Background: an optimization exercise with open tools, aiming at small area, a short achievable clock period and few clock cycles. Do not read the settings as production practice. The RTL was checked by simulation tests, not by an equivalence proof against the original design. Some runs may be left out. An edit can pass the tests and still lose a function that they never use. No activity file was given, so power comes from the tool's default toggle rates.

<file path="flow/constraint.sdc">
create_clock -name core_clock -period 10.0 [get_ports {CLK}]
set_input_delay 2.0000 -clock core_clock [delete_from_list [all_inputs] [get_ports {CLK}]]
set_output_delay 2.0000 -clock core_clock [all_outputs]
set_load 0.01 [all_outputs]
</file>
<file path="flow/run.sh">
#!/bin/bash
# synth_recipe.tcl (not shown) runs the flow's synth.tcl, then flattens the netlist and writes it again
# the make line also repeats each setting of config.mk as NAME=value (left out here)
make -C /OpenROAD-flow-scripts/flow DESIGN_CONFIG=/design/flow/config.mk WORK_HOME=/design/flow/orfs CLKGATE_MAP_FILE= SYNTH_SCRIPT=/design/flow/synth_recipe.tcl finish
</file>
<file path="flow/design.v">
   module rvmyth(
      output reg [9:0] OUT,
      input CLK,
      input reset,
      output [7:0] imem_addr,
      input [31:0] imem_data,
      output dmem_wr_en,
      output [3:0] dmem_addr,
      output [31:0] dmem_wdata,
      input [31:0] dmem_rdata
   );
   wire clk = CLK;
genvar xreg;
wire [31:0] CPU_br_tgt_pc_a2;
reg  [31:0] CPU_br_tgt_pc_a3;
wire [10:0] CPU_dec_bits_a1;
wire [3:0] CPU_dmem_addr_a4;
wire [31:0] w_CPU_dmem_rd_data_a4;
reg  [31:0] CPU_dmem_rd_data_a5;
wire CPU_dmem_rd_en_a4;
wire [31:0] CPU_dmem_wr_data_a4;
wire CPU_dmem_wr_en_a4;
wire [2:0] CPU_funct3_a1;
wire CPU_funct3_valid_a1;
wire [6:0] CPU_funct7_a1;
wire CPU_funct7_valid_a1;
wire [31:0] CPU_imem_rd_addr_a0;
reg  [31:0] CPU_imem_rd_addr_a1;
wire [31:0] CPU_imem_rd_data_a1;
wire CPU_imem_rd_en_a0;
reg  CPU_imem_rd_en_a1;
wire [31:0] CPU_imm_a1;
reg  [31:0] CPU_imm_a2,
            CPU_imm_a3;
wire [31:0] CPU_inc_pc_a1;
reg  [31:0] CPU_inc_pc_a2,
            CPU_inc_pc_a3;
wire [31:0] CPU_instr_a1;
wire CPU_is_add_a1;
reg  CPU_is_add_a2,
     CPU_is_add_a3;
wire CPU_is_addi_a1;
reg  CPU_is_addi_a2,
     CPU_is_addi_a3;
wire CPU_is_and_a1;
reg  CPU_is_and_a2,
     CPU_is_and_a3;
wire CPU_is_andi_a1;
reg  CPU_is_andi_a2,
     CPU_is_andi_a3;
wire CPU_is_auipc_a1;
reg  CPU_is_auipc_a2,
     CPU_is_auipc_a3;
wire CPU_is_b_instr_a1;
wire CPU_is_beq_a1;
reg  CPU_is_beq_a2,
     CPU_is_beq_a3,
     CPU_is_beq_a4,
     CPU_is_beq_a5;
wire CPU_is_bge_a1;
reg  CPU_is_bge_a2,
     CPU_is_bge_a3,
     CPU_is_bge_a4,
     CPU_is_bge_a5;
wire CPU_is_bgeu_a1;
reg  CPU_is_bgeu_a2,
     CPU_is_bgeu_a3,
     CPU_is_bgeu_a4,
     CPU_is_bgeu_a5;
wire CPU_is_blt_a1;
reg  CPU_is_blt_a2,
     CPU_is_blt_a3,
     CPU_is_blt_a4,
     CPU_is_blt_a5;
wire CPU_is_bltu_a1;
reg  CPU_is_bltu_a2,
     CPU_is_bltu_a3,
     CPU_is_bltu_a4,
     CPU_is_bltu_a5;
wire CPU_is_bne_a1;
reg  CPU_is_bne_a2,
     CPU_is_bne_a3,
     CPU_is_bne_a4,
     CPU_is_bne_a5;
wire CPU_is_i_instr_a1;
wire CPU_is_j_instr_a1;
wire CPU_is_jal_a1;
reg  CPU_is_jal_a2,
     CPU_is_jal_a3;
wire CPU_is_jalr_a1;
reg  CPU_is_jalr_a2,
     CPU_is_jalr_a3;
wire CPU_is_jump_a1;
reg  CPU_is_jump_a2,
     CPU_is_jump_a3;
wire CPU_is_load_a1;
reg  CPU_is_load_a2,
     CPU_is_load_a3;
wire CPU_is_lui_a1;
reg  CPU_is_lui_a2,
     CPU_is_lui_a3;
wire CPU_is_or_a1;
reg  CPU_is_or_a2,
     CPU_is_or_a3;
wire CPU_is_ori_a1;
reg  CPU_is_ori_a2,
     CPU_is_ori_a3;
wire CPU_is_r_instr_a1;
wire CPU_is_s_instr_a1;
reg  CPU_is_s_instr_a2,
     CPU_is_s_instr_a3,
     CPU_is_s_instr_a4;
wire CPU_is_sb_a1;
reg  CPU_is_sb_a2,
     CPU_is_sb_a3,
     CPU_is_sb_a4,
     CPU_is_sb_a5;
wire CPU_is_sh_a1;
reg  CPU_is_sh_a2,
     CPU_is_sh_a3,
     CPU_is_sh_a4,
     CPU_is_sh_a5;
wire CPU_is_sll_a1;
reg  CPU_is_sll_a2,
     CPU_is_sll_a3;
wire CPU_is_slli_a1;
reg  CPU_is_slli_a2,
     CPU_is_slli_a3;
wire CPU_is_slt_a1;
reg  CPU_is_slt_a2,
     CPU_is_slt_a3;
wire CPU_is_slti_a1;
reg  CPU_is_slti_a2,
     CPU_is_slti_a3;
wire CPU_is_sltiu_a1;
reg  CPU_is_sltiu_a2,
     CPU_is_sltiu_a3;
wire CPU_is_sltu_a1;
reg  CPU_is_sltu_a2,
     CPU_is_sltu_a3;
wire CPU_is_sra_a1;
reg  CPU_is_sra_a2,
     CPU_is_sra_a3;
wire CPU_is_srai_a1;
reg  CPU_is_srai_a2,
     CPU_is_srai_a3;
wire CPU_is_srl_a1;
reg  CPU_is_srl_a2,
     CPU_is_srl_a3;
wire CPU_is_srli_a1;
reg  CPU_is_srli_a2,
     CPU_is_srli_a3;
wire CPU_is_sub_a1;
reg  CPU_is_sub_a2,
     CPU_is_sub_a3;
wire CPU_is_sw_a1;
reg  CPU_is_sw_a2,
     CPU_is_sw_a3,
     CPU_is_sw_a4,
     CPU_is_sw_a5;
wire CPU_is_u_instr_a1;
wire CPU_is_xor_a1;
reg  CPU_is_xor_a2,
     CPU_is_xor_a3;
wire CPU_is_xori_a1;
reg  CPU_is_xori_a2,
     CPU_is_xori_a3;
wire [31:0] CPU_jalr_tgt_pc_a2;
reg  [31:0] CPU_jalr_tgt_pc_a3;
wire [31:0] CPU_ld_data_a5;
wire [6:0] CPU_opcode_a1;
wire [31:0] CPU_pc_a0;
reg  [31:0] CPU_pc_a1,
            CPU_pc_a2,
            CPU_pc_a3;
wire [4:0] w_CPU_rd_a1;
reg  [4:0] CPU_rd_a2,
           CPU_rd_a3,
           CPU_rd_a4,
           CPU_rd_a5;
wire CPU_rd_valid_a1;
reg  CPU_rd_valid_a2,
     CPU_rd_valid_a3,
     CPU_rd_valid_a4;
wire CPU_reset_a0;
reg  CPU_reset_a1,
     CPU_reset_a2,
     CPU_reset_a3,
     CPU_reset_a4;
wire [31:0] CPU_result_a3;
reg  [5:2] CPU_result_a4;
wire [31:0] CPU_rf_rd_data1_a2;
wire [31:0] CPU_rf_rd_data2_a2;
wire CPU_rf_rd_en1_a2;
wire CPU_rf_rd_en2_a2;
wire [4:0] CPU_rf_rd_index1_a2;
wire [4:0] CPU_rf_rd_index2_a2;
wire [31:0] CPU_rf_wr_data_a3;
wire CPU_rf_wr_en_a3;
wire [4:0] CPU_rf_wr_index_a3;
wire [4:0] w_CPU_rs1_a1;
reg  [4:0] CPU_rs1_a2;
wire CPU_rs1_valid_a1;
reg  CPU_rs1_valid_a2;
wire [4:0] w_CPU_rs2_a1;
reg  [4:0] CPU_rs2_a2;
wire CPU_rs2_valid_a1;
reg  CPU_rs2_valid_a2;
wire CPU_sltiu_result_a3;
wire CPU_sltu_result_a3;
wire [31:0] CPU_src1_value_a2;
reg  [31:0] CPU_src1_value_a3;
wire [31:0] CPU_src2_value_a2;
reg  [31:0] CPU_src2_value_a3,
            CPU_src2_value_a4;
wire CPU_taken_br_a3;
wire CPU_valid_a3;
reg  CPU_valid_a4;
wire CPU_valid_jump_a3;
reg  CPU_valid_jump_a4,
     CPU_valid_jump_a5;
wire CPU_valid_load_a3;
reg  CPU_valid_load_a4,
     CPU_valid_load_a5;
wire CPU_valid_taken_br_a3;
reg  CPU_valid_taken_br_a4,
     CPU_valid_taken_br_a5;
wire [31:0] CPU_Xreg_value_a3 [31:0];
reg  [31:0] CPU_Xreg_value_a4 [31:0],
            CPU_Xreg_value_a5 [31:0];
      always @(posedge clk) CPU_br_tgt_pc_a3[31:0] <= CPU_br_tgt_pc_a2[31:0];
      always @(posedge clk) CPU_dmem_rd_data_a5[31:0] <= w_CPU_dmem_rd_data_a4[31:0];
      always @(posedge clk) CPU_imem_rd_addr_a1[31:0] <= CPU_imem_rd_addr_a0[31:0];
      always @(posedge clk) CPU_imem_rd_en_a1 <= CPU_imem_rd_en_a0;
      always @(posedge clk) CPU_imm_a2[31:0] <= CPU_imm_a1[31:0];
      always @(posedge clk) CPU_imm_a3[31:0] <= CPU_imm_a2[31:0];
      always @(posedge clk) CPU_inc_pc_a2[31:0] <= CPU_inc_pc_a1[31:0];
      always @(posedge clk) CPU_inc_pc_a3[31:0] <= CPU_inc_pc_a2[31:0];
      always @(posedge clk) CPU_is_add_a2 <= CPU_is_add_a1;
      always @(posedge clk) CPU_is_add_a3 <= CPU_is_add_a2;
      always @(posedge clk) CPU_is_addi_a2 <= CPU_is_addi_a1;
      always @(posedge clk) CPU_is_addi_a3 <= CPU_is_addi_a2;
      always @(posedge clk) CPU_is_and_a2 <= CPU_is_and_a1;
      always @(posedge clk) CPU_is_and_a3 <= CPU_is_and_a2;
      always @(posedge clk) CPU_is_andi_a2 <= CPU_is_andi_a1;
      always @(posedge clk) CPU_is_andi_a3 <= CPU_is_andi_a2;
      always @(posedge clk) CPU_is_auipc_a2 <= CPU_is_auipc_a1;
      always @(posedge clk) CPU_is_auipc_a3 <= CPU_is_auipc_a2;
      always @(posedge clk) CPU_is_beq_a2 <= CPU_is_beq_a1;
      always @(posedge clk) CPU_is_beq_a3 <= CPU_is_beq_a2;
      always @(posedge clk) CPU_is_beq_a4 <= CPU_is_beq_a3;
      always @(posedge clk) CPU_is_beq_a5 <= CPU_is_beq_a4;
      always @(posedge clk) CPU_is_bge_a2 <= CPU_is_bge_a1;
      always @(posedge clk) CPU_is_bge_a3 <= CPU_is_bge_a2;
      always @(posedge clk) CPU_is_bge_a4 <= CPU_is_bge_a3;
      always @(posedge clk) CPU_is_bge_a5 <= CPU_is_bge_a4;
      always @(posedge clk) CPU_is_bgeu_a2 <= CPU_is_bgeu_a1;
      always @(posedge clk) CPU_is_bgeu_a3 <= CPU_is_bgeu_a2;
      always @(posedge clk) CPU_is_bgeu_a4 <= CPU_is_bgeu_a3;
      always @(posedge clk) CPU_is_bgeu_a5 <= CPU_is_bgeu_a4;
      always @(posedge clk) CPU_is_blt_a2 <= CPU_is_blt_a1;
      always @(posedge clk) CPU_is_blt_a3 <= CPU_is_blt_a2;
      always @(posedge clk) CPU_is_blt_a4 <= CPU_is_blt_a3;
      always @(posedge clk) CPU_is_blt_a5 <= CPU_is_blt_a4;
      always @(posedge clk) CPU_is_bltu_a2 <= CPU_is_bltu_a1;
      always @(posedge clk) CPU_is_bltu_a3 <= CPU_is_bltu_a2;
      always @(posedge clk) CPU_is_bltu_a4 <= CPU_is_bltu_a3;
      always @(posedge clk) CPU_is_bltu_a5 <= CPU_is_bltu_a4;
      always @(posedge clk) CPU_is_bne_a2 <= CPU_is_bne_a1;
      always @(posedge clk) CPU_is_bne_a3 <= CPU_is_bne_a2;
      always @(posedge clk) CPU_is_bne_a4 <= CPU_is_bne_a3;
      always @(posedge clk) CPU_is_bne_a5 <= CPU_is_bne_a4;
      always @(posedge clk) CPU_is_jal_a2 <= CPU_is_jal_a1;
      always @(posedge clk) CPU_is_jal_a3 <= CPU_is_jal_a2;
      always @(posedge clk) CPU_is_jalr_a2 <= CPU_is_jalr_a1;
      always @(posedge clk) CPU_is_jalr_a3 <= CPU_is_jalr_a2;
      always @(posedge clk) CPU_is_jump_a2 <= CPU_is_jump_a1;
      always @(posedge clk) CPU_is_jump_a3 <= CPU_is_jump_a2;
      always @(posedge clk) CPU_is_load_a2 <= CPU_is_load_a1;
      always @(posedge clk) CPU_is_load_a3 <= CPU_is_load_a2;
      always @(posedge clk) CPU_is_lui_a2 <= CPU_is_lui_a1;
      always @(posedge clk) CPU_is_lui_a3 <= CPU_is_lui_a2;
      always @(posedge clk) CPU_is_or_a2 <= CPU_is_or_a1;
      always @(posedge clk) CPU_is_or_a3 <= CPU_is_or_a2;
      always @(posedge clk) CPU_is_ori_a2 <= CPU_is_ori_a1;
      always @(posedge clk) CPU_is_ori_a3 <= CPU_is_ori_a2;
      always @(posedge clk) CPU_is_s_instr_a2 <= CPU_is_s_instr_a1;
      always @(posedge clk) CPU_is_s_instr_a3 <= CPU_is_s_instr_a2;
      always @(posedge clk) CPU_is_s_instr_a4 <= CPU_is_s_instr_a3;
      always @(posedge clk) CPU_is_sb_a2 <= CPU_is_sb_a1;
      always @(posedge clk) CPU_is_sb_a3 <= CPU_is_sb_a2;
      always @(posedge clk) CPU_is_sb_a4 <= CPU_is_sb_a3;
      always @(posedge clk) CPU_is_sb_a5 <= CPU_is_sb_a4;
      always @(posedge clk) CPU_is_sh_a2 <= CPU_is_sh_a1;
      always @(posedge clk) CPU_is_sh_a3 <= CPU_is_sh_a2;
      always @(posedge clk) CPU_is_sh_a4 <= CPU_is_sh_a3;
      always @(posedge clk) CPU_is_sh_a5 <= CPU_is_sh_a4;
      always @(posedge clk) CPU_is_sll_a2 <= CPU_is_sll_a1;
      always @(posedge clk) CPU_is_sll_a3 <= CPU_is_sll_a2;
      always @(posedge clk) CPU_is_slli_a2 <= CPU_is_slli_a1;
      always @(posedge clk) CPU_is_slli_a3 <= CPU_is_slli_a2;
      always @(posedge clk) CPU_is_slt_a2 <= CPU_is_slt_a1;
      always @(posedge clk) CPU_is_slt_a3 <= CPU_is_slt_a2;
      always @(posedge clk) CPU_is_slti_a2 <= CPU_is_slti_a1;
      always @(posedge clk) CPU_is_slti_a3 <= CPU_is_slti_a2;
      always @(posedge clk) CPU_is_sltiu_a2 <= CPU_is_sltiu_a1;
      always @(posedge clk) CPU_is_sltiu_a3 <= CPU_is_sltiu_a2;
      always @(posedge clk) CPU_is_sltu_a2 <= CPU_is_sltu_a1;
      always @(posedge clk) CPU_is_sltu_a3 <= CPU_is_sltu_a2;
      always @(posedge clk) CPU_is_sra_a2 <= CPU_is_sra_a1;
      always @(posedge clk) CPU_is_sra_a3 <= CPU_is_sra_a2;
      always @(posedge clk) CPU_is_srai_a2 <= CPU_is_srai_a1;
      always @(posedge clk) CPU_is_srai_a3 <= CPU_is_srai_a2;
      always @(posedge clk) CPU_is_srl_a2 <= CPU_is_srl_a1;
      always @(posedge clk) CPU_is_srl_a3 <= CPU_is_srl_a2;
      always @(posedge clk) CPU_is_srli_a2 <= CPU_is_srli_a1;
      always @(posedge clk) CPU_is_srli_a3 <= CPU_is_srli_a2;
      always @(posedge clk) CPU_is_sub_a2 <= CPU_is_sub_a1;
      always @(posedge clk) CPU_is_sub_a3 <= CPU_is_sub_a2;
      always @(posedge clk) CPU_is_sw_a2 <= CPU_is_sw_a1;
      always @(posedge clk) CPU_is_sw_a3 <= CPU_is_sw_a2;
      always @(posedge clk) CPU_is_sw_a4 <= CPU_is_sw_a3;
      always @(posedge clk) CPU_is_sw_a5 <= CPU_is_sw_a4;
      always @(posedge clk) CPU_is_xor_a2 <= CPU_is_xor_a1;
      always @(posedge clk) CPU_is_xor_a3 <= CPU_is_xor_a2;
      always @(posedge clk) CPU_is_xori_a2 <= CPU_is_xori_a1;
      always @(posedge clk) CPU_is_xori_a3 <= CPU_is_xori_a2;
      always @(posedge clk) CPU_jalr_tgt_pc_a3[31:0] <= CPU_jalr_tgt_pc_a2[31:0];
      always @(posedge clk) CPU_pc_a1[31:0] <= CPU_pc_a0[31:0];
      always @(posedge clk) CPU_pc_a2[31:0] <= CPU_pc_a1[31:0];
      always @(posedge clk) CPU_pc_a3[31:0] <= CPU_pc_a2[31:0];
      always @(posedge clk) CPU_rd_a2[4:0] <= w_CPU_rd_a1[4:0];
      always @(posedge clk) CPU_rd_a3[4:0] <= CPU_rd_a2[4:0];
      always @(posedge clk) CPU_rd_a4[4:0] <= CPU_rd_a3[4:0];
      always @(posedge clk) CPU_rd_a5[4:0] <= CPU_rd_a4[4:0];
      always @(posedge clk) CPU_rd_valid_a2 <= CPU_rd_valid_a1;
      always @(posedge clk) CPU_rd_valid_a3 <= CPU_rd_valid_a2;
      always @(posedge clk) CPU_rd_valid_a4 <= CPU_rd_valid_a3;
      always @(posedge clk) CPU_reset_a1 <= CPU_reset_a0;
      always @(posedge clk) CPU_reset_a2 <= CPU_reset_a1;
      always @(posedge clk) CPU_reset_a3 <= CPU_reset_a2;
      always @(posedge clk) CPU_reset_a4 <= CPU_reset_a3;
      always @(posedge clk) CPU_result_a4[5:2] <= CPU_result_a3[5:2];
      always @(posedge clk) CPU_rs1_a2[4:0] <= w_CPU_rs1_a1[4:0];
      always @(posedge clk) CPU_rs1_valid_a2 <= CPU_rs1_valid_a1;
      always @(posedge clk) CPU_rs2_a2[4:0] <= w_CPU_rs2_a1[4:0];
      always @(posedge clk) CPU_rs2_valid_a2 <= CPU_rs2_valid_a1;
      always @(posedge clk) CPU_src1_value_a3[31:0] <= CPU_src1_value_a2[31:0];
      always @(posedge clk) CPU_src2_value_a3[31:0] <= CPU_src2_value_a2[31:0];
      always @(posedge clk) CPU_src2_value_a4[31:0] <= CPU_src2_value_a3[31:0];
      always @(posedge clk) CPU_valid_a4 <= CPU_valid_a3;
      always @(posedge clk) CPU_valid_jump_a4 <= CPU_valid_jump_a3;
      always @(posedge clk) CPU_valid_jump_a5 <= CPU_valid_jump_a4;
      always @(posedge clk) CPU_valid_load_a4 <= CPU_valid_load_a3;
      always @(posedge clk) CPU_valid_load_a5 <= CPU_valid_load_a4;
      always @(posedge clk) CPU_valid_taken_br_a4 <= CPU_valid_taken_br_a3;
      always @(posedge clk) CPU_valid_taken_br_a5 <= CPU_valid_taken_br_a4;
      generate for (xreg = 0; xreg <= 31; xreg=xreg+1) begin : L1gen_CPU_Xreg
         always @(posedge clk) CPU_Xreg_value_a4[xreg][31:0] <= CPU_Xreg_value_a3[xreg][31:0];
         always @(posedge clk) CPU_Xreg_value_a5[xreg][31:0] <= CPU_Xreg_value_a4[xreg][31:0];
      end endgenerate
         assign CPU_reset_a0 = reset;
         assign CPU_pc_a0[31:0] = (CPU_reset_a1) ? 32'd0 : 
                     (CPU_valid_taken_br_a3) ? CPU_br_tgt_pc_a3 : 
                     (CPU_valid_load_a3) ? CPU_inc_pc_a3 : 
                     (CPU_valid_jump_a3 && CPU_is_jal_a3) ? CPU_br_tgt_pc_a3 :
                     (CPU_valid_jump_a3 && CPU_is_jalr_a3) ? CPU_jalr_tgt_pc_a3 : CPU_inc_pc_a1;
         assign CPU_imem_rd_en_a0 = !CPU_reset_a0;
         assign CPU_imem_rd_addr_a0[31:0] = CPU_pc_a0[9:2];
         assign CPU_instr_a1[31:0] = CPU_imem_rd_data_a1[31:0];
         assign CPU_inc_pc_a1[31:0] = CPU_pc_a1 + 32'd4;          
         assign CPU_is_i_instr_a1 = CPU_instr_a1[6:2] == 5'b00000 ||
                       CPU_instr_a1[6:2] == 5'b00001 ||
                       CPU_instr_a1[6:2] == 5'b00100 ||
                       CPU_instr_a1[6:2] == 5'b00110 ||
                       CPU_instr_a1[6:2] == 5'b11001;
         assign CPU_is_r_instr_a1 = CPU_instr_a1[6:2] == 5'b01011 ||
                       CPU_instr_a1[6:2] == 5'b10100 ||
                       CPU_instr_a1[6:2] == 5'b01100 ||
                       CPU_instr_a1[6:2] == 5'b01101;                       
         assign CPU_is_b_instr_a1 = CPU_instr_a1[6:2] == 5'b11000;
         assign CPU_is_u_instr_a1 = CPU_instr_a1[6:2] == 5'b00101 ||
                       CPU_instr_a1[6:2] == 5'b01101;
         assign CPU_is_s_instr_a1 = CPU_instr_a1[6:2] == 5'b01000 ||
                       CPU_instr_a1[6:2] == 5'b01001;
         assign CPU_is_j_instr_a1 = CPU_instr_a1[6:2] == 5'b11011;
         assign CPU_imm_a1[31:0] = CPU_is_i_instr_a1 ? { {21{CPU_instr_a1[31]}} , CPU_instr_a1[30:20] } :
                      CPU_is_s_instr_a1 ? { {21{CPU_instr_a1[31]}} , CPU_instr_a1[30:25] , CPU_instr_a1[11:8] , CPU_instr_a1[7] } :
                      CPU_is_b_instr_a1 ? { {20{CPU_instr_a1[31]}} , CPU_instr_a1[7] , CPU_instr_a1[30:25] , CPU_instr_a1[11:8] , 1'b0} :
                      CPU_is_u_instr_a1 ? { CPU_instr_a1[31:12] , 12'b0} : 
                      CPU_is_j_instr_a1 ? { {12{CPU_instr_a1[31]}} , CPU_instr_a1[19:12] , CPU_instr_a1[20] , CPU_instr_a1[30:21] , 1'b0} : 32'b0;
         assign CPU_rs2_valid_a1 = CPU_is_r_instr_a1 || CPU_is_s_instr_a1 || CPU_is_b_instr_a1;
         assign CPU_rs1_valid_a1 = CPU_is_r_instr_a1 || CPU_is_s_instr_a1 || CPU_is_b_instr_a1 || CPU_is_i_instr_a1;
         assign CPU_rd_valid_a1 = CPU_is_r_instr_a1 || CPU_is_i_instr_a1 || CPU_is_u_instr_a1 || CPU_is_j_instr_a1;
         assign CPU_funct3_valid_a1 = CPU_is_r_instr_a1 || CPU_is_s_instr_a1 || CPU_is_b_instr_a1 || CPU_is_i_instr_a1;
         assign CPU_funct7_valid_a1 = CPU_is_r_instr_a1;
            assign w_CPU_rs2_a1[4:0] = CPU_instr_a1[24:20];
            assign w_CPU_rs1_a1[4:0] = CPU_instr_a1[19:15];
            assign w_CPU_rd_a1[4:0] = CPU_instr_a1[11:7];
            assign CPU_funct3_a1[2:0] = CPU_instr_a1[14:12];
            assign CPU_funct7_a1[6:0] = CPU_instr_a1[31:25];
         assign CPU_opcode_a1[6:0] = CPU_instr_a1[6:0];
         assign CPU_dec_bits_a1[10:0] = {CPU_funct7_a1[5],CPU_funct3_a1,CPU_opcode_a1};
         assign CPU_is_beq_a1 = CPU_dec_bits_a1[9:0] == 10'b000_1100011;
         assign CPU_is_bne_a1 = CPU_dec_bits_a1[9:0] == 10'b001_1100011;
         assign CPU_is_blt_a1 = CPU_dec_bits_a1[9:0] == 10'b100_1100011;
         assign CPU_is_bge_a1 = CPU_dec_bits_a1[9:0] == 10'b101_1100011;
         assign CPU_is_bltu_a1 = CPU_dec_bits_a1[9:0] == 10'b110_1100011;
         assign CPU_is_bgeu_a1 = CPU_dec_bits_a1[9:0] == 10'b111_1100011;
         assign CPU_is_add_a1 = CPU_dec_bits_a1 == 11'b0_000_0110011;
         assign CPU_is_addi_a1 = CPU_dec_bits_a1[9:0] == 10'b000_0010011;
         assign CPU_is_or_a1 = CPU_dec_bits_a1 == 11'b0_110_0110011;
         assign CPU_is_ori_a1 = CPU_dec_bits_a1[9:0] == 10'b110_0010011;
         assign CPU_is_xor_a1 = CPU_dec_bits_a1 == 11'b0_100_0110011;
         assign CPU_is_xori_a1 = CPU_dec_bits_a1[9:0] == 10'b100_0010011;
         assign CPU_is_and_a1 = CPU_dec_bits_a1 == 11'b0_111_0110011;
         assign CPU_is_andi_a1 = CPU_dec_bits_a1[9:0] == 10'b111_0010011;
         assign CPU_is_sub_a1 = CPU_dec_bits_a1 == 11'b1_000_0110011;
         assign CPU_is_slti_a1 = CPU_dec_bits_a1[9:0] == 10'b010_0010011;
         assign CPU_is_sltiu_a1 = CPU_dec_bits_a1[9:0] == 10'b011_0010011;
         assign CPU_is_slli_a1 = CPU_dec_bits_a1 == 11'b0_001_0010011;
         assign CPU_is_srli_a1 = CPU_dec_bits_a1 == 11'b0_101_0010011;
         assign CPU_is_srai_a1 = CPU_dec_bits_a1 == 11'b1_101_0010011;
         assign CPU_is_sll_a1 = CPU_dec_bits_a1 == 11'b0_001_0110011;
         assign CPU_is_slt_a1 = CPU_dec_bits_a1 == 11'b0_010_0110011;
         assign CPU_is_sltu_a1 = CPU_dec_bits_a1 == 11'b0_011_0110011;
         assign CPU_is_srl_a1 = CPU_dec_bits_a1 == 11'b0_101_0110011;
         assign CPU_is_sra_a1 = CPU_dec_bits_a1 == 11'b1_101_0110011;
         assign CPU_is_load_a1 = CPU_dec_bits_a1[6:0] == 7'b0000011;
         assign CPU_is_sb_a1 = CPU_dec_bits_a1[9:0] == 10'b000_0100011;
         assign CPU_is_sh_a1 = CPU_dec_bits_a1[9:0] == 10'b001_0100011;
         assign CPU_is_sw_a1 = CPU_dec_bits_a1[9:0] == 10'b010_0100011;
         assign CPU_is_lui_a1 = CPU_dec_bits_a1[6:0] == 7'b0110111;
         assign CPU_is_auipc_a1 = CPU_dec_bits_a1[6:0] == 7'b0010111;
         assign CPU_is_jal_a1 = CPU_dec_bits_a1[6:0] == 7'b1101111;
         assign CPU_is_jalr_a1 = CPU_dec_bits_a1[9:0] == 10'b000_1100111;
         assign CPU_is_jump_a1 = CPU_is_jal_a1 || CPU_is_jalr_a1;
         assign CPU_rf_rd_en1_a2 = CPU_rs1_valid_a2;
            assign CPU_rf_rd_index1_a2[4:0] = CPU_rs1_a2[4:0];
         assign CPU_rf_rd_en2_a2 = CPU_rs2_valid_a2;
            assign CPU_rf_rd_index2_a2[4:0] = CPU_rs2_a2[4:0];
         assign CPU_br_tgt_pc_a2[31:0] = CPU_pc_a2 + CPU_imm_a2;
         assign CPU_jalr_tgt_pc_a2[31:0] = CPU_src1_value_a2 + CPU_imm_a2;
         assign CPU_src1_value_a2[31:0] = (CPU_rf_wr_en_a3 && (CPU_rf_wr_index_a3 != 5'b0) && (CPU_rf_wr_index_a3 == CPU_rs1_a2)) ? CPU_rf_wr_data_a3 : CPU_rf_rd_data1_a2[31:0];
         assign CPU_src2_value_a2[31:0] = (CPU_rf_wr_en_a3 && (CPU_rf_wr_index_a3 != 5'b0) && (CPU_rf_wr_index_a3 == CPU_rs2_a2)) ? CPU_rf_wr_data_a3 : CPU_rf_rd_data2_a2[31:0];
         assign CPU_sltu_result_a3 = CPU_src1_value_a3 < CPU_src2_value_a3 ;
         assign CPU_sltiu_result_a3 = CPU_src1_value_a3 < CPU_imm_a3 ;
         assign CPU_result_a3[31:0] = CPU_is_addi_a3 ? CPU_src1_value_a3 + CPU_imm_a3 :
                         CPU_is_add_a3 ? CPU_src1_value_a3 + CPU_src2_value_a3 : 
                         CPU_is_or_a3 ? CPU_src1_value_a3 | CPU_src2_value_a3 : 
                         CPU_is_ori_a3 ? CPU_src1_value_a3 | CPU_imm_a3 :
                         CPU_is_xor_a3 ? CPU_src1_value_a3 ^ CPU_src2_value_a3 :
                         CPU_is_xori_a3 ? CPU_src1_value_a3 ^ CPU_imm_a3 :
                         CPU_is_and_a3 ? CPU_src1_value_a3 & CPU_src2_value_a3 :
                         CPU_is_andi_a3 ? CPU_src1_value_a3 & CPU_imm_a3 :
                         CPU_is_sub_a3 ? CPU_src1_value_a3 - CPU_src2_value_a3 :
                         CPU_is_slti_a3 ? ((CPU_src1_value_a3[31] == CPU_imm_a3[31]) ? CPU_sltiu_result_a3 : {31'b0,CPU_src1_value_a3[31]}) :
                         CPU_is_sltiu_a3 ? CPU_sltiu_result_a3 :
                         CPU_is_slli_a3 ? CPU_src1_value_a3 << CPU_imm_a3[5:0] :
                         CPU_is_srli_a3 ? CPU_src1_value_a3 >> CPU_imm_a3[5:0] :
                         CPU_is_srai_a3 ? ({{32{CPU_src1_value_a3[31]}}, CPU_src1_value_a3} >> CPU_imm_a3[4:0]) :
                         CPU_is_sll_a3 ? CPU_src1_value_a3 << CPU_src2_value_a3[4:0] :
                         CPU_is_slt_a3 ? ((CPU_src1_value_a3[31] == CPU_src2_value_a3[31]) ? CPU_sltu_result_a3 : {31'b0,CPU_src1_value_a3[31]}) :
                         CPU_is_sltu_a3 ? CPU_sltu_result_a3 :
                         CPU_is_srl_a3 ? CPU_src1_value_a3 >> CPU_src2_value_a3[5:0] :
                         CPU_is_sra_a3 ? ({{32{CPU_src1_value_a3[31]}}, CPU_src1_value_a3} >> CPU_src2_value_a3[4:0]) :
                         CPU_is_lui_a3 ? ({CPU_imm_a3[31:12], 12'b0}) :
                         CPU_is_auipc_a3 ? CPU_pc_a3 + CPU_imm_a3 :
                         CPU_is_jal_a3 ? CPU_pc_a3 + 4 :
                         CPU_is_jalr_a3 ? CPU_pc_a3 + 4 : 
                         (CPU_is_load_a3 || CPU_is_s_instr_a3) ? CPU_src1_value_a3 + CPU_imm_a3 : 32'b0;
         assign CPU_rf_wr_en_a3 = (CPU_rd_valid_a3 && CPU_valid_a3 && CPU_rd_a3 != 5'b0) || CPU_valid_load_a5;
            assign CPU_rf_wr_index_a3[4:0] = !CPU_valid_a3 ? CPU_rd_a5[4:0] : CPU_rd_a3[4:0];
         assign CPU_rf_wr_data_a3[31:0] = !CPU_valid_a3 ? CPU_ld_data_a5[31:0] : CPU_result_a3[31:0];
         assign CPU_taken_br_a3 = CPU_is_beq_a3 ? (CPU_src1_value_a3 == CPU_src2_value_a3) :
                     CPU_is_bne_a3 ? (CPU_src1_value_a3 != CPU_src2_value_a3) :
                     CPU_is_blt_a3 ? ((CPU_src1_value_a3 < CPU_src2_value_a3) ^ (CPU_src1_value_a3[31] != CPU_src2_value_a3[31])) :
                     CPU_is_bge_a3 ? ((CPU_src1_value_a3 >= CPU_src2_value_a3) ^ (CPU_src1_value_a3[31] != CPU_src2_value_a3[31])) :
                     CPU_is_bltu_a3 ? (CPU_src1_value_a3 < CPU_src2_value_a3) :
                     CPU_is_bgeu_a3 ? (CPU_src1_value_a3 >= CPU_src2_value_a3) : 1'b0;
         assign CPU_valid_taken_br_a3 = CPU_valid_a3 && CPU_taken_br_a3;
         assign CPU_valid_load_a3 = CPU_valid_a3 && CPU_is_load_a3;
         assign CPU_valid_a3 = !(CPU_valid_taken_br_a4 || CPU_valid_taken_br_a5 || CPU_valid_load_a4 || CPU_valid_load_a5 || CPU_valid_jump_a4 || CPU_valid_jump_a5);
         assign CPU_valid_jump_a3 = CPU_valid_a3 && CPU_is_jump_a3;
         assign CPU_dmem_rd_en_a4 = CPU_valid_load_a4;
         assign CPU_dmem_wr_en_a4 = CPU_valid_a4 && CPU_is_s_instr_a4;
         assign CPU_dmem_addr_a4[3:0] = CPU_result_a4[5:2];
         assign CPU_dmem_wr_data_a4[31:0] = CPU_src2_value_a4[31:0];
         assign CPU_ld_data_a5[31:0] = CPU_dmem_rd_data_a5[31:0];
      always @ (posedge CLK) begin
         OUT <= CPU_Xreg_value_a5[17][9:0];                
      end
               assign imem_addr = CPU_imem_rd_addr_a1[7:0];
               assign CPU_imem_rd_data_a1[31:0] = imem_data;
            generate for (xreg = 0; xreg <= 31; xreg=xreg+1) begin : L1_CPU_Xreg  
               wire L1_wr_a3;
               assign L1_wr_a3 = CPU_rf_wr_en_a3 && (CPU_rf_wr_index_a3 != 5'b0) && (CPU_rf_wr_index_a3 == xreg);
               assign CPU_Xreg_value_a3[xreg][31:0] = CPU_reset_a3 ?   xreg           :
                              L1_wr_a3        ?   CPU_rf_wr_data_a3 :
                                             CPU_Xreg_value_a4[xreg][31:0];
            end endgenerate
               assign CPU_rf_rd_data1_a2[31:0] = CPU_Xreg_value_a4[CPU_rf_rd_index1_a2];
               assign CPU_rf_rd_data2_a2[31:0] = CPU_Xreg_value_a4[CPU_rf_rd_index2_a2]; 
            assign dmem_wr_en = CPU_dmem_wr_en_a4;
            assign dmem_addr = CPU_dmem_addr_a4;
            assign dmem_wdata = CPU_dmem_wr_data_a4;
            assign w_CPU_dmem_rd_data_a4[31:0] = dmem_rdata;
   endmodule
</file>
<file path="flow/config.mk">
export PLATFORM = sky130hd
export DESIGN_NAME = rvmyth
export DESIGN_NICKNAME = rvmyth
export VERILOG_FILES = /design/flow/design.v
export SDC_FILE = /design/flow/constraint.sdc
export NUM_CORES = 4
export LEC_CHECK = 0
export CAP_MARGIN = 20
export CORE_MARGIN = 2
export CORE_UTILIZATION = 20
export PLACE_DENSITY = 0.3
export SLEW_MARGIN = 20
</file>
Fig. 1: run 1, zoomed window
Scale bar: 20 µm. Window x 474 to 524, y 474 to 524 µm. Cells in grey, sequential cells in the stronger grey; small squares are vias.
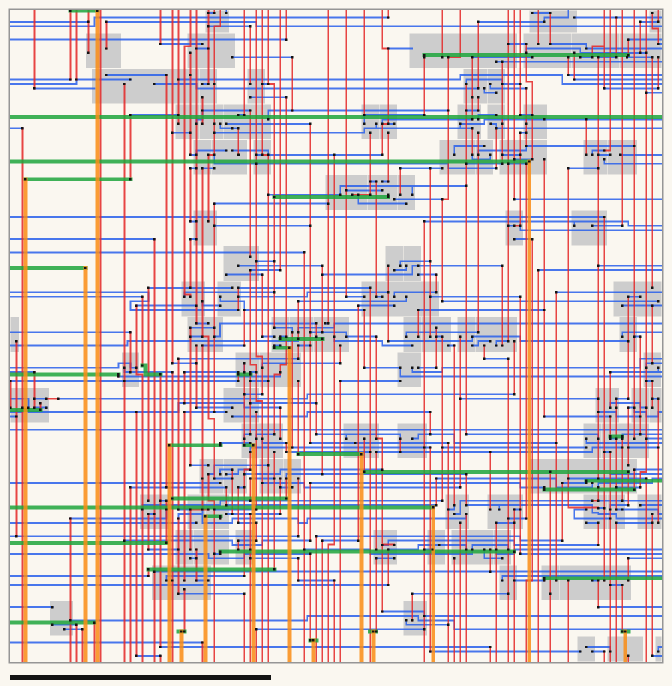
[M3] green
[M4] orange
[M2] red
[M1] blue
most frequent: nor2_1 (17), nand2_1 (13), a21oi_1 (10)
cells with their middle in the window: 94
sequential cells in the window: 0

Fig. 2: run 1, wires at chosen ports, followed through buffers
Scale bar: 200 µm.
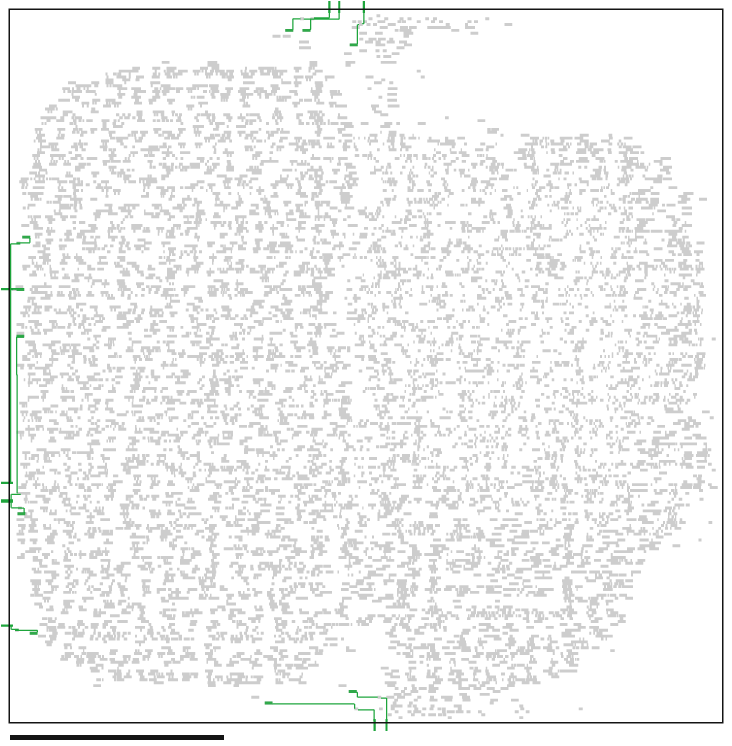
[`OUT`] green | bits: 10 | direction: output | end cells: 10 | buffers: 10 | wire: 777 µm
I/O pin count: 121
IO Port Bufs: 120

Fig. 3: run 1, routing congestion map
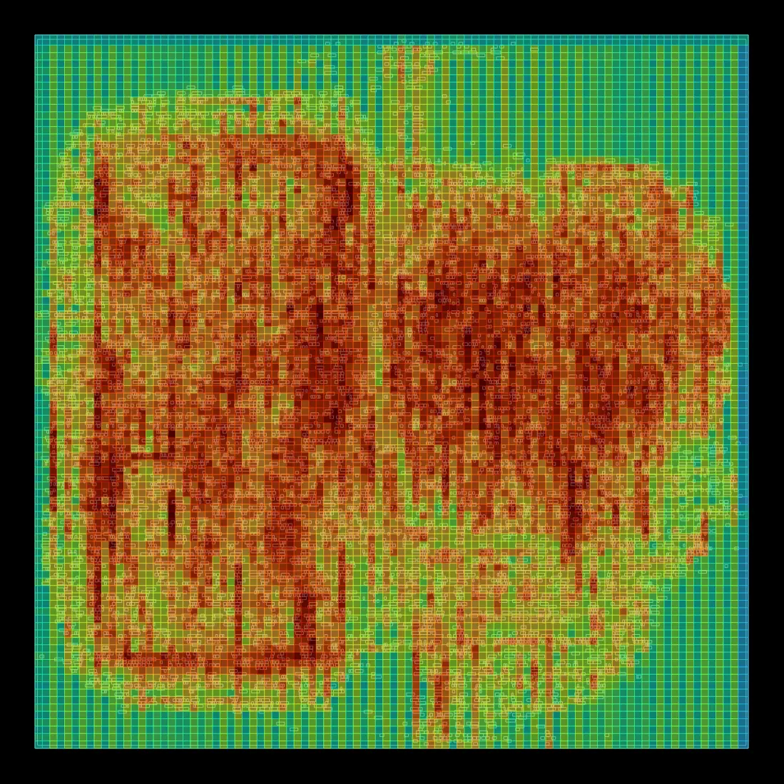
met1 Use GR: 38.05%
GRT Total Usage: 30.45%

==> out/metrics.cfg, run 1 <==
[logic_synthesis]
synthCells = 10614
synth_edf_count = 0
synth_area_leaders = dfxtp_1 36%, a21oi_1 4.8%, nand2_1 4.5%
yosysWarnings = 3
synth_area_per_cell_um2 = 8.233
ys_seq_area_share_pct = 35.90
ys_top_cells_by_count = 1567 x dfxtp_1, 1042 x nand2_1, 948 x nor2_1, 834 x a21oi_1, 722 x clkbuf_1
syn_area_mm2 = 0.08739
yosys.area.top_type = dfxtp_1
synthesis.nets = 10975
yosys_register_bits = 1567
synth_top_cell_area_share_pct = 35.90
post-synth-top-count-cell = dfxtp_1
ys.flop_type = dfxtp_1
async_reset_ff_share_pct = 0
yosys.cell_types.count = 113

[sta]
max-slew-margin-rel_pct = 13.30
tightestPinTransition_ns = 1.301
fin_crit_ns = 8.835
final.setup.tns_ns = 0
hold_ws_ns = 0.3164
finalMaxSlewViolations = 0
setup_ws_ns = 1.165
setup_viol_count_final = 0
period_share_pct = 88.35
fin_skew_ns = 0.08567
fmax_mhz = 113.2
rsz0062_at_grt = no
final_hold_viol_count = 0

[die]
chipWidth_um = 665.0
row_count = 242
dieArea_mm2 = 0.4422
core-area_mm2 = 0.4348
initial_core_util_pct = 20.10
die_h_um = 665.0

[critical_path]
required_ns = 10.81
cp-end-kind = flop
crit_top_cell = o221ai_1
start_kind = flop
cp_max_fo = 11
worst-r2r-cell-count = 26
arrival_ns = 9.64
crit_type = flop to flop
max_stage_delay_ns = 0.96
crit_slowest_cell = dfxtp_1

[worst_hold_path]
holdPathStages = 0
hold_class = flop to flop

[detailed_routing]
drt_wl_total_mm = 703.5
drc_errors = 0
ant_nets = 0
via_per_inst = 5.868
wl_per_cell_um = 43.01
first_pass_iters = 9
via_count = 95994
drt_iter0_drc = 13212

[placed_design]
dp_slack_ns = 1.613
dpl.hpwl_mm = 471.5
placed_cell_area_mm2 = 0.09644
dp.cells = 15946
place_congestion = 1.032

[clock_tree]
cts_root_buffer = clkbuf_16
numCtsBuffers = 209
cts_tree = done
post_cts_resized = 0
ctsHoldBuffers = 0
postCtsSetupBuffers = 0
worst_skew_pair.late_latency_ns = 0.98
clkSinkCount = 1567
cts_buffer_depth = 4
clk_pin_slew_ns = 0.06
cts.htree.levels = 4

[global_routing]
grt_overflow = 0
grt_pass1_wl_mm = 912.3
grt_max_degree = 133
grt_pass1_vias = 89638
antenna_found_initial = 81

[flow_run]
maxCapViolations = 0

[power]
leakage_uw = 0.03636
power_frac_seq_pct = 38.8
internal_power_uw = 11780
power.switching_uw = 5322
powerDensity_mw_per_mm2 = 164.8
ir_worst_vdd_v = 0.0001586
comb_power_share_pct = 13.9
p_clk_share_pct = 47.3
switching_share_pct = 31.12

[cells_and_area]
syn_to_final_growth_pct = 18.71
final_nets = 10787
design_area_mm2 = 0.1037
drive_above_1_share_pct = 12.32
instances_no_fill = 16358

[status]
status = no timing/DRC/antenna violations

Testbench counts for the RTL of run 1, summed over its fixed seeds: cycles 114,206.
run 1: layout by cell type (no fill, tap or decap), types with 52 or more instances in the layout:
| cell type | n |
|---|---|
| mux4_2 | 110 |
| mux2i_1 | 158 |
| a21o_1 | 77 |
| nor2_1 | 847 |
| a22o_1 | 316 |
| o21ai_1 | 219 |
| a22oi_1 | 372 |
| buf_4 | 439 |
| nor2b_1 | 65 |
| o31ai_1 | 62 |
| nor3_1 | 177 |
| clkdlybuf4s50_1 | 120 |
| o21ai_0 | 578 |
| inv_1 | 199 |
| xor2_1 | 57 |
| a21oi_1 | 830 |
| dfxtp_1 | 1549 |
| nand4_1 | 180 |
| o22ai_1 | 63 |
| ha_1 | 289 |
| xnor2_1 | 147 |
| a31oi_1 | 66 |
| a221oi_1 | 346 |
| nand3_1 | 446 |
| nor2_4 | 97 |
| nand2_1 | 1014 |
| a211oi_1 | 245 |
| o211ai_1 | 81 |
| clkbuf_16 | 213 |
| nand2b_1 | 52 |
run 1: logic make-up after synthesis:
family / Yosys count / synth area share (%)
buf+inv: 1200 / 5.902
xor+xnor: 204 / 2.045
fa+ha+maj: 295 / 4.275
compound gates: 3811 / 29.83
mux: 309 / 5.349
simple gates: 3228 / 16.70
flops: 1567 / 35.90
run 1: power groups by stage:
stage,clock network [µW],registers [µW],logic (µW)
after floorplan,0,6580,1270
after global placement,0,6770,2300
after detailed placement,0,6770,2280
after CTS,8250,6640,2290
after global routing,8470,6640,2400
final,8090,6630,2370
run 1: flip-flops by register name, indices dropped and copies added (netlist names), 8 cells and up:
| signal | count |
|---|---|
| CPU_pc_a2 | 30 |
| CPU_imem_rd_addr_a1 | 8 |
| CPU_br_tgt_pc_a3 | 32 |
| CPU_Xreg_value_a5 | 10 |
| CPU_inc_pc_a3 | 32 |
| CPU_src1_value_a3 | 32 |
| CPU_src2_value_a3 | 32 |
| CPU_dmem_rd_data_a5 | 32 |
| CPU_pc_a3 | 30 |
| CPU_jalr_tgt_pc_a3 | 32 |
| CPU_pc_a1 | 24 |
| CPU_imm_a3 | 32 |
| CPU_imm_a2 | 32 |
| CPU_src2_value_a4 | 32 |
| CPU_Xreg_value_a4 | 1024 |
| CPU_inc_pc_a2 | 32 |
| OUT | 10 |
run 1: through the flow:
| stage | util [%] | power, µW |
|---|---|---|
| after floorplan | - | 7846 |
| after global placement | 22.15 | 9071 |
| after detailed placement | 22.18 | 9049 |
| after CTS | 23.83 | 17170 |
| after global routing | 23.84 | 17510 |
| final | 23.86 | 17100 |
run 1: layout make-up:
type | count | area [µm²]
diodes | 31 | 77.57
repair buffers | 587 | 5024
clock buffers | 302 | 6145
well taps | 5734 | 7174
flip-flops and latches | 1567 | 31410
multi-input cells | 7847 | 52070
fillers | 47342 | 331100
clock inverters | 76 | 1022
inverters | 214 | 813.3
run 1: worst max-delay path: cells and delay by family, from the launching register on:
family          cells  cell delay, ns
compound gates     13            4.13
simple gates        4            1.21
fa+ha+maj           3            1.05
flops               1            0.96
xor+xnor            3            0.82
buf+inv             3            0.47
run 1: final timing paths:
check | start | endpoint | slack (ns)
worst min register to register | CPU_inc_pc_a2[27] | CPU_inc_pc_a3[27] | 0.32
worst min-delay path | CPU_inc_pc_a2[27] | CPU_inc_pc_a3[27] | 0.32
worst max-delay path | CPU_src1_value_a3[0] | CPU_jalr_tgt_pc_a3[31] | 1.17
worst max register to register | CPU_src1_value_a3[0] | CPU_jalr_tgt_pc_a3[31] | 1.17
run 1: per-layer routing:
| metal | global-route usage [%] | part of all wire (%) | vias to the layer above | routed length [µm] |
|---|---|---|---|---|
| met5 | 0 | 0.033 | - | 232 |
| met4 | 19.50 | 7.8 | 32 | 55090 |
| met3 | 6.110 | 8.0 | 1722 | 56230 |
| met2 | 47.72 | 44 | 6105 | 308600 |
| met1 | 38.05 | 40 | 48840 | 283300 |
| li1 | - | - | 39295 | - |
Fig. 4: run 1, clock routing
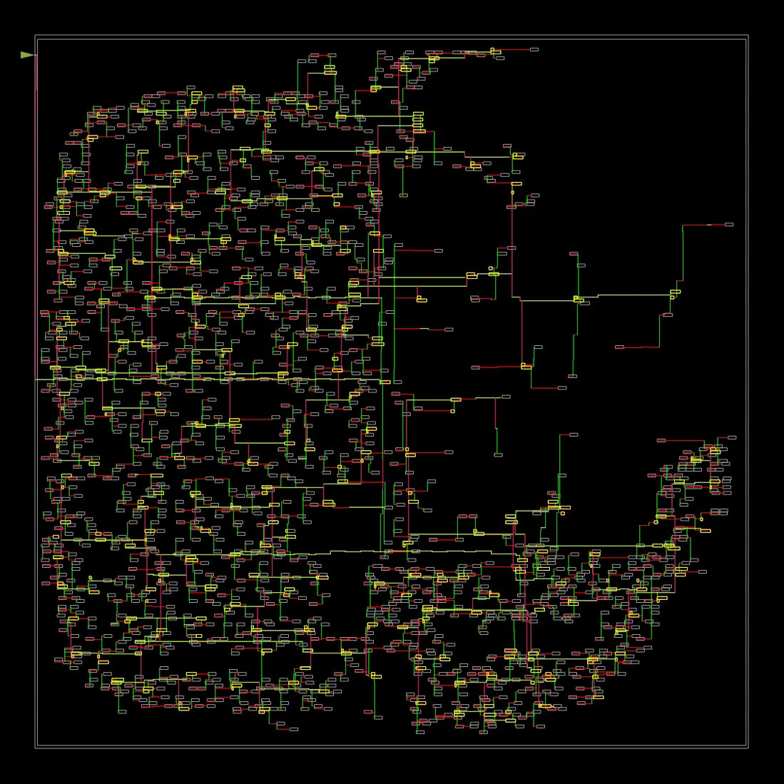

## Run 2: files that changed since run 1, shown whole
removed: flow/run.sh
==> flow/design.v <==
module rvmyth(
   output [9:0] OUT,
   input CLK,
   input reset,
   output [7:0] imem_addr,
   input [31:0] imem_data,
   output dmem_wr_en,
   output [3:0] dmem_addr,
   output [31:0] dmem_wdata,
   input [31:0] dmem_rdata
);
   wire clk = CLK;
   reg  [9:0]  pc;
   reg         ex_wr;         
   reg         ex_ld;         
   reg         ex_st;         
   reg         ex_br;         
   reg         ex_jalr;       
   reg         ex_pred;       
   reg  [2:0]  ex_f3;
   reg  [4:0]  ex_rd;
   reg  [31:0] ex_a, ex_b;
   reg  [5:0]  ex_imm;        
   reg  [9:0]  ex_pc;
   reg         ex_lui, ex_auipc, ex_link;
   reg         ex_auipc_wr;   
   reg  [9:0]  ex_npc;        
   reg         ex_sub, ex_s_add, ex_s_slt, ex_s_sltu, ex_s_xor, ex_s_or, ex_s_and;
   reg         ex_s_sll, ex_s_srl, ex_s_sra, ex_sh5;
   reg         mem_wr, mem_ld, mem_st;
   reg  [4:0]  mem_rd;
   reg  [3:0]  mem_addr;
   reg  [31:0] mem_res;
   wire [31:0] wb_data = mem_ld ? dmem_rdata : mem_res;
   wire [31:0] xr [0:31];
   assign xr[0] = 32'd0;
   genvar gi;
   generate for (gi = 1; gi < 32; gi = gi + 1) begin : g_rf
      reg [31:0] r;
      always @(posedge clk)
         if (reset) r <= gi;
         else if (mem_wr && mem_rd == gi) r <= wb_data;
      assign xr[gi] = r;
   end endgenerate
   wire [31:0] ins = imem_data;
   wire [6:0]  op  = ins[6:0];
   wire [4:0]  op5 = ins[6:2];
   wire [2:0]  f3  = ins[14:12];
   wire        f7b = ins[30];
   wire [4:0]  rd  = ins[11:7];
   wire [4:0]  rs1 = ins[19:15];
   wire [4:0]  rs2 = ins[24:20];
   wire c_i = op5 == 5'b00000 || op5 == 5'b00001 || op5 == 5'b00100 || op5 == 5'b00110 || op5 == 5'b11001;
   wire c_r = op5 == 5'b01011 || op5 == 5'b10100 || op5 == 5'b01100 || op5 == 5'b01101;
   wire c_b = op5 == 5'b11000;
   wire c_u = op5 == 5'b00101 || op5 == 5'b01101;
   wire c_s = op5 == 5'b01000 || op5 == 5'b01001;
   wire c_j = op5 == 5'b11011;
   wire [31:0] imm = c_i ? {{21{ins[31]}}, ins[30:20]} :
                     c_s ? {{21{ins[31]}}, ins[30:25], ins[11:8], ins[7]} :
                     c_b ? {{20{ins[31]}}, ins[7], ins[30:25], ins[11:8], 1'b0} :
                     c_u ? {ins[31:12], 12'b0} :
                     c_j ? {{12{ins[31]}}, ins[19:12], ins[20], ins[30:21], 1'b0} : 32'b0;
   wire is_opi  = op == 7'b0010011;
   wire is_op   = op == 7'b0110011;
   wire is_bra  = op == 7'b1100011 && f3 != 3'b010 && f3 != 3'b011;
   wire is_jal  = op == 7'b1101111;
   wire is_jalr = op == 7'b1100111 && f3 == 3'b000;
   wire is_load = op == 7'b0000011;
   wire is_lui  = op == 7'b0110111;
   wire is_auipc= op == 7'b0010111;
   wire d_add  = (is_opi && f3 == 3'b000) || (is_op && f3 == 3'b000 && ins[31:25] == 7'b0000000) ||
                 (is_op && f3 == 3'b000 && ins[31:25] == 7'b0100000) || is_load || c_s;
   wire d_sub  = is_op && f3 == 3'b000 && f7b;
   wire d_slt  = (is_opi && f3 == 3'b010) || (is_op && f3 == 3'b010 && ins[31:25] == 7'b0);
   wire d_sltu = (is_opi && f3 == 3'b011) || (is_op && f3 == 3'b011 && ins[31:25] == 7'b0);
   wire d_xor  = (is_opi && f3 == 3'b100) || (is_op && f3 == 3'b100 && ins[31:25] == 7'b0);
   wire d_or   = (is_opi && f3 == 3'b110) || (is_op && f3 == 3'b110 && ins[31:25] == 7'b0);
   wire d_and  = (is_opi && f3 == 3'b111) || (is_op && f3 == 3'b111 && ins[31:25] == 7'b0);
   wire d_sll  = (is_opi || is_op) && f3 == 3'b001 && !f7b;
   wire d_srl  = (is_opi || is_op) && f3 == 3'b101 && !f7b;
   wire d_sra  = (is_opi || is_op) && f3 == 3'b101 && f7b;
   wire d_sh5  = is_opi ? (f3 == 3'b001 || (f3 == 3'b101 && !f7b)) : (f3 == 3'b101 && !f7b);
   wire rd_valid = c_r || c_i || c_u || c_j;
   wire rs1_used = !(c_u || c_j);
   wire rs2_used = op5 == 5'b01100 || c_s || c_b;
   wire stall = ex_ld && ex_rd != 5'd0 &&
                ((rs1_used && rs1 == ex_rd) || (rs2_used && rs2 == ex_rd));
   wire [31:0] ex_res;
   wire        ex_redirect;
   wire [9:0]  ex_target;
   wire [10:0] ex_pc4 = {1'b0, ex_pc} + 11'd4;
   wire [31:0] rf1 = xr[rs1];
   wire [31:0] rf2 = xr[rs2];
   wire fa_ex  = ex_wr && ex_rd == rs1;
   wire fb_ex  = ex_wr && ex_rd == rs2;
   wire fa_mem = mem_wr && mem_rd == rs1;
   wire fb_mem = mem_wr && mem_rd == rs2;
   wire [31:0] a_val = fa_ex ? ex_res : fa_mem ? wb_data : rf1;
   wire [31:0] b_reg = fb_mem ? wb_data : rf2;
   wire        b_ex  = rs2_used && fb_ex;
   wire [31:0] b_val = b_ex ? ex_res : rs2_used ? b_reg : imm;
   wire [10:0] pc4    = {1'b0, pc} + 11'd4;
   wire [9:0]  pc_imm = pc + imm[9:0];
   wire        pred   = is_bra && ins[31];
   wire        jalr_fast = is_jalr && ex_auipc_wr && ex_rd == rs1;
   wire [9:0]  jalr_tgt  = ex_pc + ins[29:20];
   wire        fd_jump = is_jal || pred;
   wire        go     = !reset && !ex_redirect && !stall;
   always @(posedge clk) begin
      if (reset)            pc <= 10'd0;
      else if (ex_redirect) pc <= ex_target;
      else if (stall)       pc <= pc;
      else if (jalr_fast)   pc <= jalr_tgt;
      else if (fd_jump)     pc <= pc_imm;
      else                  pc <= pc4[9:0];
   end
   always @(posedge clk) begin
      ex_wr   <= go && rd_valid && rd != 5'd0;
      ex_ld   <= go && is_load;
      ex_st   <= go && c_s;
      ex_br   <= go && is_bra;
      ex_jalr <= go && is_jalr && !jalr_fast;
      ex_auipc_wr <= go && is_auipc && rd != 5'd0;
      ex_pred <= pred;
      ex_f3   <= f3;
      ex_rd   <= rd;
      ex_a    <= a_val;
      ex_b    <= b_val;
      ex_imm  <= imm[5:0];
      ex_pc   <= pc;
      ex_lui  <= is_lui;
      ex_auipc <= is_auipc;
      ex_link <= is_jal || is_jalr;
      ex_npc  <= pred ? pc4[9:0] : pc_imm;
      ex_sub  <= d_sub || d_slt || d_sltu || is_bra;
      ex_s_add <= d_add || d_sub;
      ex_s_slt <= d_slt;
      ex_s_sltu <= d_sltu;
      ex_s_xor <= d_xor;
      ex_s_or  <= d_or;
      ex_s_and <= d_and;
      ex_s_sll <= d_sll;
      ex_s_srl <= d_srl;
      ex_s_sra <= d_sra;
      ex_sh5   <= d_sh5;
   end
   wire [31:0] bx = ex_b ^ {32{ex_sub}};
   wire [32:0] sum = {1'b0, ex_a} + {1'b0, bx} + {32'd0, ex_sub};
   wire ltu = !sum[32];
   wire lt  = (ex_a[31] != ex_b[31]) ? ex_a[31] : ltu;
   wire eq  = ex_a == ex_b;
   wire [5:0] sh = {ex_sh5 & ex_b[5], ex_b[4:0]};
   wire [31:0] a_rev, shr_rev;
   genvar gb;
   generate for (gb = 0; gb < 32; gb = gb + 1) begin : g_rev
      assign a_rev[gb] = ex_a[31-gb];
      assign shr_rev[gb] = shr[31-gb];
   end endgenerate
   wire [31:0] sh_in = ex_s_sll ? a_rev : ex_a;
   wire        fill  = ex_s_sra & ex_a[31];
   wire [63:0] shr64 = {{32{fill}}, sh_in} >> sh[4:0];
   wire [31:0] shr   = sh[5] ? {32{fill}} : shr64[31:0];
   assign ex_res = ({32{ex_s_add}}  & sum[31:0]) |
                   ({32{ex_s_slt}}  & {31'd0, lt}) |
                   ({32{ex_s_sltu}} & {31'd0, ltu}) |
                   ({32{ex_s_xor}}  & (ex_a ^ ex_b)) |
                   ({32{ex_s_or}}   & (ex_a | ex_b)) |
                   ({32{ex_s_and}}  & (ex_a & ex_b)) |
                   ({32{ex_s_sll}}  & shr_rev) |
                   ({32{ex_s_srl | ex_s_sra}} & shr) |
                   ({32{ex_lui}}    & {ex_b[31:12], 12'd0}) |
                   ({32{ex_auipc}}  & {ex_b[31:12], 2'b00, ex_pc}) |
                   ({32{ex_link}}   & {21'd0, ex_pc4});
   wire taken = (ex_f3 == 3'b000) ? eq :
                (ex_f3 == 3'b001) ? !eq :
                (ex_f3 == 3'b100) ? lt :
                (ex_f3 == 3'b101) ? !lt :
                (ex_f3 == 3'b110) ? ltu : !ltu;
   assign ex_redirect = ex_jalr || (ex_br && (taken != ex_pred));
   assign ex_target   = ex_jalr ? sum[9:0] : ex_npc;
   wire [5:0] maddr = ex_a[5:0] + ex_imm;
   always @(posedge clk) begin
      mem_wr   <= !reset && ex_wr;
      mem_ld   <= ex_ld;
      mem_st   <= !reset && ex_st;
      mem_rd   <= ex_rd;
      mem_addr <= maddr[5:2];
      mem_res  <= ex_st ? ex_b : ex_res;
   end
   assign imem_addr  = pc[9:2];
   assign dmem_wr_en = mem_st;
   assign dmem_addr  = mem_addr;
   assign dmem_wdata = mem_res;
   assign OUT        = xr[17][9:0];
endmodule
==> flow/flow/run.sh <==
#!/bin/bash
set -euo pipefail
bash standard.sh SETUP_SLACK_MARGIN=6.5 finish > make_finish.log 2>&1
==> flow/standard.sh <==
#!/bin/bash
# synth_recipe.tcl (not shown) runs the flow's synth.tcl, then flattens the netlist and writes it again
# the make line also repeats each setting of config.mk as NAME=value (left out here)
make -C /OpenROAD-flow-scripts/flow DESIGN_CONFIG=/design/flow/config.mk WORK_HOME=/design/flow/orfs CLKGATE_MAP_FILE= SYNTH_SCRIPT=/design/flow/synth_recipe.tcl "${@:-finish}"
==> flow/config.mk <==
export PLATFORM = sky130hd
export DESIGN_NAME = rvmyth
export DESIGN_NICKNAME = rvmyth
export VERILOG_FILES = /design/flow/design.v
export SDC_FILE = /design/flow/constraint.sdc
export NUM_CORES = 4
export LEC_CHECK = 0
export CAP_MARGIN = 20
export CORE_MARGIN = 2
export CORE_UTILIZATION = 40
export PLACE_DENSITY = 0.55
export SLEW_MARGIN = 20
Fig. 5: run 2, clock routing
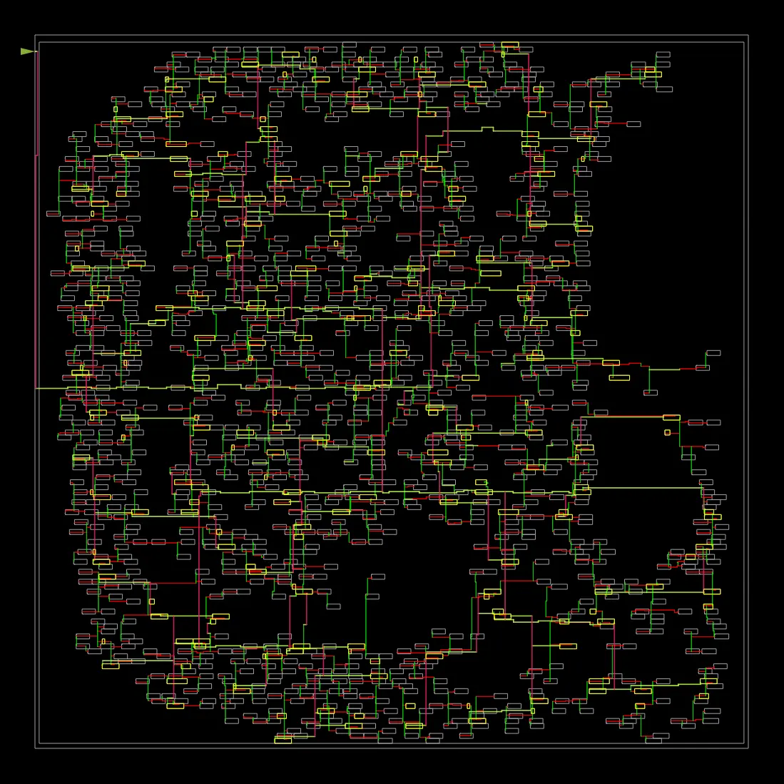
clock sinks: 1165
clock skew: 0.03844 ns
clkbuf count: 195
sequential cell count: 1165

Fig. 6: run 2, routing congestion map
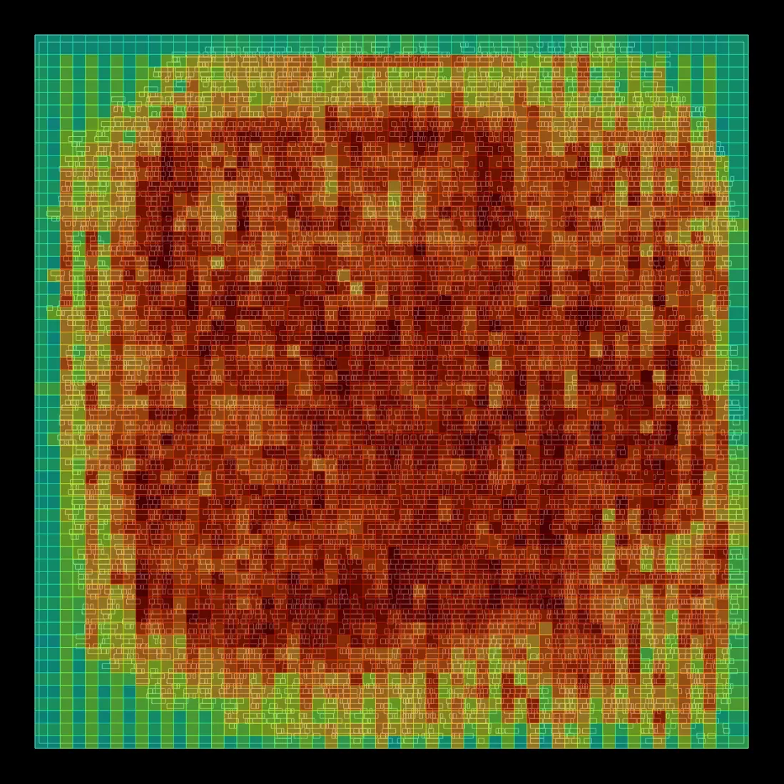
grt met3 use: 18.40%
GRT Total Usage: 45.72%

Fig. 7: run 2, wires at chosen ports, followed through buffers
Scale bar: 100 µm.
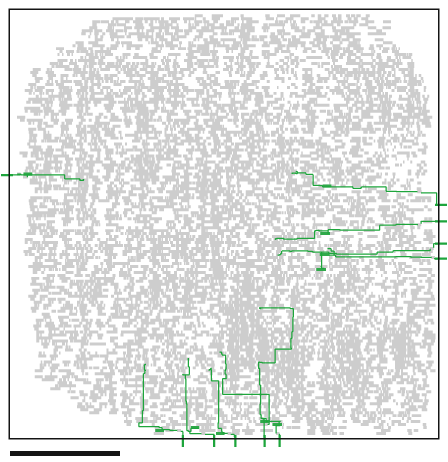
[`OUT`] green | bits: 10 | direction: output | end cells: 10 | buffers: 10 | wire: 1350 µm

Fig. 8: run 2, zoomed window
Scale bar: 20 µm. Window x 268 to 318, y 268 to 318 µm. Cells in grey, sequential cells in the stronger grey; small squares are vias.
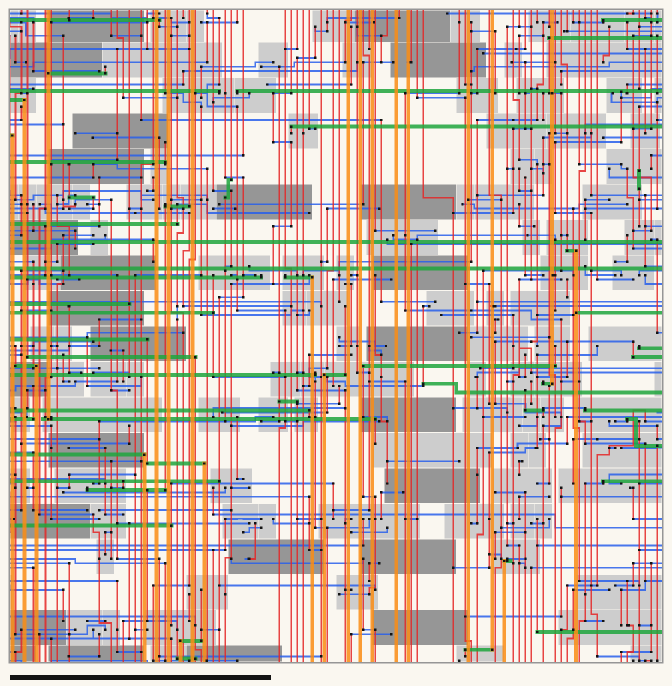
[M4] orange
[M3] green
[M2] red
[M1] blue
most frequent: dfxtp_1 (21), nor2_1 (15), a211oi_1 (11)
sequential cells in the window: 22
cells with their middle in the window: 126
netlist names of flops here include: `g_rf.r` (13), `ex_a` (5), `ex_b` (4)

==> run 2 against run 1 <==
Against the previous run: synthesized cell count is 32% lower; power is 34% lower; clock skew is 0.047 ns lower; die area is 66% lower; sequential share of layout area is 0.38 points lower; maximum frequency is 110% higher; sequential power is 28% lower; first-iteration DRC count is 0.16% higher; critical path type is now input port to flop; critical endpoint is now ex_b[1].
==> out/metrics.cfg, run 2 <==
[cells_and_area]
layout_common_cells = 1127 x dfxtp_1, 1030 x nor2_1, 920 x a211oi_1
fillers = 13552
drive_above_1_share_pct = 22.73
final_nets = 7616
layout_commonest_cell = dfxtp_1
regMostFlops = g_rf.r
largest_reg_flops = 992
final_util_pct = 52.96
syn_to_final_growth_pct = 31.27

[sta]
setup_ws_ns = 5.850
rsz0062_at_grt = yes
tightestPinTransition_ns = 1.348
fmax_mhz = 241.0
setup_viol_count_final = 0
final.setup.tns_ns = 0
fin_crit_ns = 4.150
final_hold_viol_count = 0
period_share_pct = 41.50
max-slew-margin-rel_pct = 10.16
hold_ws_ns = 0.4166
finalMaxSlewViolations = 0

[logic_synthesis]
synth_area_leaders = dfxtp_1 39%, a211oi_1 12%, a22oi_1 10%
yosys.cell_types.count = 83
synthesis.nets = 7385
synth_area_per_cell_um2 = 8.288
post-synth-top-count-cell = dfxtp_1
synthCells = 7197
yosys_register_bits = 1165
ys_seq_area_share_pct = 39.10
synth_top_cell_area_share_pct = 39.10
yosys.area.top_type = dfxtp_1
ys.flop_type = dfxtp_1
async_reset_ff_share_pct = 0
syn_area_mm2 = 0.05965
yosysWarnings = 1
ys_top_cells_by_count = 1165 x dfxtp_1, 1121 x nor2_1, 928 x a211oi_1, 831 x a22oi_1, 659 x clkbuf_1
synth_edf_count = 0

[die]
pin_count = 121
chipWidth_um = 390.2
core-area_mm2 = 0.1478
dieArea_mm2 = 0.1522
die_h_um = 390.2
initial_core_util_pct = 40.35
row_count = 141

[clock_tree]
cts.htree.levels = 4
cts_buffer_depth = 3
numCtsBuffers = 133
cts_tree = done
cts_root_buffer = clkbuf_16
ctsHoldBuffers = 0
clk_pin_slew_ns = 0.07
worst_skew_pair.late_latency_ns = 0.82

[detailed_routing]
via_count = 67509
drc_errors = 0
ant_nets = 0
drt_wl_total_mm = 368.7
via_per_inst = 7.123
first_pass_iters = 12
drt_iter0_drc = 13233
wl_per_cell_um = 38.90

[worst_hold_path]
holdPathStages = 0
hold_class = flop to flop

[critical_path]
cp_max_fo = 5
crit_type = input port to flop
crit_chain = buf_12 -> mux2_4 -> o31ai_4 -> nand2_2 -> buf_6 -> buf_6 -> buf_6 -> buf_6 -> buf_6 -> buf_6 -> buf_6 -> buf_6 -> buf_6 -> buf_6 -> buf_6 -> buf_6 -> buf_6 -> buf_6 -> buf_6 -> buf_6 -> buf_6 -> nand3_4 -> o21a_1
worst-r2r-cell-count = 13
crit_top_cell = buf_6
cp-end-kind = flop
start_kind = input port
arrival_ns = 4.89
max_stage_delay_ns = 0.34
required_ns = 10.74
crit_slowest_cell = mux2_4

[power]
power_uw = 11270
ir_worst_vdd_v = 0.0001581
leakage_uw = 0.02812
powerDensity_mw_per_mm2 = 143.9

[placed_design]
place_congestion = 1.005
dpl.hpwl_mm = 206.2
dp_slack_ns = 3.076
numPortBuffers = 120

[global_routing]
grt_overflow = 0
grt_pass1_vias = 60272
antenna_found_initial = 28
grt_pass1_wl_mm = 490.2
grt_max_degree = 115

[flow_run]
maxCapViolations = 0

[status]
status = no timing/DRC/antenna violations

Testbench counts for the RTL of run 2, summed over its fixed seeds: cycles 92,338.
-- run 2: cell families (layout without fill, tap and decap cells) --
family | Yosys count | count (layout) | share of synthesized area [%]
DFF | 1165 | 1165 | 39.10
xor gates and xnor gates | 98 | 98 | 1.439
other | 0 | 12 | 0
buffers and inverters | 860 | 1192 | 5.607
AOI/OAI and AO/OA | 2502 | 2502 | 31.05
adders and majority gates | 124 | 124 | 2.630
muxes | 185 | 185 | 4.094
and+or+nand+nor | 2263 | 2269 | 16.08
-- run 2: cell type report --
cell class / count / area [µm²] / share of cell area (%)
tap: 1930 / 2415 / 3.084
timing repair buffer: 837 / 9753 / 12.46
timing repair inverter: 1 / 5.005 / 0.006392
sequential: 1165 / 23410 / 29.90
clock buffer: 195 / 4051 / 5.174
clock inverter: 47 / 653.1 / 0.8341
multi-input combinational: 5178 / 37560 / 47.97
inverter: 112 / 424.2 / 0.5417
antenna: 12 / 30.03 / 0.03835
-- run 2: critical path: cells and delay by family --
family,cells,cell delay [ns]
mux,1,0.34
compound gates,2,0.42
simple gates,2,0.20
buf+inv,18,1.91
-- run 2: worst paths after layout --
path	from	to	slack, ns
worst max-delay path	imem_data[4]	ex_b[1]	5.85
worst min-delay path	ex_rd[0]	mem_rd[0]	0.42
worst max register to register	ex_a[28]	pc[1]	6.31
worst min register to register	ex_rd[0]	mem_rd[0]	0.42
-- run 2: layer usage --
metal  GRT usage, %  wire length [µm]  vias to the layer above
li1               -                 -                    27490
met1          54.33            128000                    31933
met2          64.46            144700                     5913
met3          18.40             54330                     2143
met4          37.56             41180                       30
met5              0               469                        -
-- run 2: report_power, final --
part | leakage (µW) | switching [µW] | internal, µW
clock network | 0.00230 | 2170 | 3150
logic | 0.0164 | 776 | 402
registers | 0.00943 | 82.5 | 4690
-- run 2: through the flow --
| stage | std cells | area, µm² |
|---|---|---|
| after CTS | 9280 | 74650 |
| after global routing | 9467 | 78280 |
| after floorplan | 7197 | 61430 |
| after global placement | 8705 | 63470 |
| after detailed placement | 8710 | 63600 |
| final | 9477 | 78300 |
-- run 2: what timing repair did --
action,4_1_cts,5_1_grt
pin swaps,255,240
buffers inserted,301,168
gates cloned,27,12
gates resized for setup,839,373
endpoints found under the setup margin,607,401
Fig. 9: run 2, I/O pins on the die edge
Pins as bars across the die edge, other pins in grey.
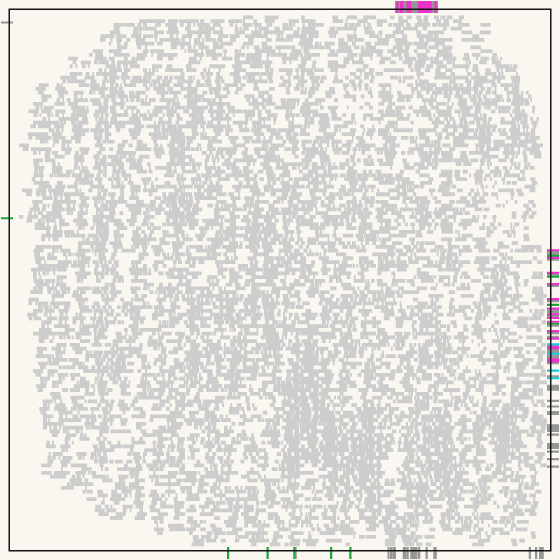

==> run 3, diff against run 2 <==
--- a/flow/design.v
+++ b/flow/design.v
@@ -20,6 +20,7 @@
    reg  [2:0]  ex_f3;
    reg  [4:0]  ex_rd;
-   reg  [31:0] ex_a, ex_b;
-   reg  [5:0]  ex_imm;        
+   reg  [31:0] ex_a;
+   reg  [31:0] ex_b;          
+   reg  [3:0]  ex_maddr;      
    reg  [9:0]  ex_pc;
    reg         ex_lui, ex_auipc, ex_link;
@@ -28,9 +29,6 @@
    reg         ex_sub, ex_s_add, ex_s_slt, ex_s_sltu, ex_s_xor, ex_s_or, ex_s_and;
    reg         ex_s_sll, ex_s_srl, ex_s_sra, ex_sh5;
-   reg         mem_wr, mem_ld, mem_st;
-   reg  [4:0]  mem_rd;
-   reg  [3:0]  mem_addr;
-   reg  [31:0] mem_res;
-   wire [31:0] wb_data = mem_ld ? dmem_rdata : mem_res;
+   wire [31:0] ex_res;
+   wire [31:0] wb_data = ex_ld ? dmem_rdata : ex_res;
    wire [31:0] xr [0:31];
    assign xr[0] = 32'd0;
@@ -40,5 +38,5 @@
       always @(posedge clk)
          if (reset) r <= gi;
-         else if (mem_wr && mem_rd == gi) r <= wb_data;
+         else if (ex_wr && ex_rd == gi) r <= wb_data;
       assign xr[gi] = r;
    end endgenerate
@@ -83,28 +81,23 @@
    wire d_sh5  = is_opi ? (f3 == 3'b001 || (f3 == 3'b101 && !f7b)) : (f3 == 3'b101 && !f7b);
    wire rd_valid = c_r || c_i || c_u || c_j;
-   wire rs1_used = !(c_u || c_j);
    wire rs2_used = op5 == 5'b01100 || c_s || c_b;
-   wire stall = ex_ld && ex_rd != 5'd0 &&
-                ((rs1_used && rs1 == ex_rd) || (rs2_used && rs2 == ex_rd));
-   wire [31:0] ex_res;
    wire        ex_redirect;
    wire [9:0]  ex_target;
-   wire [10:0] ex_pc4 = {1'b0, ex_pc} + 11'd4;
    wire [31:0] rf1 = xr[rs1];
    wire [31:0] rf2 = xr[rs2];
    wire fa_ex  = ex_wr && ex_rd == rs1;
    wire fb_ex  = ex_wr && ex_rd == rs2;
-   wire fa_mem = mem_wr && mem_rd == rs1;
-   wire fb_mem = mem_wr && mem_rd == rs2;
-   wire [31:0] a_val = fa_ex ? ex_res : fa_mem ? wb_data : rf1;
-   wire [31:0] b_reg = fb_mem ? wb_data : rf2;
+   wire [31:0] a_val = fa_ex ? wb_data : rf1;
    wire        b_ex  = rs2_used && fb_ex;
-   wire [31:0] b_val = b_ex ? ex_res : rs2_used ? b_reg : imm;
+   wire [31:0] b_val = b_ex ? wb_data : rs2_used ? rf2 : imm;
+   wire        fd_sub = d_sub || d_slt || d_sltu || is_bra;
+   wire        stall = (is_load || c_s) && fa_ex;
+   wire [5:0]  maddr = rf1[5:0] + imm[5:0];
    wire [10:0] pc4    = {1'b0, pc} + 11'd4;
-   wire [9:0]  pc_imm = pc + imm[9:0];
+   wire [9:0]  tgt_b  = pc + {ins[29:25], ins[11:8], 1'b0};
+   wire [9:0]  tgt_j  = pc + {ins[29:21], 1'b0};
    wire        pred   = is_bra && ins[31];
    wire        jalr_fast = is_jalr && ex_auipc_wr && ex_rd == rs1;
    wire [9:0]  jalr_tgt  = ex_pc + ins[29:20];
-   wire        fd_jump = is_jal || pred;
    wire        go     = !reset && !ex_redirect && !stall;
    always @(posedge clk) begin
@@ -113,5 +106,6 @@
       else if (stall)       pc <= pc;
       else if (jalr_fast)   pc <= jalr_tgt;
-      else if (fd_jump)     pc <= pc_imm;
+      else if (is_jal)      pc <= tgt_j;
+      else if (pred)        pc <= tgt_b;
       else                  pc <= pc4[9:0];
    end
@@ -127,12 +121,12 @@
       ex_rd   <= rd;
       ex_a    <= a_val;
-      ex_b    <= b_val;
-      ex_imm  <= imm[5:0];
+      ex_b    <= b_val ^ {32{fd_sub}};
+      ex_maddr <= maddr[5:2];
       ex_pc   <= pc;
       ex_lui  <= is_lui;
       ex_auipc <= is_auipc;
       ex_link <= is_jal || is_jalr;
-      ex_npc  <= pred ? pc4[9:0] : pc_imm;
-      ex_sub  <= d_sub || d_slt || d_sltu || is_bra;
+      ex_npc  <= pred ? pc4[9:0] : tgt_b;
+      ex_sub  <= fd_sub;
       ex_s_add <= d_add || d_sub;
       ex_s_slt <= d_slt;
@@ -146,9 +140,9 @@
       ex_sh5   <= d_sh5;
    end
-   wire [31:0] bx = ex_b ^ {32{ex_sub}};
-   wire [32:0] sum = {1'b0, ex_a} + {1'b0, bx} + {32'd0, ex_sub};
+   wire [10:0] ex_pc4 = {1'b0, ex_pc} + 11'd4;
+   wire [32:0] sum = {1'b0, ex_a} + {1'b0, ex_b} + {32'd0, ex_sub};
    wire ltu = !sum[32];
-   wire lt  = (ex_a[31] != ex_b[31]) ? ex_a[31] : ltu;
-   wire eq  = ex_a == ex_b;
+   wire lt  = (ex_a[31] == ex_b[31]) ? ex_a[31] : ltu;
+   wire eq  = &(ex_a ^ ex_b);
    wire [5:0] sh = {ex_sh5 & ex_b[5], ex_b[4:0]};
    wire [31:0] a_rev, shr_rev;
@@ -180,17 +174,8 @@
    assign ex_redirect = ex_jalr || (ex_br && (taken != ex_pred));
    assign ex_target   = ex_jalr ? sum[9:0] : ex_npc;
-   wire [5:0] maddr = ex_a[5:0] + ex_imm;
-   always @(posedge clk) begin
-      mem_wr   <= !reset && ex_wr;
-      mem_ld   <= ex_ld;
-      mem_st   <= !reset && ex_st;
-      mem_rd   <= ex_rd;
-      mem_addr <= maddr[5:2];
-      mem_res  <= ex_st ? ex_b : ex_res;
-   end
    assign imem_addr  = pc[9:2];
-   assign dmem_wr_en = mem_st;
-   assign dmem_addr  = mem_addr;
-   assign dmem_wdata = mem_res;
+   assign dmem_wr_en = ex_st;
+   assign dmem_addr  = ex_maddr;
+   assign dmem_wdata = ex_b;
    assign OUT        = xr[17][9:0];
 endmodule
==> flow/flow/run.sh (replaced) <==
#!/bin/bash
set -euo pipefail
bash standard.sh SETUP_SLACK_MARGIN=6.0 MATCH_CELL_FOOTPRINT=0 \
  "BUFFER_PORTS_ARGS=-buffer_cell sky130_fd_sc_hd__buf_4" finish > make_finish.log 2>&1
--- a/flow/config.mk
+++ b/flow/config.mk
@@ -8,5 +8,5 @@
 export CAP_MARGIN = 20
 export CORE_MARGIN = 2
-export CORE_UTILIZATION = 40
-export PLACE_DENSITY = 0.55
+export CORE_UTILIZATION = 30
+export PLACE_DENSITY = 0.45
 export SLEW_MARGIN = 20
Fig. 10: run 3, I/O pins on the die edge
Pins as bars across the die edge, other pins in grey.
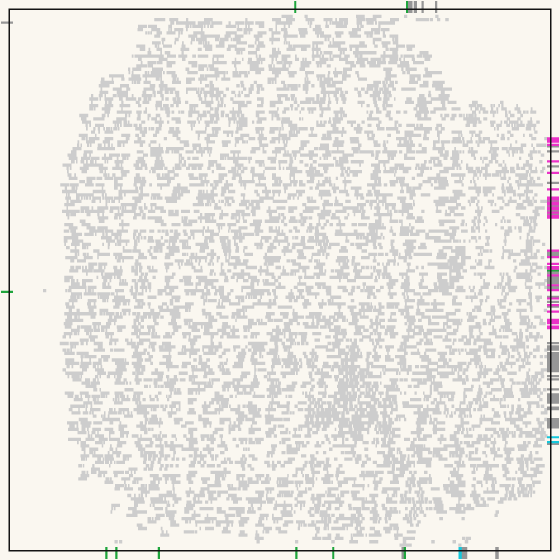
[`OUT`] green | pins: 10 | direction: output | edge: 6 bottom, 2 top, 1 right, 1 left
[`dmem_addr`] cyan | pins: 4 | direction: output | edge: 2 bottom, 2 right
[`dmem_wdata`] magenta | pins: 32 | direction: output | edge: right
all pins by edge: 92 right, 17 bottom, 10 top, 2 left
Die Ht: 444.5 µm
width of the die: 444.5 µm

Fig. 11: run 3, routing congestion map
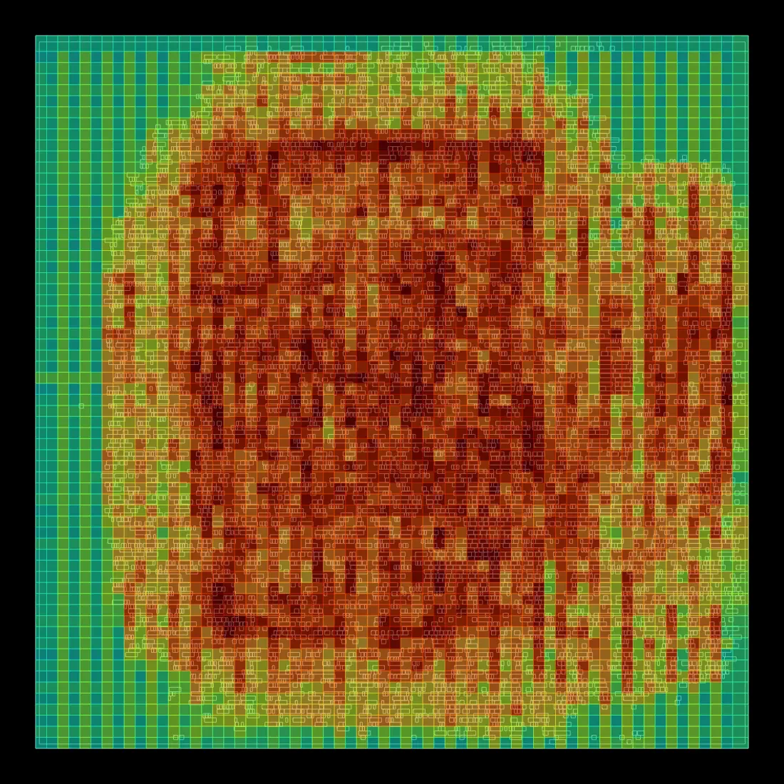
met1 Use GR: 47.37%
global routing's busiest layer: met2
grt met3 use: 15.08%

==> run 3 against run 2 <==
Against the previous run: still clean; synthesized cell count increased by 5.2%; critical path depth shrank 13; global-route usage fell by 7.3 points; design area is 11% lower; sequential cell count down 47; sequential share of layout area up 2.3 points; via count is 0.51% lower; critical path type unchanged; largest cell class unchanged.
==> out/metrics.cfg, run 3 <==
[status]
status = no timing/DRC/antenna violations

[power]
comb_power_share_pct = 9.2
power_frac_seq_pct = 42.6
switching_share_pct = 27.12
leakage_uw = 0.02326
powerDensity_mw_per_mm2 = 154.0
internal_power_uw = 7833
p_clk_share_pct = 48.3
ir_worst_vdd_v = 0.0001517
power_uw = 10750
power.switching_uw = 2915

[critical_path]
crit_chain = buf_16 -> buf_4 -> nand3_4 -> nor2_4 -> buf_4 -> a22o_1 -> a221oi_1 -> nand3_1 -> nor4_1 -> o2bb2ai_1
cp_max_fo = 20
crit_top_cell = buf_4
max_stage_delay_ns = 1.13
required_ns = 10.62
crit_type = input port to flop
cp-end-kind = flop
crit_slowest_cell = nor4_1
worst-r2r-cell-count = 14
start_kind = input port
arrival_ns = 4.89

[clock_tree]
clkSinkCount = 1118
cts_buffer_depth = 3
cts.htree.levels = 4
cts_tree = done
numCtsBuffers = 134
cts_root_buffer = clkbuf_16
ctsHoldBuffers = 0
clk_pin_slew_ns = 0.06
worst_skew_pair.late_latency_ns = 0.82

[detailed_routing]
wl_per_cell_um = 39.56
drt_iter0_drc = 12001
via_count = 67164
ant_nets = 0
drt_wl_total_mm = 399.5
first_pass_iters = 15
drc_errors = 0
via_per_inst = 6.652

[logic_synthesis]
yosys.area.top_type = dfxtp_1
ys_top_cells_by_count = 1678 x nand2_1, 1118 x dfxtp_1, 913 x a21oi_1, 639 x a22oi_1, 604 x clkbuf_1
synth_area_per_cell_um2 = 7.691
ys_seq_area_share_pct = 38.44
synth_area_leaders = dfxtp_1 38%, nand2_1 11%, a22oi_1 8.2%
post-synth-top-count-cell = nand2_1
yosys_register_bits = 1118
synth_edf_count = 0
ys.flop_type = dfxtp_1
yosysWarnings = 1
synthCells = 7570
async_reset_ff_share_pct = 0
yosys.cell_types.count = 92
synthesis.nets = 7732
syn_area_mm2 = 0.05822

[sta]
fin_crit_ns = 4.273
final_hold_viol_count = 0
fin_skew_ns = 0.03613
rsz0062_at_grt = yes
period_share_pct = 42.73
tightestPinTransition_ns = 1.359
fmax_mhz = 234.0
final.setup.tns_ns = 0
max-slew-margin-rel_pct = 8.561
setup_viol_count_final = 0
finalMaxSlewViolations = 0
setup_ws_ns = 5.727

[global_routing]
grt_pass1_wl_mm = 529.2
grt_util_all_layers_pct = 38.45
antenna_found_initial = 28
grt_pass1_vias = 60427
grt_max_degree = 213
grt_overflow = 0

[cells_and_area]
final_util_pct = 36.19
top_regs = g_rf.r: 992 flops, ex_a: 32 flops, ex_b: 32 flops
layout_commonest_cell = nand2_1
final_nets = 7616
regMostFlops = g_rf.r
layout_common_cells = 1643 x nand2_1, 1089 x dfxtp_1, 895 x a21oi_1
drive_above_1_share_pct = 14.64
largest_reg_flops = 992
fillers = 19826
syn_to_final_growth_pct = 19.83
multi_input_area_mm2 = 0.03438

[placed_design]
numPortBuffers = 120
place_congestion = 0.9837
dpl.hpwl_mm = 230.4

[worst_hold_path]
holdPathStages = 0
hold_class = flop to flop

[die]
initial_core_util_pct = 30.20
row_count = 161
pin_count = 121
dieArea_mm2 = 0.1976
core-area_mm2 = 0.1928

[flow_run]
maxCapViolations = 0

Testbench counts for the RTL of run 3, summed over its fixed seeds: cycles 91,774.
Fig. 12: run 3, wires at chosen ports, followed through buffers
Scale bar: 100 µm.
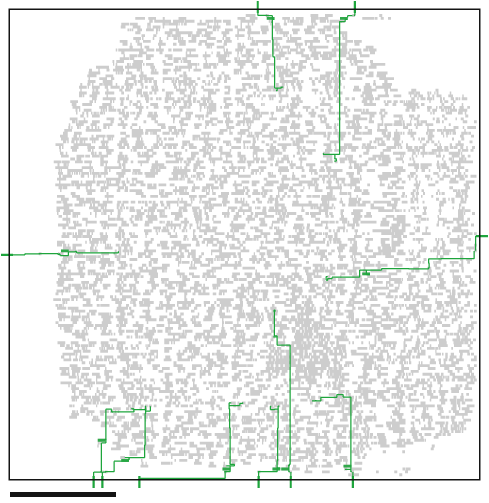
[`OUT`] green | bits: 10 | direction: output | end cells: 10 | buffers: 10 | wire: 1440 µm

Fig. 13: run 3, where the registers sit
Scale bar: 100 µm. Other sequential cells in the stronger grey, the rest of the logic in the fainter grey.
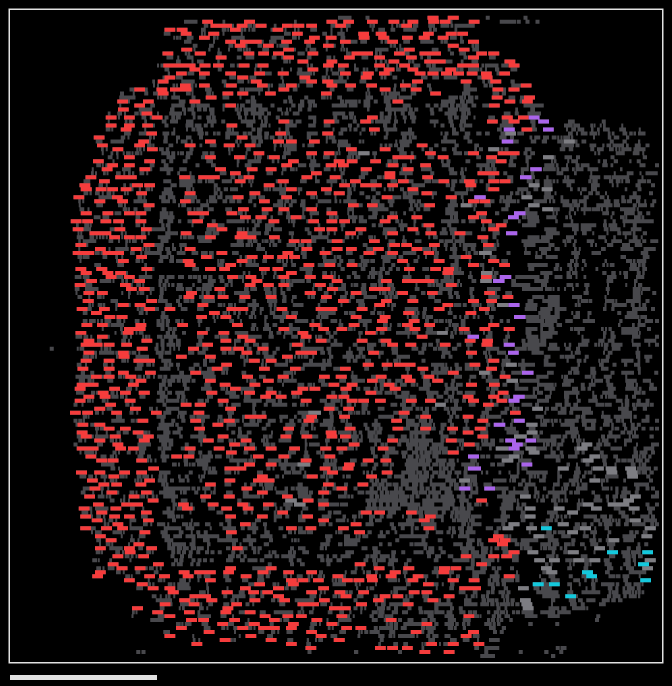
[`ex_a`] purple | flops: 32
[`ex_npc`] cyan | flops: 10 | where: lower right
[`g_rf.r`] red | flops: 992
not coloured: 84
sequential cell power: 4570 µW
register area: 0.02243 mm²
Seq/total area: 32.15%

==> run 3: cell types whose count changed after synthesis, moves of 91 or more <==
cell / previous run / this run
a221oi_1: 63 / 164
a211oi_1: 928 / 145
mux2i_1: 112 / 21
a22oi_1: 831 / 639
nor2_1: 1121 / 575
nand2_1: 620 / 1678
a21oi_1: 155 / 913
a22o_1: 48 / 148
==> run 3: cell type report <==
type,instances,share of cell area [%]
Tap cell,2526,4.530
Timing Repair Buffer,478,6.856
Clock inverter,45,0.7747
Sequential cell,1118,32.15
Inverter,104,0.5864
Clock buffer,198,5.780
Timing Repair inverter,1,0.007173
Antenna cell,10,0.03587
Multi-Input combinational cell,5617,49.28
==> run 3: layer usage <==
layer,up-vias,part of all wire [%],GRT usage (%)
met5,-,0.17,1.221
met4,30,8.7,24.80
met3,1844,14,15.08
met2,5740,40,55.39
met1,32421,37,47.37
li1,27129,-,-
==> run 3: worst paths after layout <==
path / to / from / slack (ns)
worst max-delay path: ex_a[13] / imem_data[18] / 5.73
worst min-delay path: ex_npc[0] / pc[0] / 0.35
worst max register to register: ex_b[9] / ex_b[3] / 6.02
worst min register to register: ex_npc[0] / pc[0] / 0.35
==> run 3: power by group through the flow <==
stage	logic [µW]	registers, µW	clock network [µW]
floorplan	480	4630	0
global placement	847	4670	0
detailed placement	852	4670	0
CTS	899	4570	5210
global route	997	4580	5370
finish	986	4570	5190
==> run 3: cell families (layout without fill, tap and decap cells) <==
logic type / Yosys count / after routing / synth area share, %
simple gates: 2774 / 2775 / 20.02
compound gates: 2551 / 2554 / 29.33
flops: 1118 / 1118 / 38.44
buf+inv: 839 / 826 / 5.852
xor+xnor: 98 / 98 / 1.474
fa+ha+maj: 97 / 97 / 2.145
mux: 93 / 93 / 2.738
other cells: 0 / 10 / 0
==> run 3: worst max-delay path: cells and delay by family <==
kind                   cells  cell delay (ns)
AND/OR/NAND/NOR            4             1.49
buffers and inverters      3             0.62
AO/OA/AOI/OAI              3             0.74
==> run 3: through the flow <==
stage	hold slack (ns)	instance area, µm²	cells
after global placement	0.3384	62150	9689
after CTS	0.3491	68420	10014
after detailed placement	0.3411	62250	9694
after global routing	0.3664	69760	10092
final	0.3513	69770	10097
after floorplan	0.3321	58710	7570
==> run 3: what timing repair did <==
item / in CTS / in global routing
setup endpoints to repair: 1033 / 454
pin swaps: 45 / 37
resized for setup: 220 / 135
cloned: 6 / 10
setup buffers: 71 / 62
Fig. 14: run 3, clock routing
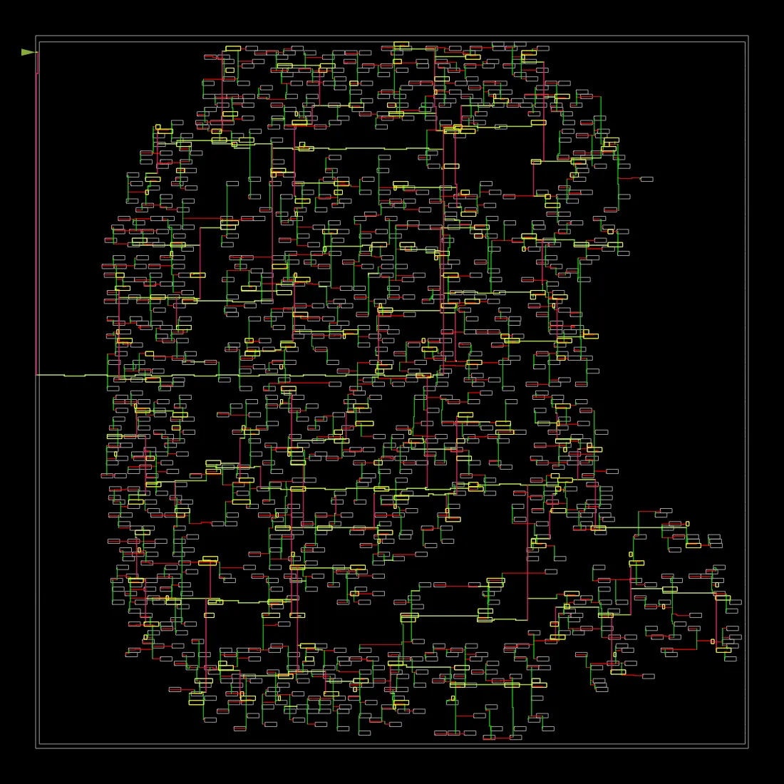

==> run 4, diff against run 3 <==
==> flow/flow/run.sh (replaced) <==
#!/bin/bash
set -euo pipefail
bash standard.sh SETUP_SLACK_MARGIN=6.3 MATCH_CELL_FOOTPRINT=0 \
  "BUFFER_PORTS_ARGS=-buffer_cell sky130_fd_sc_hd__buf_4" finish > make_finish.log 2>&1
Fig. 15: run 4, clock routing
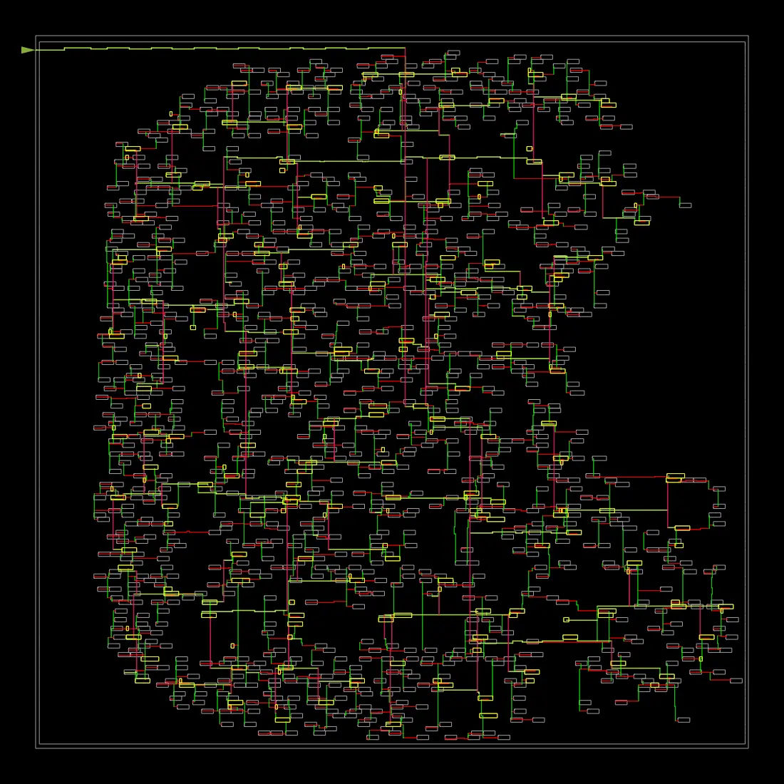
cts bufs inserted: 135
Clk. pwr: 5130 µW

Fig. 16: run 4, routing congestion map
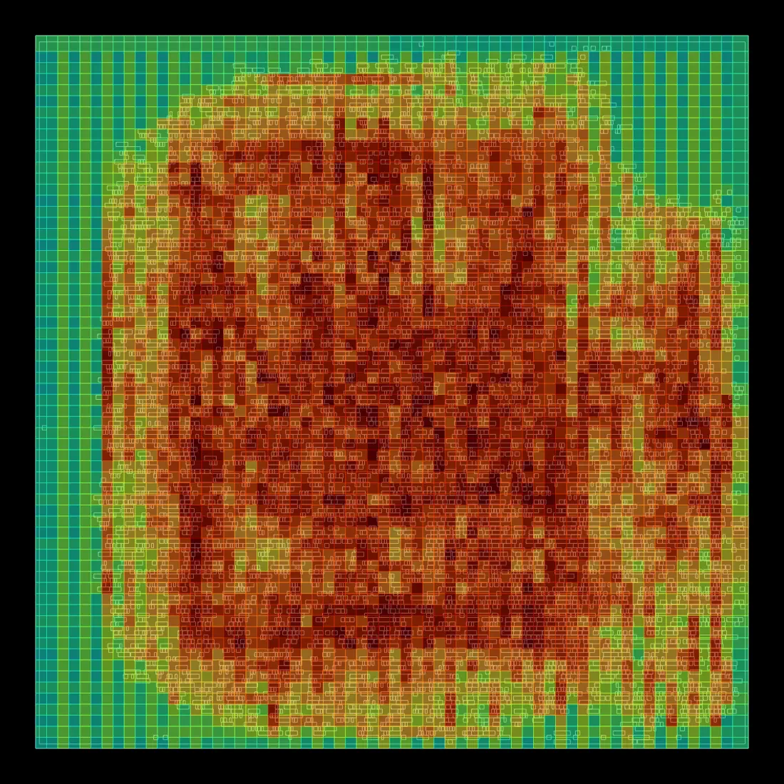
grt met3 use: 14.92%
GRT Total Usage: 38.92%
fin util: 38.47%

Fig. 17: run 4, where the registers sit
Scale bar: 100 µm. Other sequential cells in the stronger grey, the rest of the logic in the fainter grey.
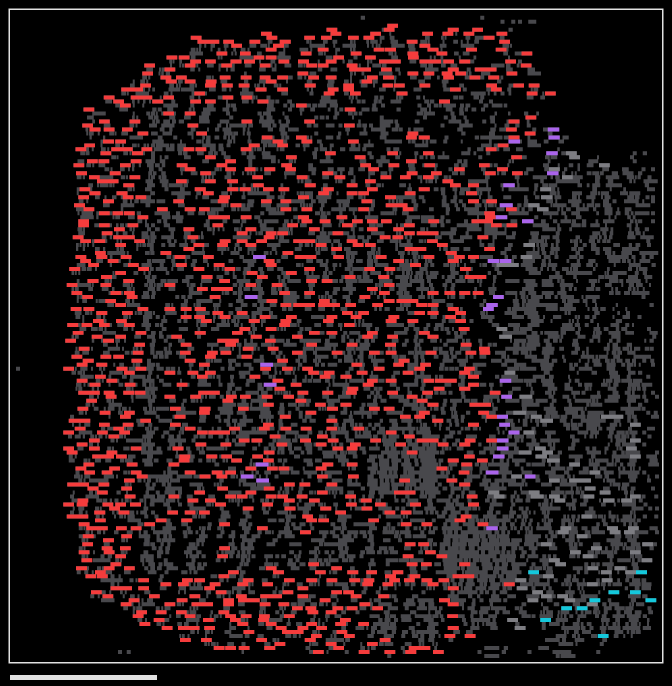
[`ex_a`] purple | flops: 32
[`ex_npc`] cyan | flops: 10 | where: lower right
[`g_rf.r`] red | flops: 992
register area: 0.02247 mm²
sequential cell power: 4560 µW
Seq/total area: 30.31%

Fig. 18: run 4, I/O pins on the die edge
Pins as bars across the die edge, other pins in grey.
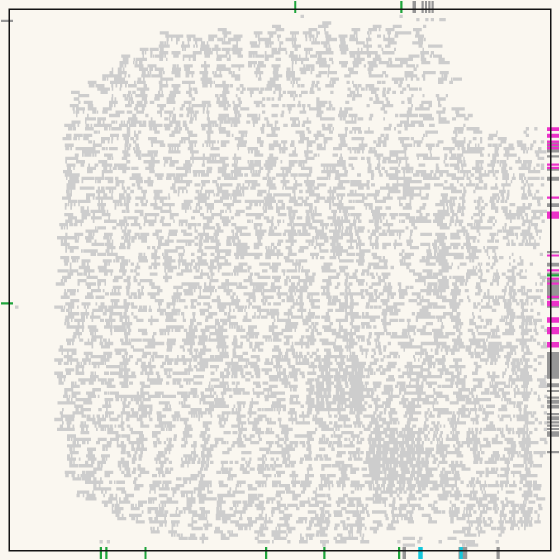
[`OUT`] green | pins: 10 | direction: output | edge: 6 bottom, 2 top, 1 right, 1 left
[`dmem_wdata`] magenta | pins: 32 | direction: output | edge: right
[`dmem_addr`] cyan | pins: 4 | direction: output | edge: bottom
all pins by edge: 92 right, 19 bottom, 8 top, 2 left

==> run 4 against run 3 <==
Against the previous run: still clean on timing, DRC and antenna; maximum frequency grew 6.6%; register-to-register slack gained 0.27 ns; sequential share of layout area shrank 1.8 points; count of clock-buffer cells in the layout shrank 13; power grew 0.64%; combinational power grew 14%; die area is the same; largest cell class unchanged; highest routed layer unchanged.
==> out/metrics.cfg, run 4 <==
[critical_path]
start_kind = input port
cp_max_fo = 24
crit_chain = buf_12 -> inv_4 -> nand3_4 -> nor2_4 -> buf_8 -> a22oi_1 -> nand4_1 -> or3_4 -> ha_4 -> a31oi_4 -> o21ai_4 -> a21oi_2 -> xnor2_1
arrival_ns = 4.74
crit_slowest_cell = buf_8
worst-r2r-cell-count = 12
required_ns = 10.73
crit_type = input port to flop
cp-end-kind = flop
max_stage_delay_ns = 0.50

[logic_synthesis]
async_reset_ff_share_pct = 0
syn_area_mm2 = 0.05822
synth_edf_count = 0
yosysWarnings = 1
post-synth-top-count-cell = nand2_1
yosys.area.top_type = dfxtp_1
synthCells = 7570
synth_top_cell_area_share_pct = 38.44
ys_top_cells_by_count = 1678 x nand2_1, 1118 x dfxtp_1, 913 x a21oi_1, 639 x a22oi_1, 604 x clkbuf_1
yosys_register_bits = 1118
synth_area_leaders = dfxtp_1 38%, nand2_1 11%, a22oi_1 8.2%
ys_seq_area_share_pct = 38.44
synth_area_per_cell_um2 = 7.691
synthesis.nets = 7732
ys.flop_type = dfxtp_1
yosys.cell_types.count = 92

[die]
initial_core_util_pct = 30.20
row_count = 161
die_h_um = 444.5
core-area_mm2 = 0.1928
pin_count = 121
dieArea_mm2 = 0.1976
chipWidth_um = 444.5

[detailed_routing]
first_pass_iters = 14
via_count = 68642
drt_iter0_drc = 12459
ant_nets = 0
drc_errors = 0
drt_wl_total_mm = 410.3
via_per_inst = 6.648
wl_per_cell_um = 39.74

[placed_design]
dpl.hpwl_mm = 232.7
numPortBuffers = 120
dp.cells = 9704
place_congestion = 0.9989
dp_slack_ns = 4.208

[sta]
final_hold_viol_count = 0
fmax_mhz = 249.6
max-slew-margin-rel_pct = 13.09
fin_skew_ns = 0.04827
fin_crit_ns = 4.007
period_share_pct = 40.07
setup_ws_ns = 5.993
finalMaxSlewViolations = 0
rsz0062_at_grt = yes
tightestPinTransition_ns = 1.304
hold_ws_ns = 0.3611
setup_viol_count_final = 0
final.setup.tns_ns = 0

[power]
p_clk_share_pct = 47.5
comb_power_share_pct = 10.3
power.switching_uw = 2975
switching_share_pct = 27.50
leakage_uw = 0.02506
internal_power_uw = 7842
ir_worst_vdd_v = 0.0001813
power_frac_seq_pct = 42.2
powerDensity_mw_per_mm2 = 145.9

[global_routing]
antenna_found_initial = 24
grt_pass1_vias = 60798
grt_max_degree = 202
grt_pass1_wl_mm = 534.0
grt_overflow = 0

[cells_and_area]
layout_common_cells = 1631 x nand2_1, 1077 x dfxtp_1, 863 x a21oi_1
largest_reg_flops = 992
regMostFlops = g_rf.r
final_nets = 7843
drive_above_1_share_pct = 19.60
top_regs = g_rf.r: 992 flops, ex_a: 32 flops, ex_b: 32 flops
instances_no_fill = 10325
syn_to_final_growth_pct = 27.36
fillers = 19484
layout_commonest_cell = nand2_1

[clock_tree]
clkSinkCount = 1118
clk_pin_slew_ns = 0.06
cts_tree = done
worst_skew_pair.late_latency_ns = 0.84
cts.htree.levels = 4
cts_root_buffer = clkbuf_16
cts_buffer_depth = 3

[status]
status = no timing/DRC/antenna violations

[worst_hold_path]
hold_class = flop to flop
holdPathStages = 0

[flow_run]
maxCapViolations = 0

## run 4: cell types whose count changed in the layout (fill, tap and decap cells not counted), sizes merged, moves of 3 or more
cell      before  now
clkbuf       211  219
or2           18   21
buf          465  667
clkinvlp       7   10
diode         10   22
inv          105  108
clkinv        29   25
## run 4: worst max-delay path: cells and delay by family
kind,cells,cell delay (ns)
adder cells (fa/ha/maj),1,0.22
AO/OA/AOI/OAI,4,0.64
AND/OR/NAND/NOR,4,0.96
buffers and inverters,3,0.74
XOR/XNOR,1,0.12
## run 4: through the flow
step / total power (µW) / instance area (µm²)
after floorplan: 5126 / 59400
after global placement: 5526 / 62380
after detailed placement: 5525 / 62390
after CTS: 10660 / 70690
after global routing: 11020 / 74100
final: 10820 / 74150
## run 4: power groups by stage
stage	combinational [µW]	sequential (µW)	clock, µW
floorplan	498	4630	0
global placement	861	4660	0
detailed placement	862	4660	0
CTS	964	4560	5140
global route	1130	4560	5320
finish	1120	4560	5130
## run 4: path summary, 6_finish.rpt
kind	slack, ns	startpoint	to
setup / recovery	5.99	imem_data[16]	ex_maddr[3]
hold / removal	0.36	pc[0]	ex_npc[0]
setup reg to reg	6.29	ex_b[0]	ex_b[11]
hold reg to reg	0.36	pc[0]	ex_npc[0]
## run 4: final cells by class
type	count	area (µm²)	area share (%)
Clock inverter	48	591.8	0.7981
Tap cell	2526	3161	4.262
Inverter	104	414.1	0.5585
Multi-Input combinational cell	5619	35610	48.02
Timing Repair Buffer	701	8001	10.79
Timing Repair inverter	2	10.01	0.01350
Clock buffer	185	3839	5.177
Sequential cell	1118	22470	30.31
Antenna cell	22	55.05	0.07424
## run 4: kinds of logic after synthesis
logic type                 after synthesis  share of synthesized area, %
AOI/OAI and AO/OA                     2551                         29.33
adders and majority gates               97                         2.145
buffers and inverters                  839                         5.852
muxes                                   93                         2.738
xor gates and xnor gates                98                         1.474
DFF                                   1118                         38.44
and+or+nand+nor                       2774                         20.02
## run 4: per-layer routing
metal / global-route usage [%] / up-vias / routed length, µm
li1: - / 27619 / -
met1: 47.52 / 33050 / 150600
met2: 55.71 / 6029 / 165400
met3: 14.92 / 1926 / 57440
met4: 27.83 / 18 / 36230
met5: 0.1221 / - / 547
## run 4: repair_timing
action / 4_1_cts / 5_1_grt
gates cloned: 21 / 22
setup endpoints to repair: 1080 / 753
resized for setup: 482 / 345
hold buffers: 0 / 0
pin swaps: 94 / 141
hold endpoints to repair: 0 / 0
setup buffers: 170 / 152
Fig. 19: run 4, wires at chosen ports, followed through buffers
Scale bar: 100 µm.
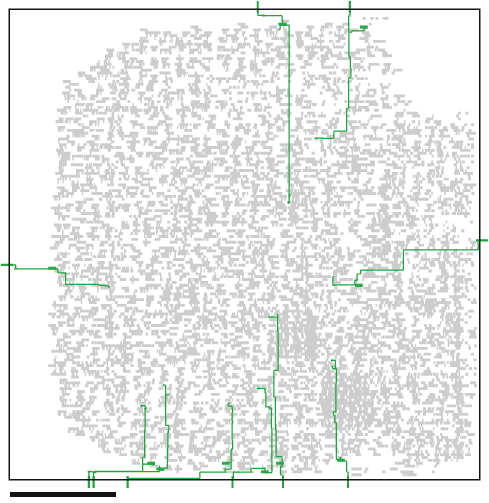

==> run 5, diff against run 4 <==
--- a/flow/design.v
+++ b/flow/design.v
@@ -26,4 +26,5 @@
    reg         ex_lui, ex_auipc, ex_link;
    reg         ex_auipc_wr;   
+   reg         ex_addz;       
    reg  [9:0]  ex_npc;        
    reg         ex_sub, ex_s_add, ex_s_slt, ex_s_sltu, ex_s_xor, ex_s_or, ex_s_and;
@@ -99,4 +100,7 @@
    wire        pred   = is_bra && ins[31];
    wire        jalr_fast = is_jalr && ex_auipc_wr && ex_rd == rs1;
+   wire        ex_sum_zero = (ex_a ^ ex_b) == {ex_a[30:0] | ex_b[30:0], 1'b0};
+   wire        br_fast   = is_bra && f3[2:1] == 2'b00 && rs2 == 5'd0 && ex_addz && ex_rd == rs1;
+   wire        br_fast_t = f3[0] ^ ex_sum_zero;
    wire [9:0]  jalr_tgt  = ex_pc + ins[29:20];
    wire        go     = !reset && !ex_redirect && !stall;
@@ -107,4 +111,5 @@
       else if (jalr_fast)   pc <= jalr_tgt;
       else if (is_jal)      pc <= tgt_j;
+      else if (br_fast)     pc <= br_fast_t ? tgt_b : pc4[9:0];
       else if (pred)        pc <= tgt_b;
       else                  pc <= pc4[9:0];
@@ -114,7 +119,8 @@
       ex_ld   <= go && is_load;
       ex_st   <= go && c_s;
-      ex_br   <= go && is_bra;
+      ex_br   <= go && is_bra && !br_fast;
       ex_jalr <= go && is_jalr && !jalr_fast;
       ex_auipc_wr <= go && is_auipc && rd != 5'd0;
+      ex_addz <= go && rd != 5'd0 && ((is_opi && f3 == 3'b000) || (is_op && f3 == 3'b000 && ins[31:25] == 7'b0));
       ex_pred <= pred;
       ex_f3   <= f3;
Fig. 20: run 5, wires at chosen ports, followed through buffers
Scale bar: 100 µm.
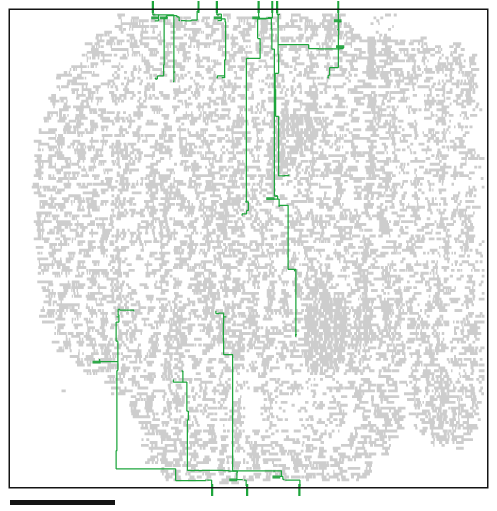
[`OUT`] green | bits: 10 | direction: output | end cells: 10 | buffers: 10 | wire: 1970 µm

Fig. 21: run 5, routing congestion map
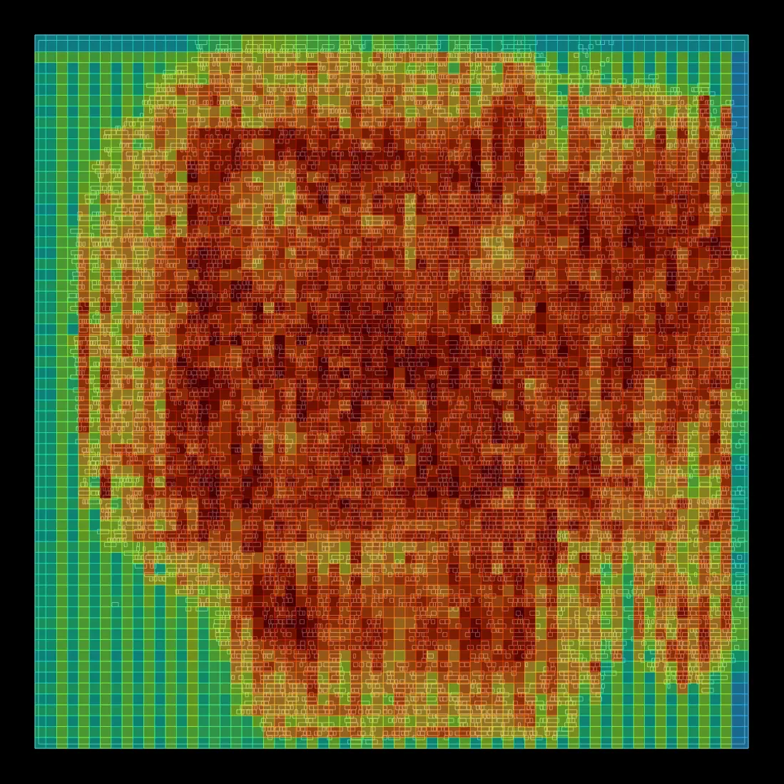
grt met3 use: 16.57%
fin util: 39.25%
Global Route met2 Usage: 58.67%
GRT Total Usage: 41.21%

Fig. 22: run 5, clock routing
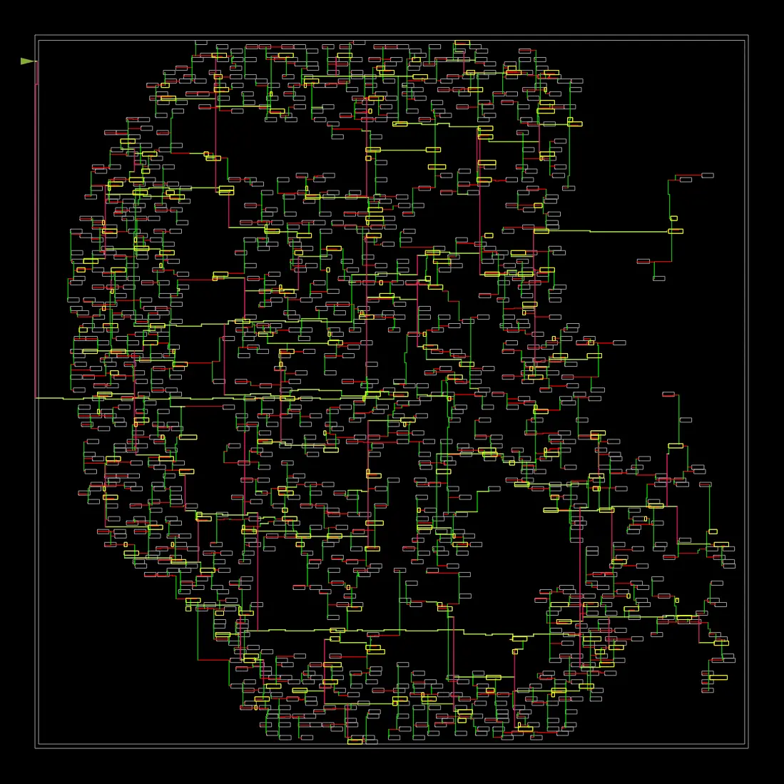
Clk. pwr: 5270 µW
clock sinks: 1119
sequential cell count: 1119
clock skew: 0.04733 ns
clkbuf count: 192

Fig. 23: run 5, where the registers sit
Scale bar: 100 µm. Other sequential cells in the stronger grey, the rest of the logic in the fainter grey.
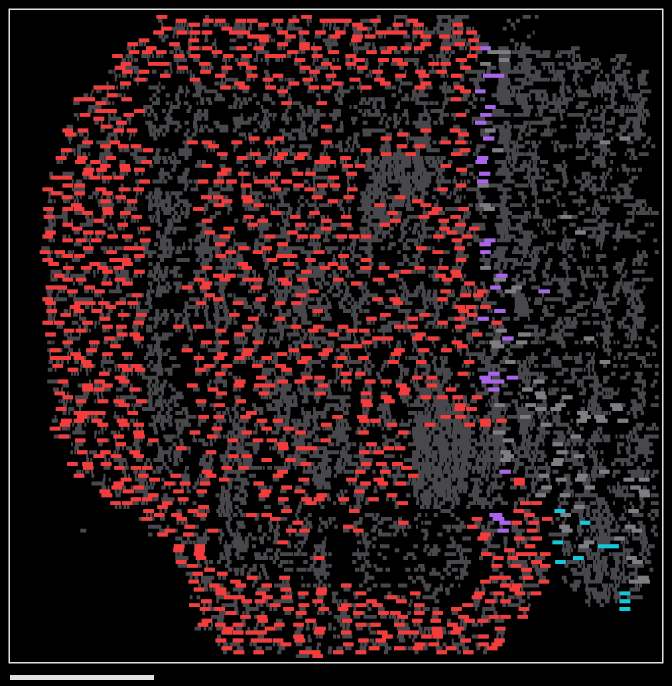
[`ex_a`] purple | flops: 32 | where: a column on the right
[`ex_npc`] cyan | flops: 10 | where: lower right
[`g_rf.r`] red | flops: 992
not coloured: 85
Seq/total area: 28.68%
register area: 0.02248 mm²
sequential cell power: 4580 µW

==> run 5 against run 4 <==
Against the previous run: still clean; synthesized cell count up 0.83%; maximum frequency down 0.74%; combinational power grew 21%; sequential share of layout area down 1.6 points; register-to-register slack got worse by 0.21 ns; cell count increased by 3.0%; first-iteration DRC count is 11% higher; highest routed layer unchanged.
==> out/metrics.cfg, run 5 <==
[logic_synthesis]
yosys.cell_types.count = 102
synth_area_per_cell_um2 = 7.895
ys.flop_type = dfxtp_1
ys_top_cells_by_count = 1422 x nand2_1, 1119 x dfxtp_1, 705 x a21oi_1, 680 x a22oi_1, 585 x clkbuf_1
synth-xor-area-share_pct = 1.700
synth_mux_area_share_pct = 3.339
synth_simple_gate_area_share_pct = 21.33
yosys_register_bits = 1119
synth_top_cell_area_share_pct = 37.17
ys_seq_area_share_pct = 37.17
synth_top_family_by_area = compound AO/OA/AOI/OAI gates
synthesis.nets = 7795
async_reset_ff_share_pct = 0
yosysWarnings = 1
synth-adder-area-share_pct = 2.072
synth_area_leaders = dfxtp_1 37%, nand2_1 8.9%, a22oi_1 8.5%
yosys.area.top_type = dfxtp_1
syn_area_mm2 = 0.06026
post-synth-top-count-cell = nand2_1
synth_edf_count = 0
synthCells = 7633
synth_compound_area_share_pct = 28.47

[die]
chipWidth_um = 452.2
die_h_um = 452.2
core-area_mm2 = 0.1997
pin_count = 121
row_count = 164
initial_core_util_pct = 30.18
dieArea_mm2 = 0.2045

[detailed_routing]
ant_nets = 0
drt_iter0_drc = 13772
first_pass_iters = 10
via_per_inst = 6.830
drc_errors = 0
via_count = 72619
drt_wl_total_mm = 450.9
wl_per_cell_um = 42.41

[clock_tree]
cts.htree.levels = 4
worst_skew_pair.late_latency_ns = 0.87
numCtsBuffers = 135
cts_buffer_depth = 3
cts_tree = done
clk_pin_slew_ns = 0.06
cts_root_buffer = clkbuf_16

[cells_and_area]
regMostFlops = g_rf.r
final_nets = 8009
layout_commonest_cell = nand2_1
top_regs = g_rf.r: 992 flops, ex_a: 32 flops, ex_b: 32 flops
layout_common_cells = 1352 x nand2_1, 1072 x dfxtp_1, 657 x a22oi_1
drive_above_1_share_pct = 22.39
syn_to_final_growth_pct = 30.05
largest_reg_flops = 992

[power]
powerDensity_mw_per_mm2 = 142.9
power_uw = 11200
switching_share_pct = 28.26
internal_power_uw = 8037
leakage_uw = 0.02709
comb_power_share_pct = 12.0
power.switching_uw = 3166
power_frac_seq_pct = 40.9
ir_worst_vdd_v = 0.0002212
p_clk_share_pct = 47.0

[sta]
max-slew-margin-rel_pct = 14.33
fin_crit_ns = 4.037
final.setup.tns_ns = 0
setup_viol_count_final = 0
setup_ws_ns = 5.963
rsz0062_at_grt = yes
finalMaxSlewViolations = 0
fmax_mhz = 247.7
period_share_pct = 40.37
final_hold_viol_count = 0
tightestPinTransition_ns = 1.285

[global_routing]
grt_pass1_vias = 64108
grt_overflow = 0
grt_max_degree = 187
grt_pass1_wl_mm = 579.8
antenna_found_initial = 40

[flow_run]
maxCapViolations = 0

[critical_path]
crit_slowest_cell = or4_4
cp_max_fo = 6
required_ns = 10.77
max_stage_delay_ns = 0.63
crit_type = input port to flop
crit_buf_inv = 4
arrival_ns = 4.80
critPathTopFamily = simple AND/OR/NAND/NOR gates
start_kind = input port
cp-end-kind = flop
crit_chain = buf_16 -> or3b_4 -> buf_6 -> nor2_4 -> buf_12 -> buf_4 -> a22oi_2 -> nand3_1 -> or4_4 -> ha_4 -> a21oi_4 -> o21bai_1 -> xor2_1

[worst_hold_path]
hold_class = flop to flop

[placed_design]
dpl.hpwl_mm = 264.8
place_congestion = 1.008
numPortBuffers = 120
dp_slack_ns = 4.146

[status]
status = no timing/DRC/antenna violations

Testbench counts for the RTL of run 5, summed over its fixed seeds: cycles 90,365.
-- run 5: path summary, 6_finish.rpt --
| path | start | end | cells past startpoint | slack [ns] |
|---|---|---|---|---|
| max | imem_data[16] | ex_maddr[2] | 13 | 5.96 |
| min | pc[0] | ex_npc[0] | 0 | 0.37 |
| max reg2reg | ex_b[16] | pc[1] | 12 | 6.08 |
| min reg2reg | pc[0] | ex_npc[0] | 0 | 0.37 |
-- run 5: kinds of logic (layout without fill, tap and decap cells) --
group	Yosys count	count (layout)
compound gates	2567	2568
xor+xnor	117	117
fa+ha+maj	97	97
buf+inv	870	1181
flops	1119	1119
mux	123	123
other cells	0	24
simple gates	2740	2748
-- run 5: power groups by stage --
stage	Clock [µW]	Combinational, µW	Sequential (µW)
floorplan	0	567	4630
global placement	0	1010	4680
finish	5270	1350	4580
detailed placement	0	1000	4680
global route	5440	1350	4580
CTS	5280	1190	4580
-- run 5: layer usage --
metal  share of wire, %  vias up  track usage (%)
met5              0.074        -                0
met4                9.4       26            29.22
met3                 14     2135            16.57
met2                 40     6649            58.67
met1                 36    35427            50.15
li1                   -    28382                -
-- run 5: repair_timing --
action,CTS,global route
setup endpoints to repair,1088,451
pin swaps,123,183
buffers inserted,260,162
hold buffers,0,0
gates resized for setup,614,350
cloned,32,21
-- run 5: per-stage QoR --
stage          cell area, µm²  hold WS, ns  instances
3_5_place_dp            64470       0.3504       9891
2_1_floorplan           61020       0.3306       7633
4_1_cts                 74590       0.3645      10426
5_1_grt                 78310       0.3790      10610
6_report                78370       0.3653      10633
3_3_place_gp            64380       0.3366       9887
-- run 5: layout make-up --
type,instances,area (µm²)
fillers,20043,121300
multi-input cells,5653,38030
flip-flops and latches,1119,22480
repair buffers,819,9453
clock buffers,192,3897
well taps,2656,3323
clock inverters,51,671.9
inverters,119,460.4
diodes,24,60.06
Fig. 24: run 5, I/O pins on the die edge
Pins as bars across the die edge, other pins in grey.
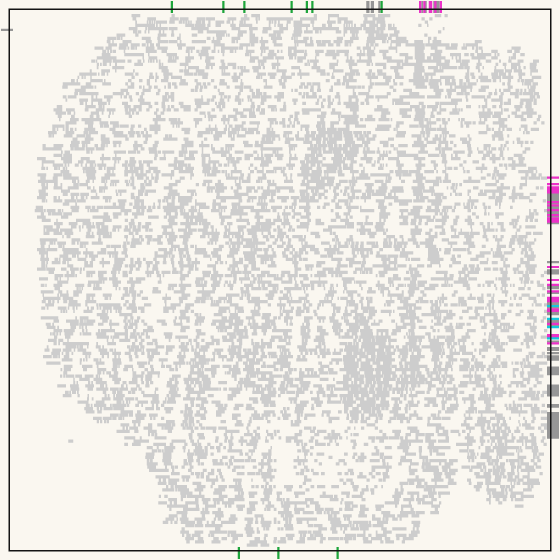

==> run 6, diff against run 5 <==
==> flow/flow/run.sh (replaced) <==
#!/bin/bash
set -euo pipefail
bash standard.sh SETUP_SLACK_MARGIN=6.0 MATCH_CELL_FOOTPRINT=0 \
  "BUFFER_PORTS_ARGS=-buffer_cell sky130_fd_sc_hd__buf_4" \
  "CTS_ARGS=-sink_clustering_enable -repair_clock_nets -dont_use_dummy_load -buf_list {sky130_fd_sc_hd__clkbuf_4 sky130_fd_sc_hd__clkbuf_8}" \
  finish > make_finish.log 2>&1
Fig. 25: run 6, I/O pins on the die edge
Pins as bars across the die edge, other pins in grey.
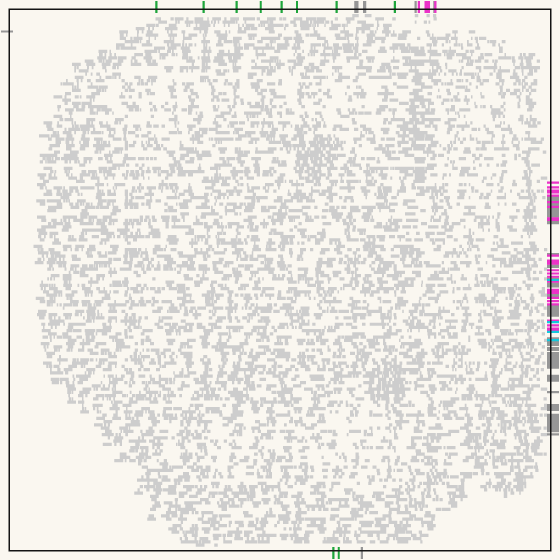
[`dmem_wdata`] magenta | pins: 32 | direction: output | edge: 27 right, 5 top
[`OUT`] green | pins: 10 | direction: output | edge: 8 top, 2 bottom
[`dmem_addr`] cyan | pins: 4 | direction: output | edge: right
all pins by edge: 97 right, 20 top, 3 bottom, 1 left
width of the die: 452.2 µm
Die Ht: 452.2 µm

Fig. 26: run 6, wires at chosen ports, followed through buffers
Scale bar: 100 µm.
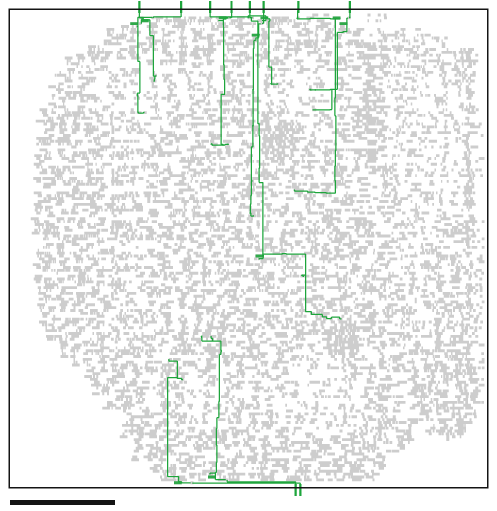
[`OUT`] green | bits: 10 | direction: output | end cells: 10 | buffers: 10 | wire: 2100 µm

==> run 6 against run 5 <==
Against the previous run: cell count shrank 3.5%; sequential share of layout area rose by 3.4 points; highest routed layer unchanged; routed wire length fell by 4.4%; design area fell by 11%.
==> out/metrics.cfg, run 6 <==
[critical_path]
arrival_ns = 4.92

[sta]
finalMaxSlewViolations = 0
setup_ws_ns = 5.897
period_share_pct = 41.03

[cells_and_area]
final_util_pct = 35.11
dominant_cells = multi-input gates

[global_routing]
grt_overflow = 0

[clock_tree]
worst_skew_pair.late_latency_ns = 1.05

[logic_synthesis]
synth-xor-area-share_pct = 1.700
ys_seq_area_share_pct = 37.17

[status]
status = no timing/DRC/antenna violations

Fig. 27: run 6, zoomed window
Scale bar: 20 µm. Window x 314 to 364, y 314 to 364 µm. Cells in grey, sequential cells in the stronger grey; small squares are vias.
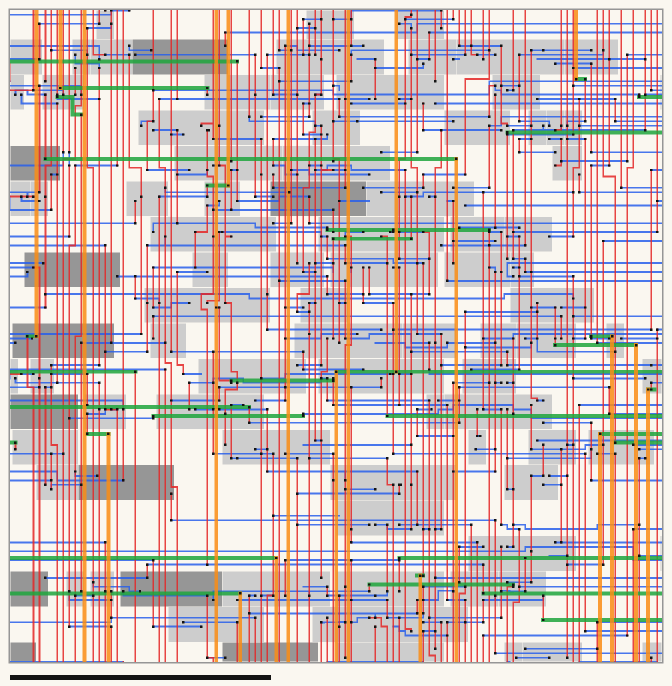
[M2] red
[M1] blue
[M3] green
[M4] orange
most frequent: mux4_2 (18), mux2i_1 (13), mux2_2 (7)
sequential cells in the window: 9
cells with their middle in the window: 87
netlist names of flops here include: `ex_b` (5), `ex_a` (3)

Fig. 28: run 6, clock routing
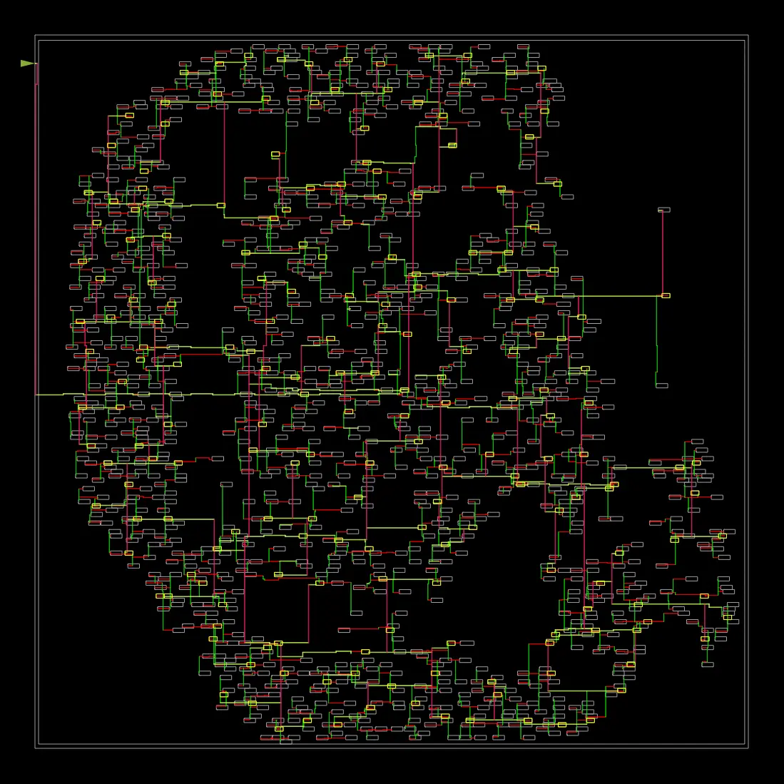
cts bufs inserted: 205
clkbuf count: 205

==> run 6: power by group <==
| part | leakage, µW | internal (µW) | total [µW] | switching [µW] |
|---|---|---|---|---|
| Clock | 0.00147 | 1780 | 3720 | 1930 |
| Sequential | 0.00905 | 4500 | 4590 | 89.7 |
| Combinational | 0.0128 | 359 | 1160 | 802 |
==> run 6: path summary, 6_finish.rpt <==
path | startpoint | endpoint | slack (ns) | cells past startpoint
worst max-delay path | imem_data[23] | ex_b[9] | 5.90 | 11
worst min-delay path | pc[0] | ex_npc[0] | 0.35 | 0
worst max register to register | ex_b[0] | ex_b[29] | 5.99 | 11
worst min register to register | pc[0] | ex_npc[0] | 0.35 | 0

## Gallery

Where the registers sit.
Plate I
Scale bar: 100 µm. Other sequential cells in the stronger grey, the rest of the logic in the fainter grey.
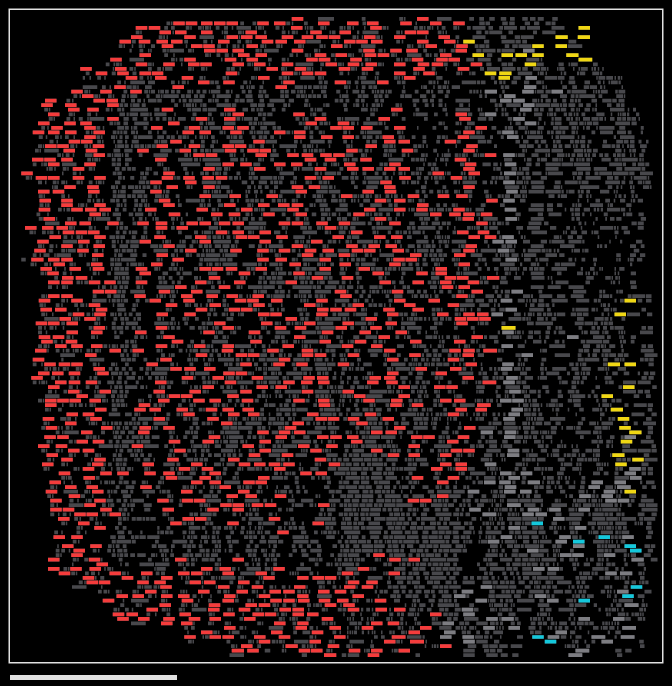
Plate II
Scale bar: 200 µm. Other sequential cells in the stronger grey, the rest of the logic in the fainter grey.
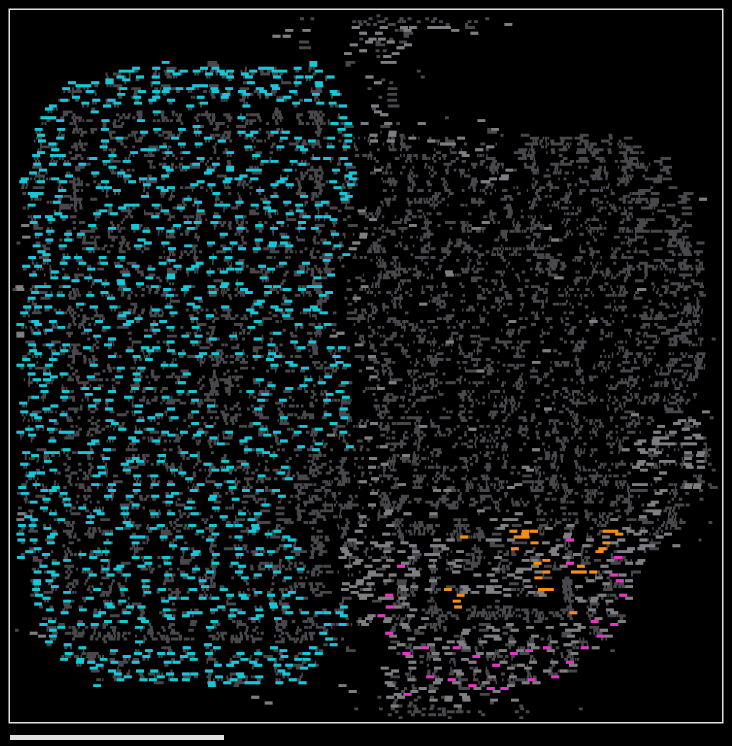
Plate I is run 2.
Plate II is run 1.
- largest die: Plate II
- most cells: Plate II


==> gallery <==
Zoomed window.
shot_01.png
Scale bar: 20 µm. Window x 314 to 364, y 314 to 364 µm. Cells in grey, sequential cells in the stronger grey; small squares are vias.
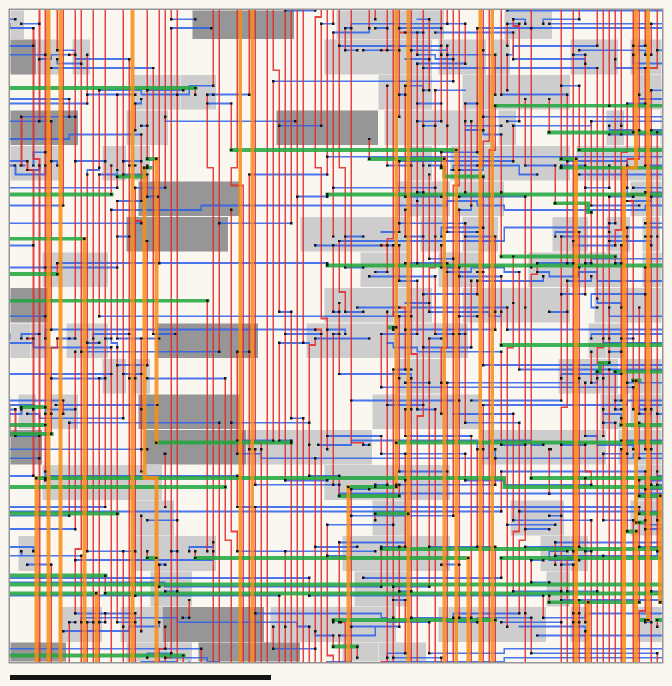
shot_02.png
Scale bar: 20 µm. Window x 308 to 358, y 308 to 358 µm. Cells in grey, sequential cells in the stronger grey; small squares are vias.
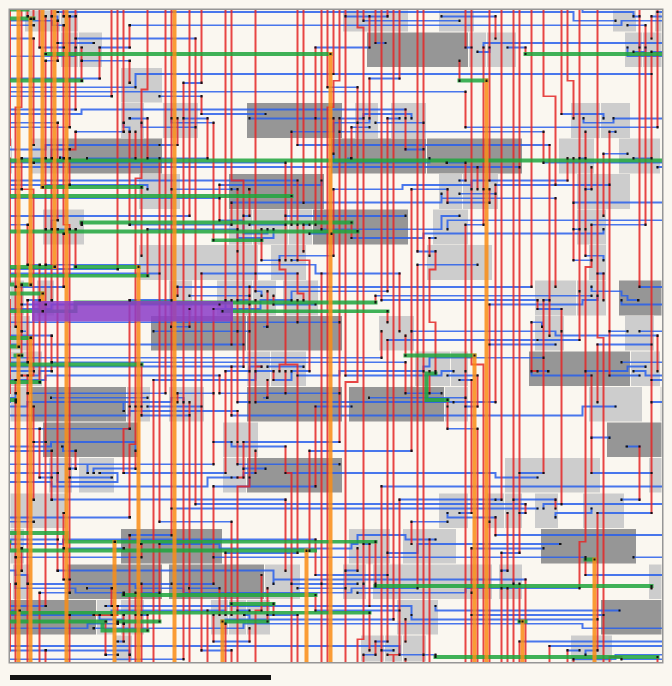
shot_03.png
Scale bar: 20 µm. Window x 308 to 358, y 308 to 358 µm. Cells in grey, sequential cells in the stronger grey; small squares are vias.
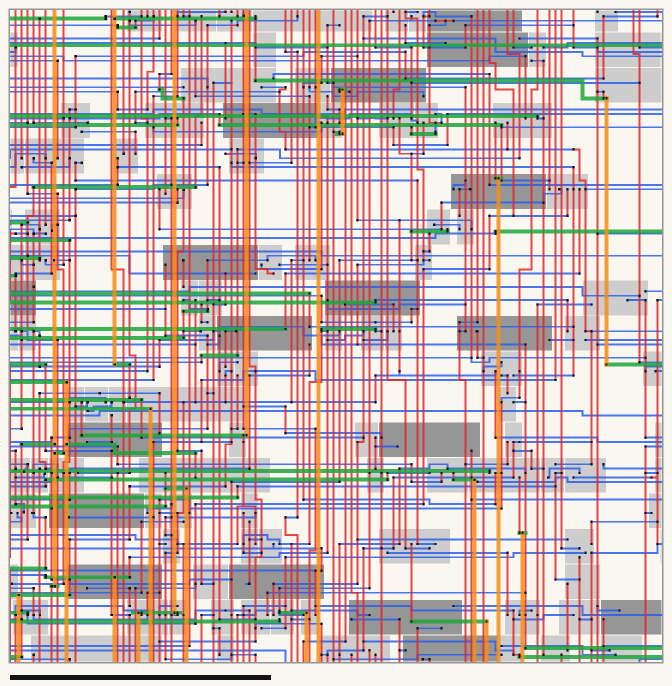
Run 5 is shot_01.png.
Run 4 is shot_03.png.
Run 3 is shot_02.png.

Key to shot_01.png:
[M3] green
[M4] orange
[M1] blue
[M2] red
sequential cells in the window: 11
most frequent: mux4_2 (11), nand2_1 (11)
netlist names of flops here include: `ex_a` (5), `ex_b` (4), `g_rf.r` (2)
cells with their middle in the window: 101

==> what the ideal ports hide <==
No port has a modelled driver above. Below, the same layouts with a new extraction and two added sets of constraints. Step 1 assumes that a clkbuf_16 drives the clock port and a buf_2 every other input. Step 2 times the ports against the registers' clock, not the clock port: input delays grow and output delays shrink by t, the midpoint of the rising clock arrivals with the driver on. Slacks: no drivers / after step 1 / after step 2; pairs: no drivers / after step 1.
| run | shift t [ns] | setup slack, ns |
|---|---|---|
| run 1 | 1.054 | 1.165 / 1.165 / 1.165 |
| run 2 | 0.883 | 5.850 / 5.865 / 4.982 |
| run 3 | 0.892 | 5.727 / 5.701 / 4.809 |
| run 4 | 0.909 | 5.993 / 5.994 / 5.085 |
| run 5 | 0.935 | 5.963 / 5.872 / 4.936 |
| run 6 | 1.075 | 5.897 / 5.827 / 4.753 |
After both steps setup and hold are still met in every run listed.
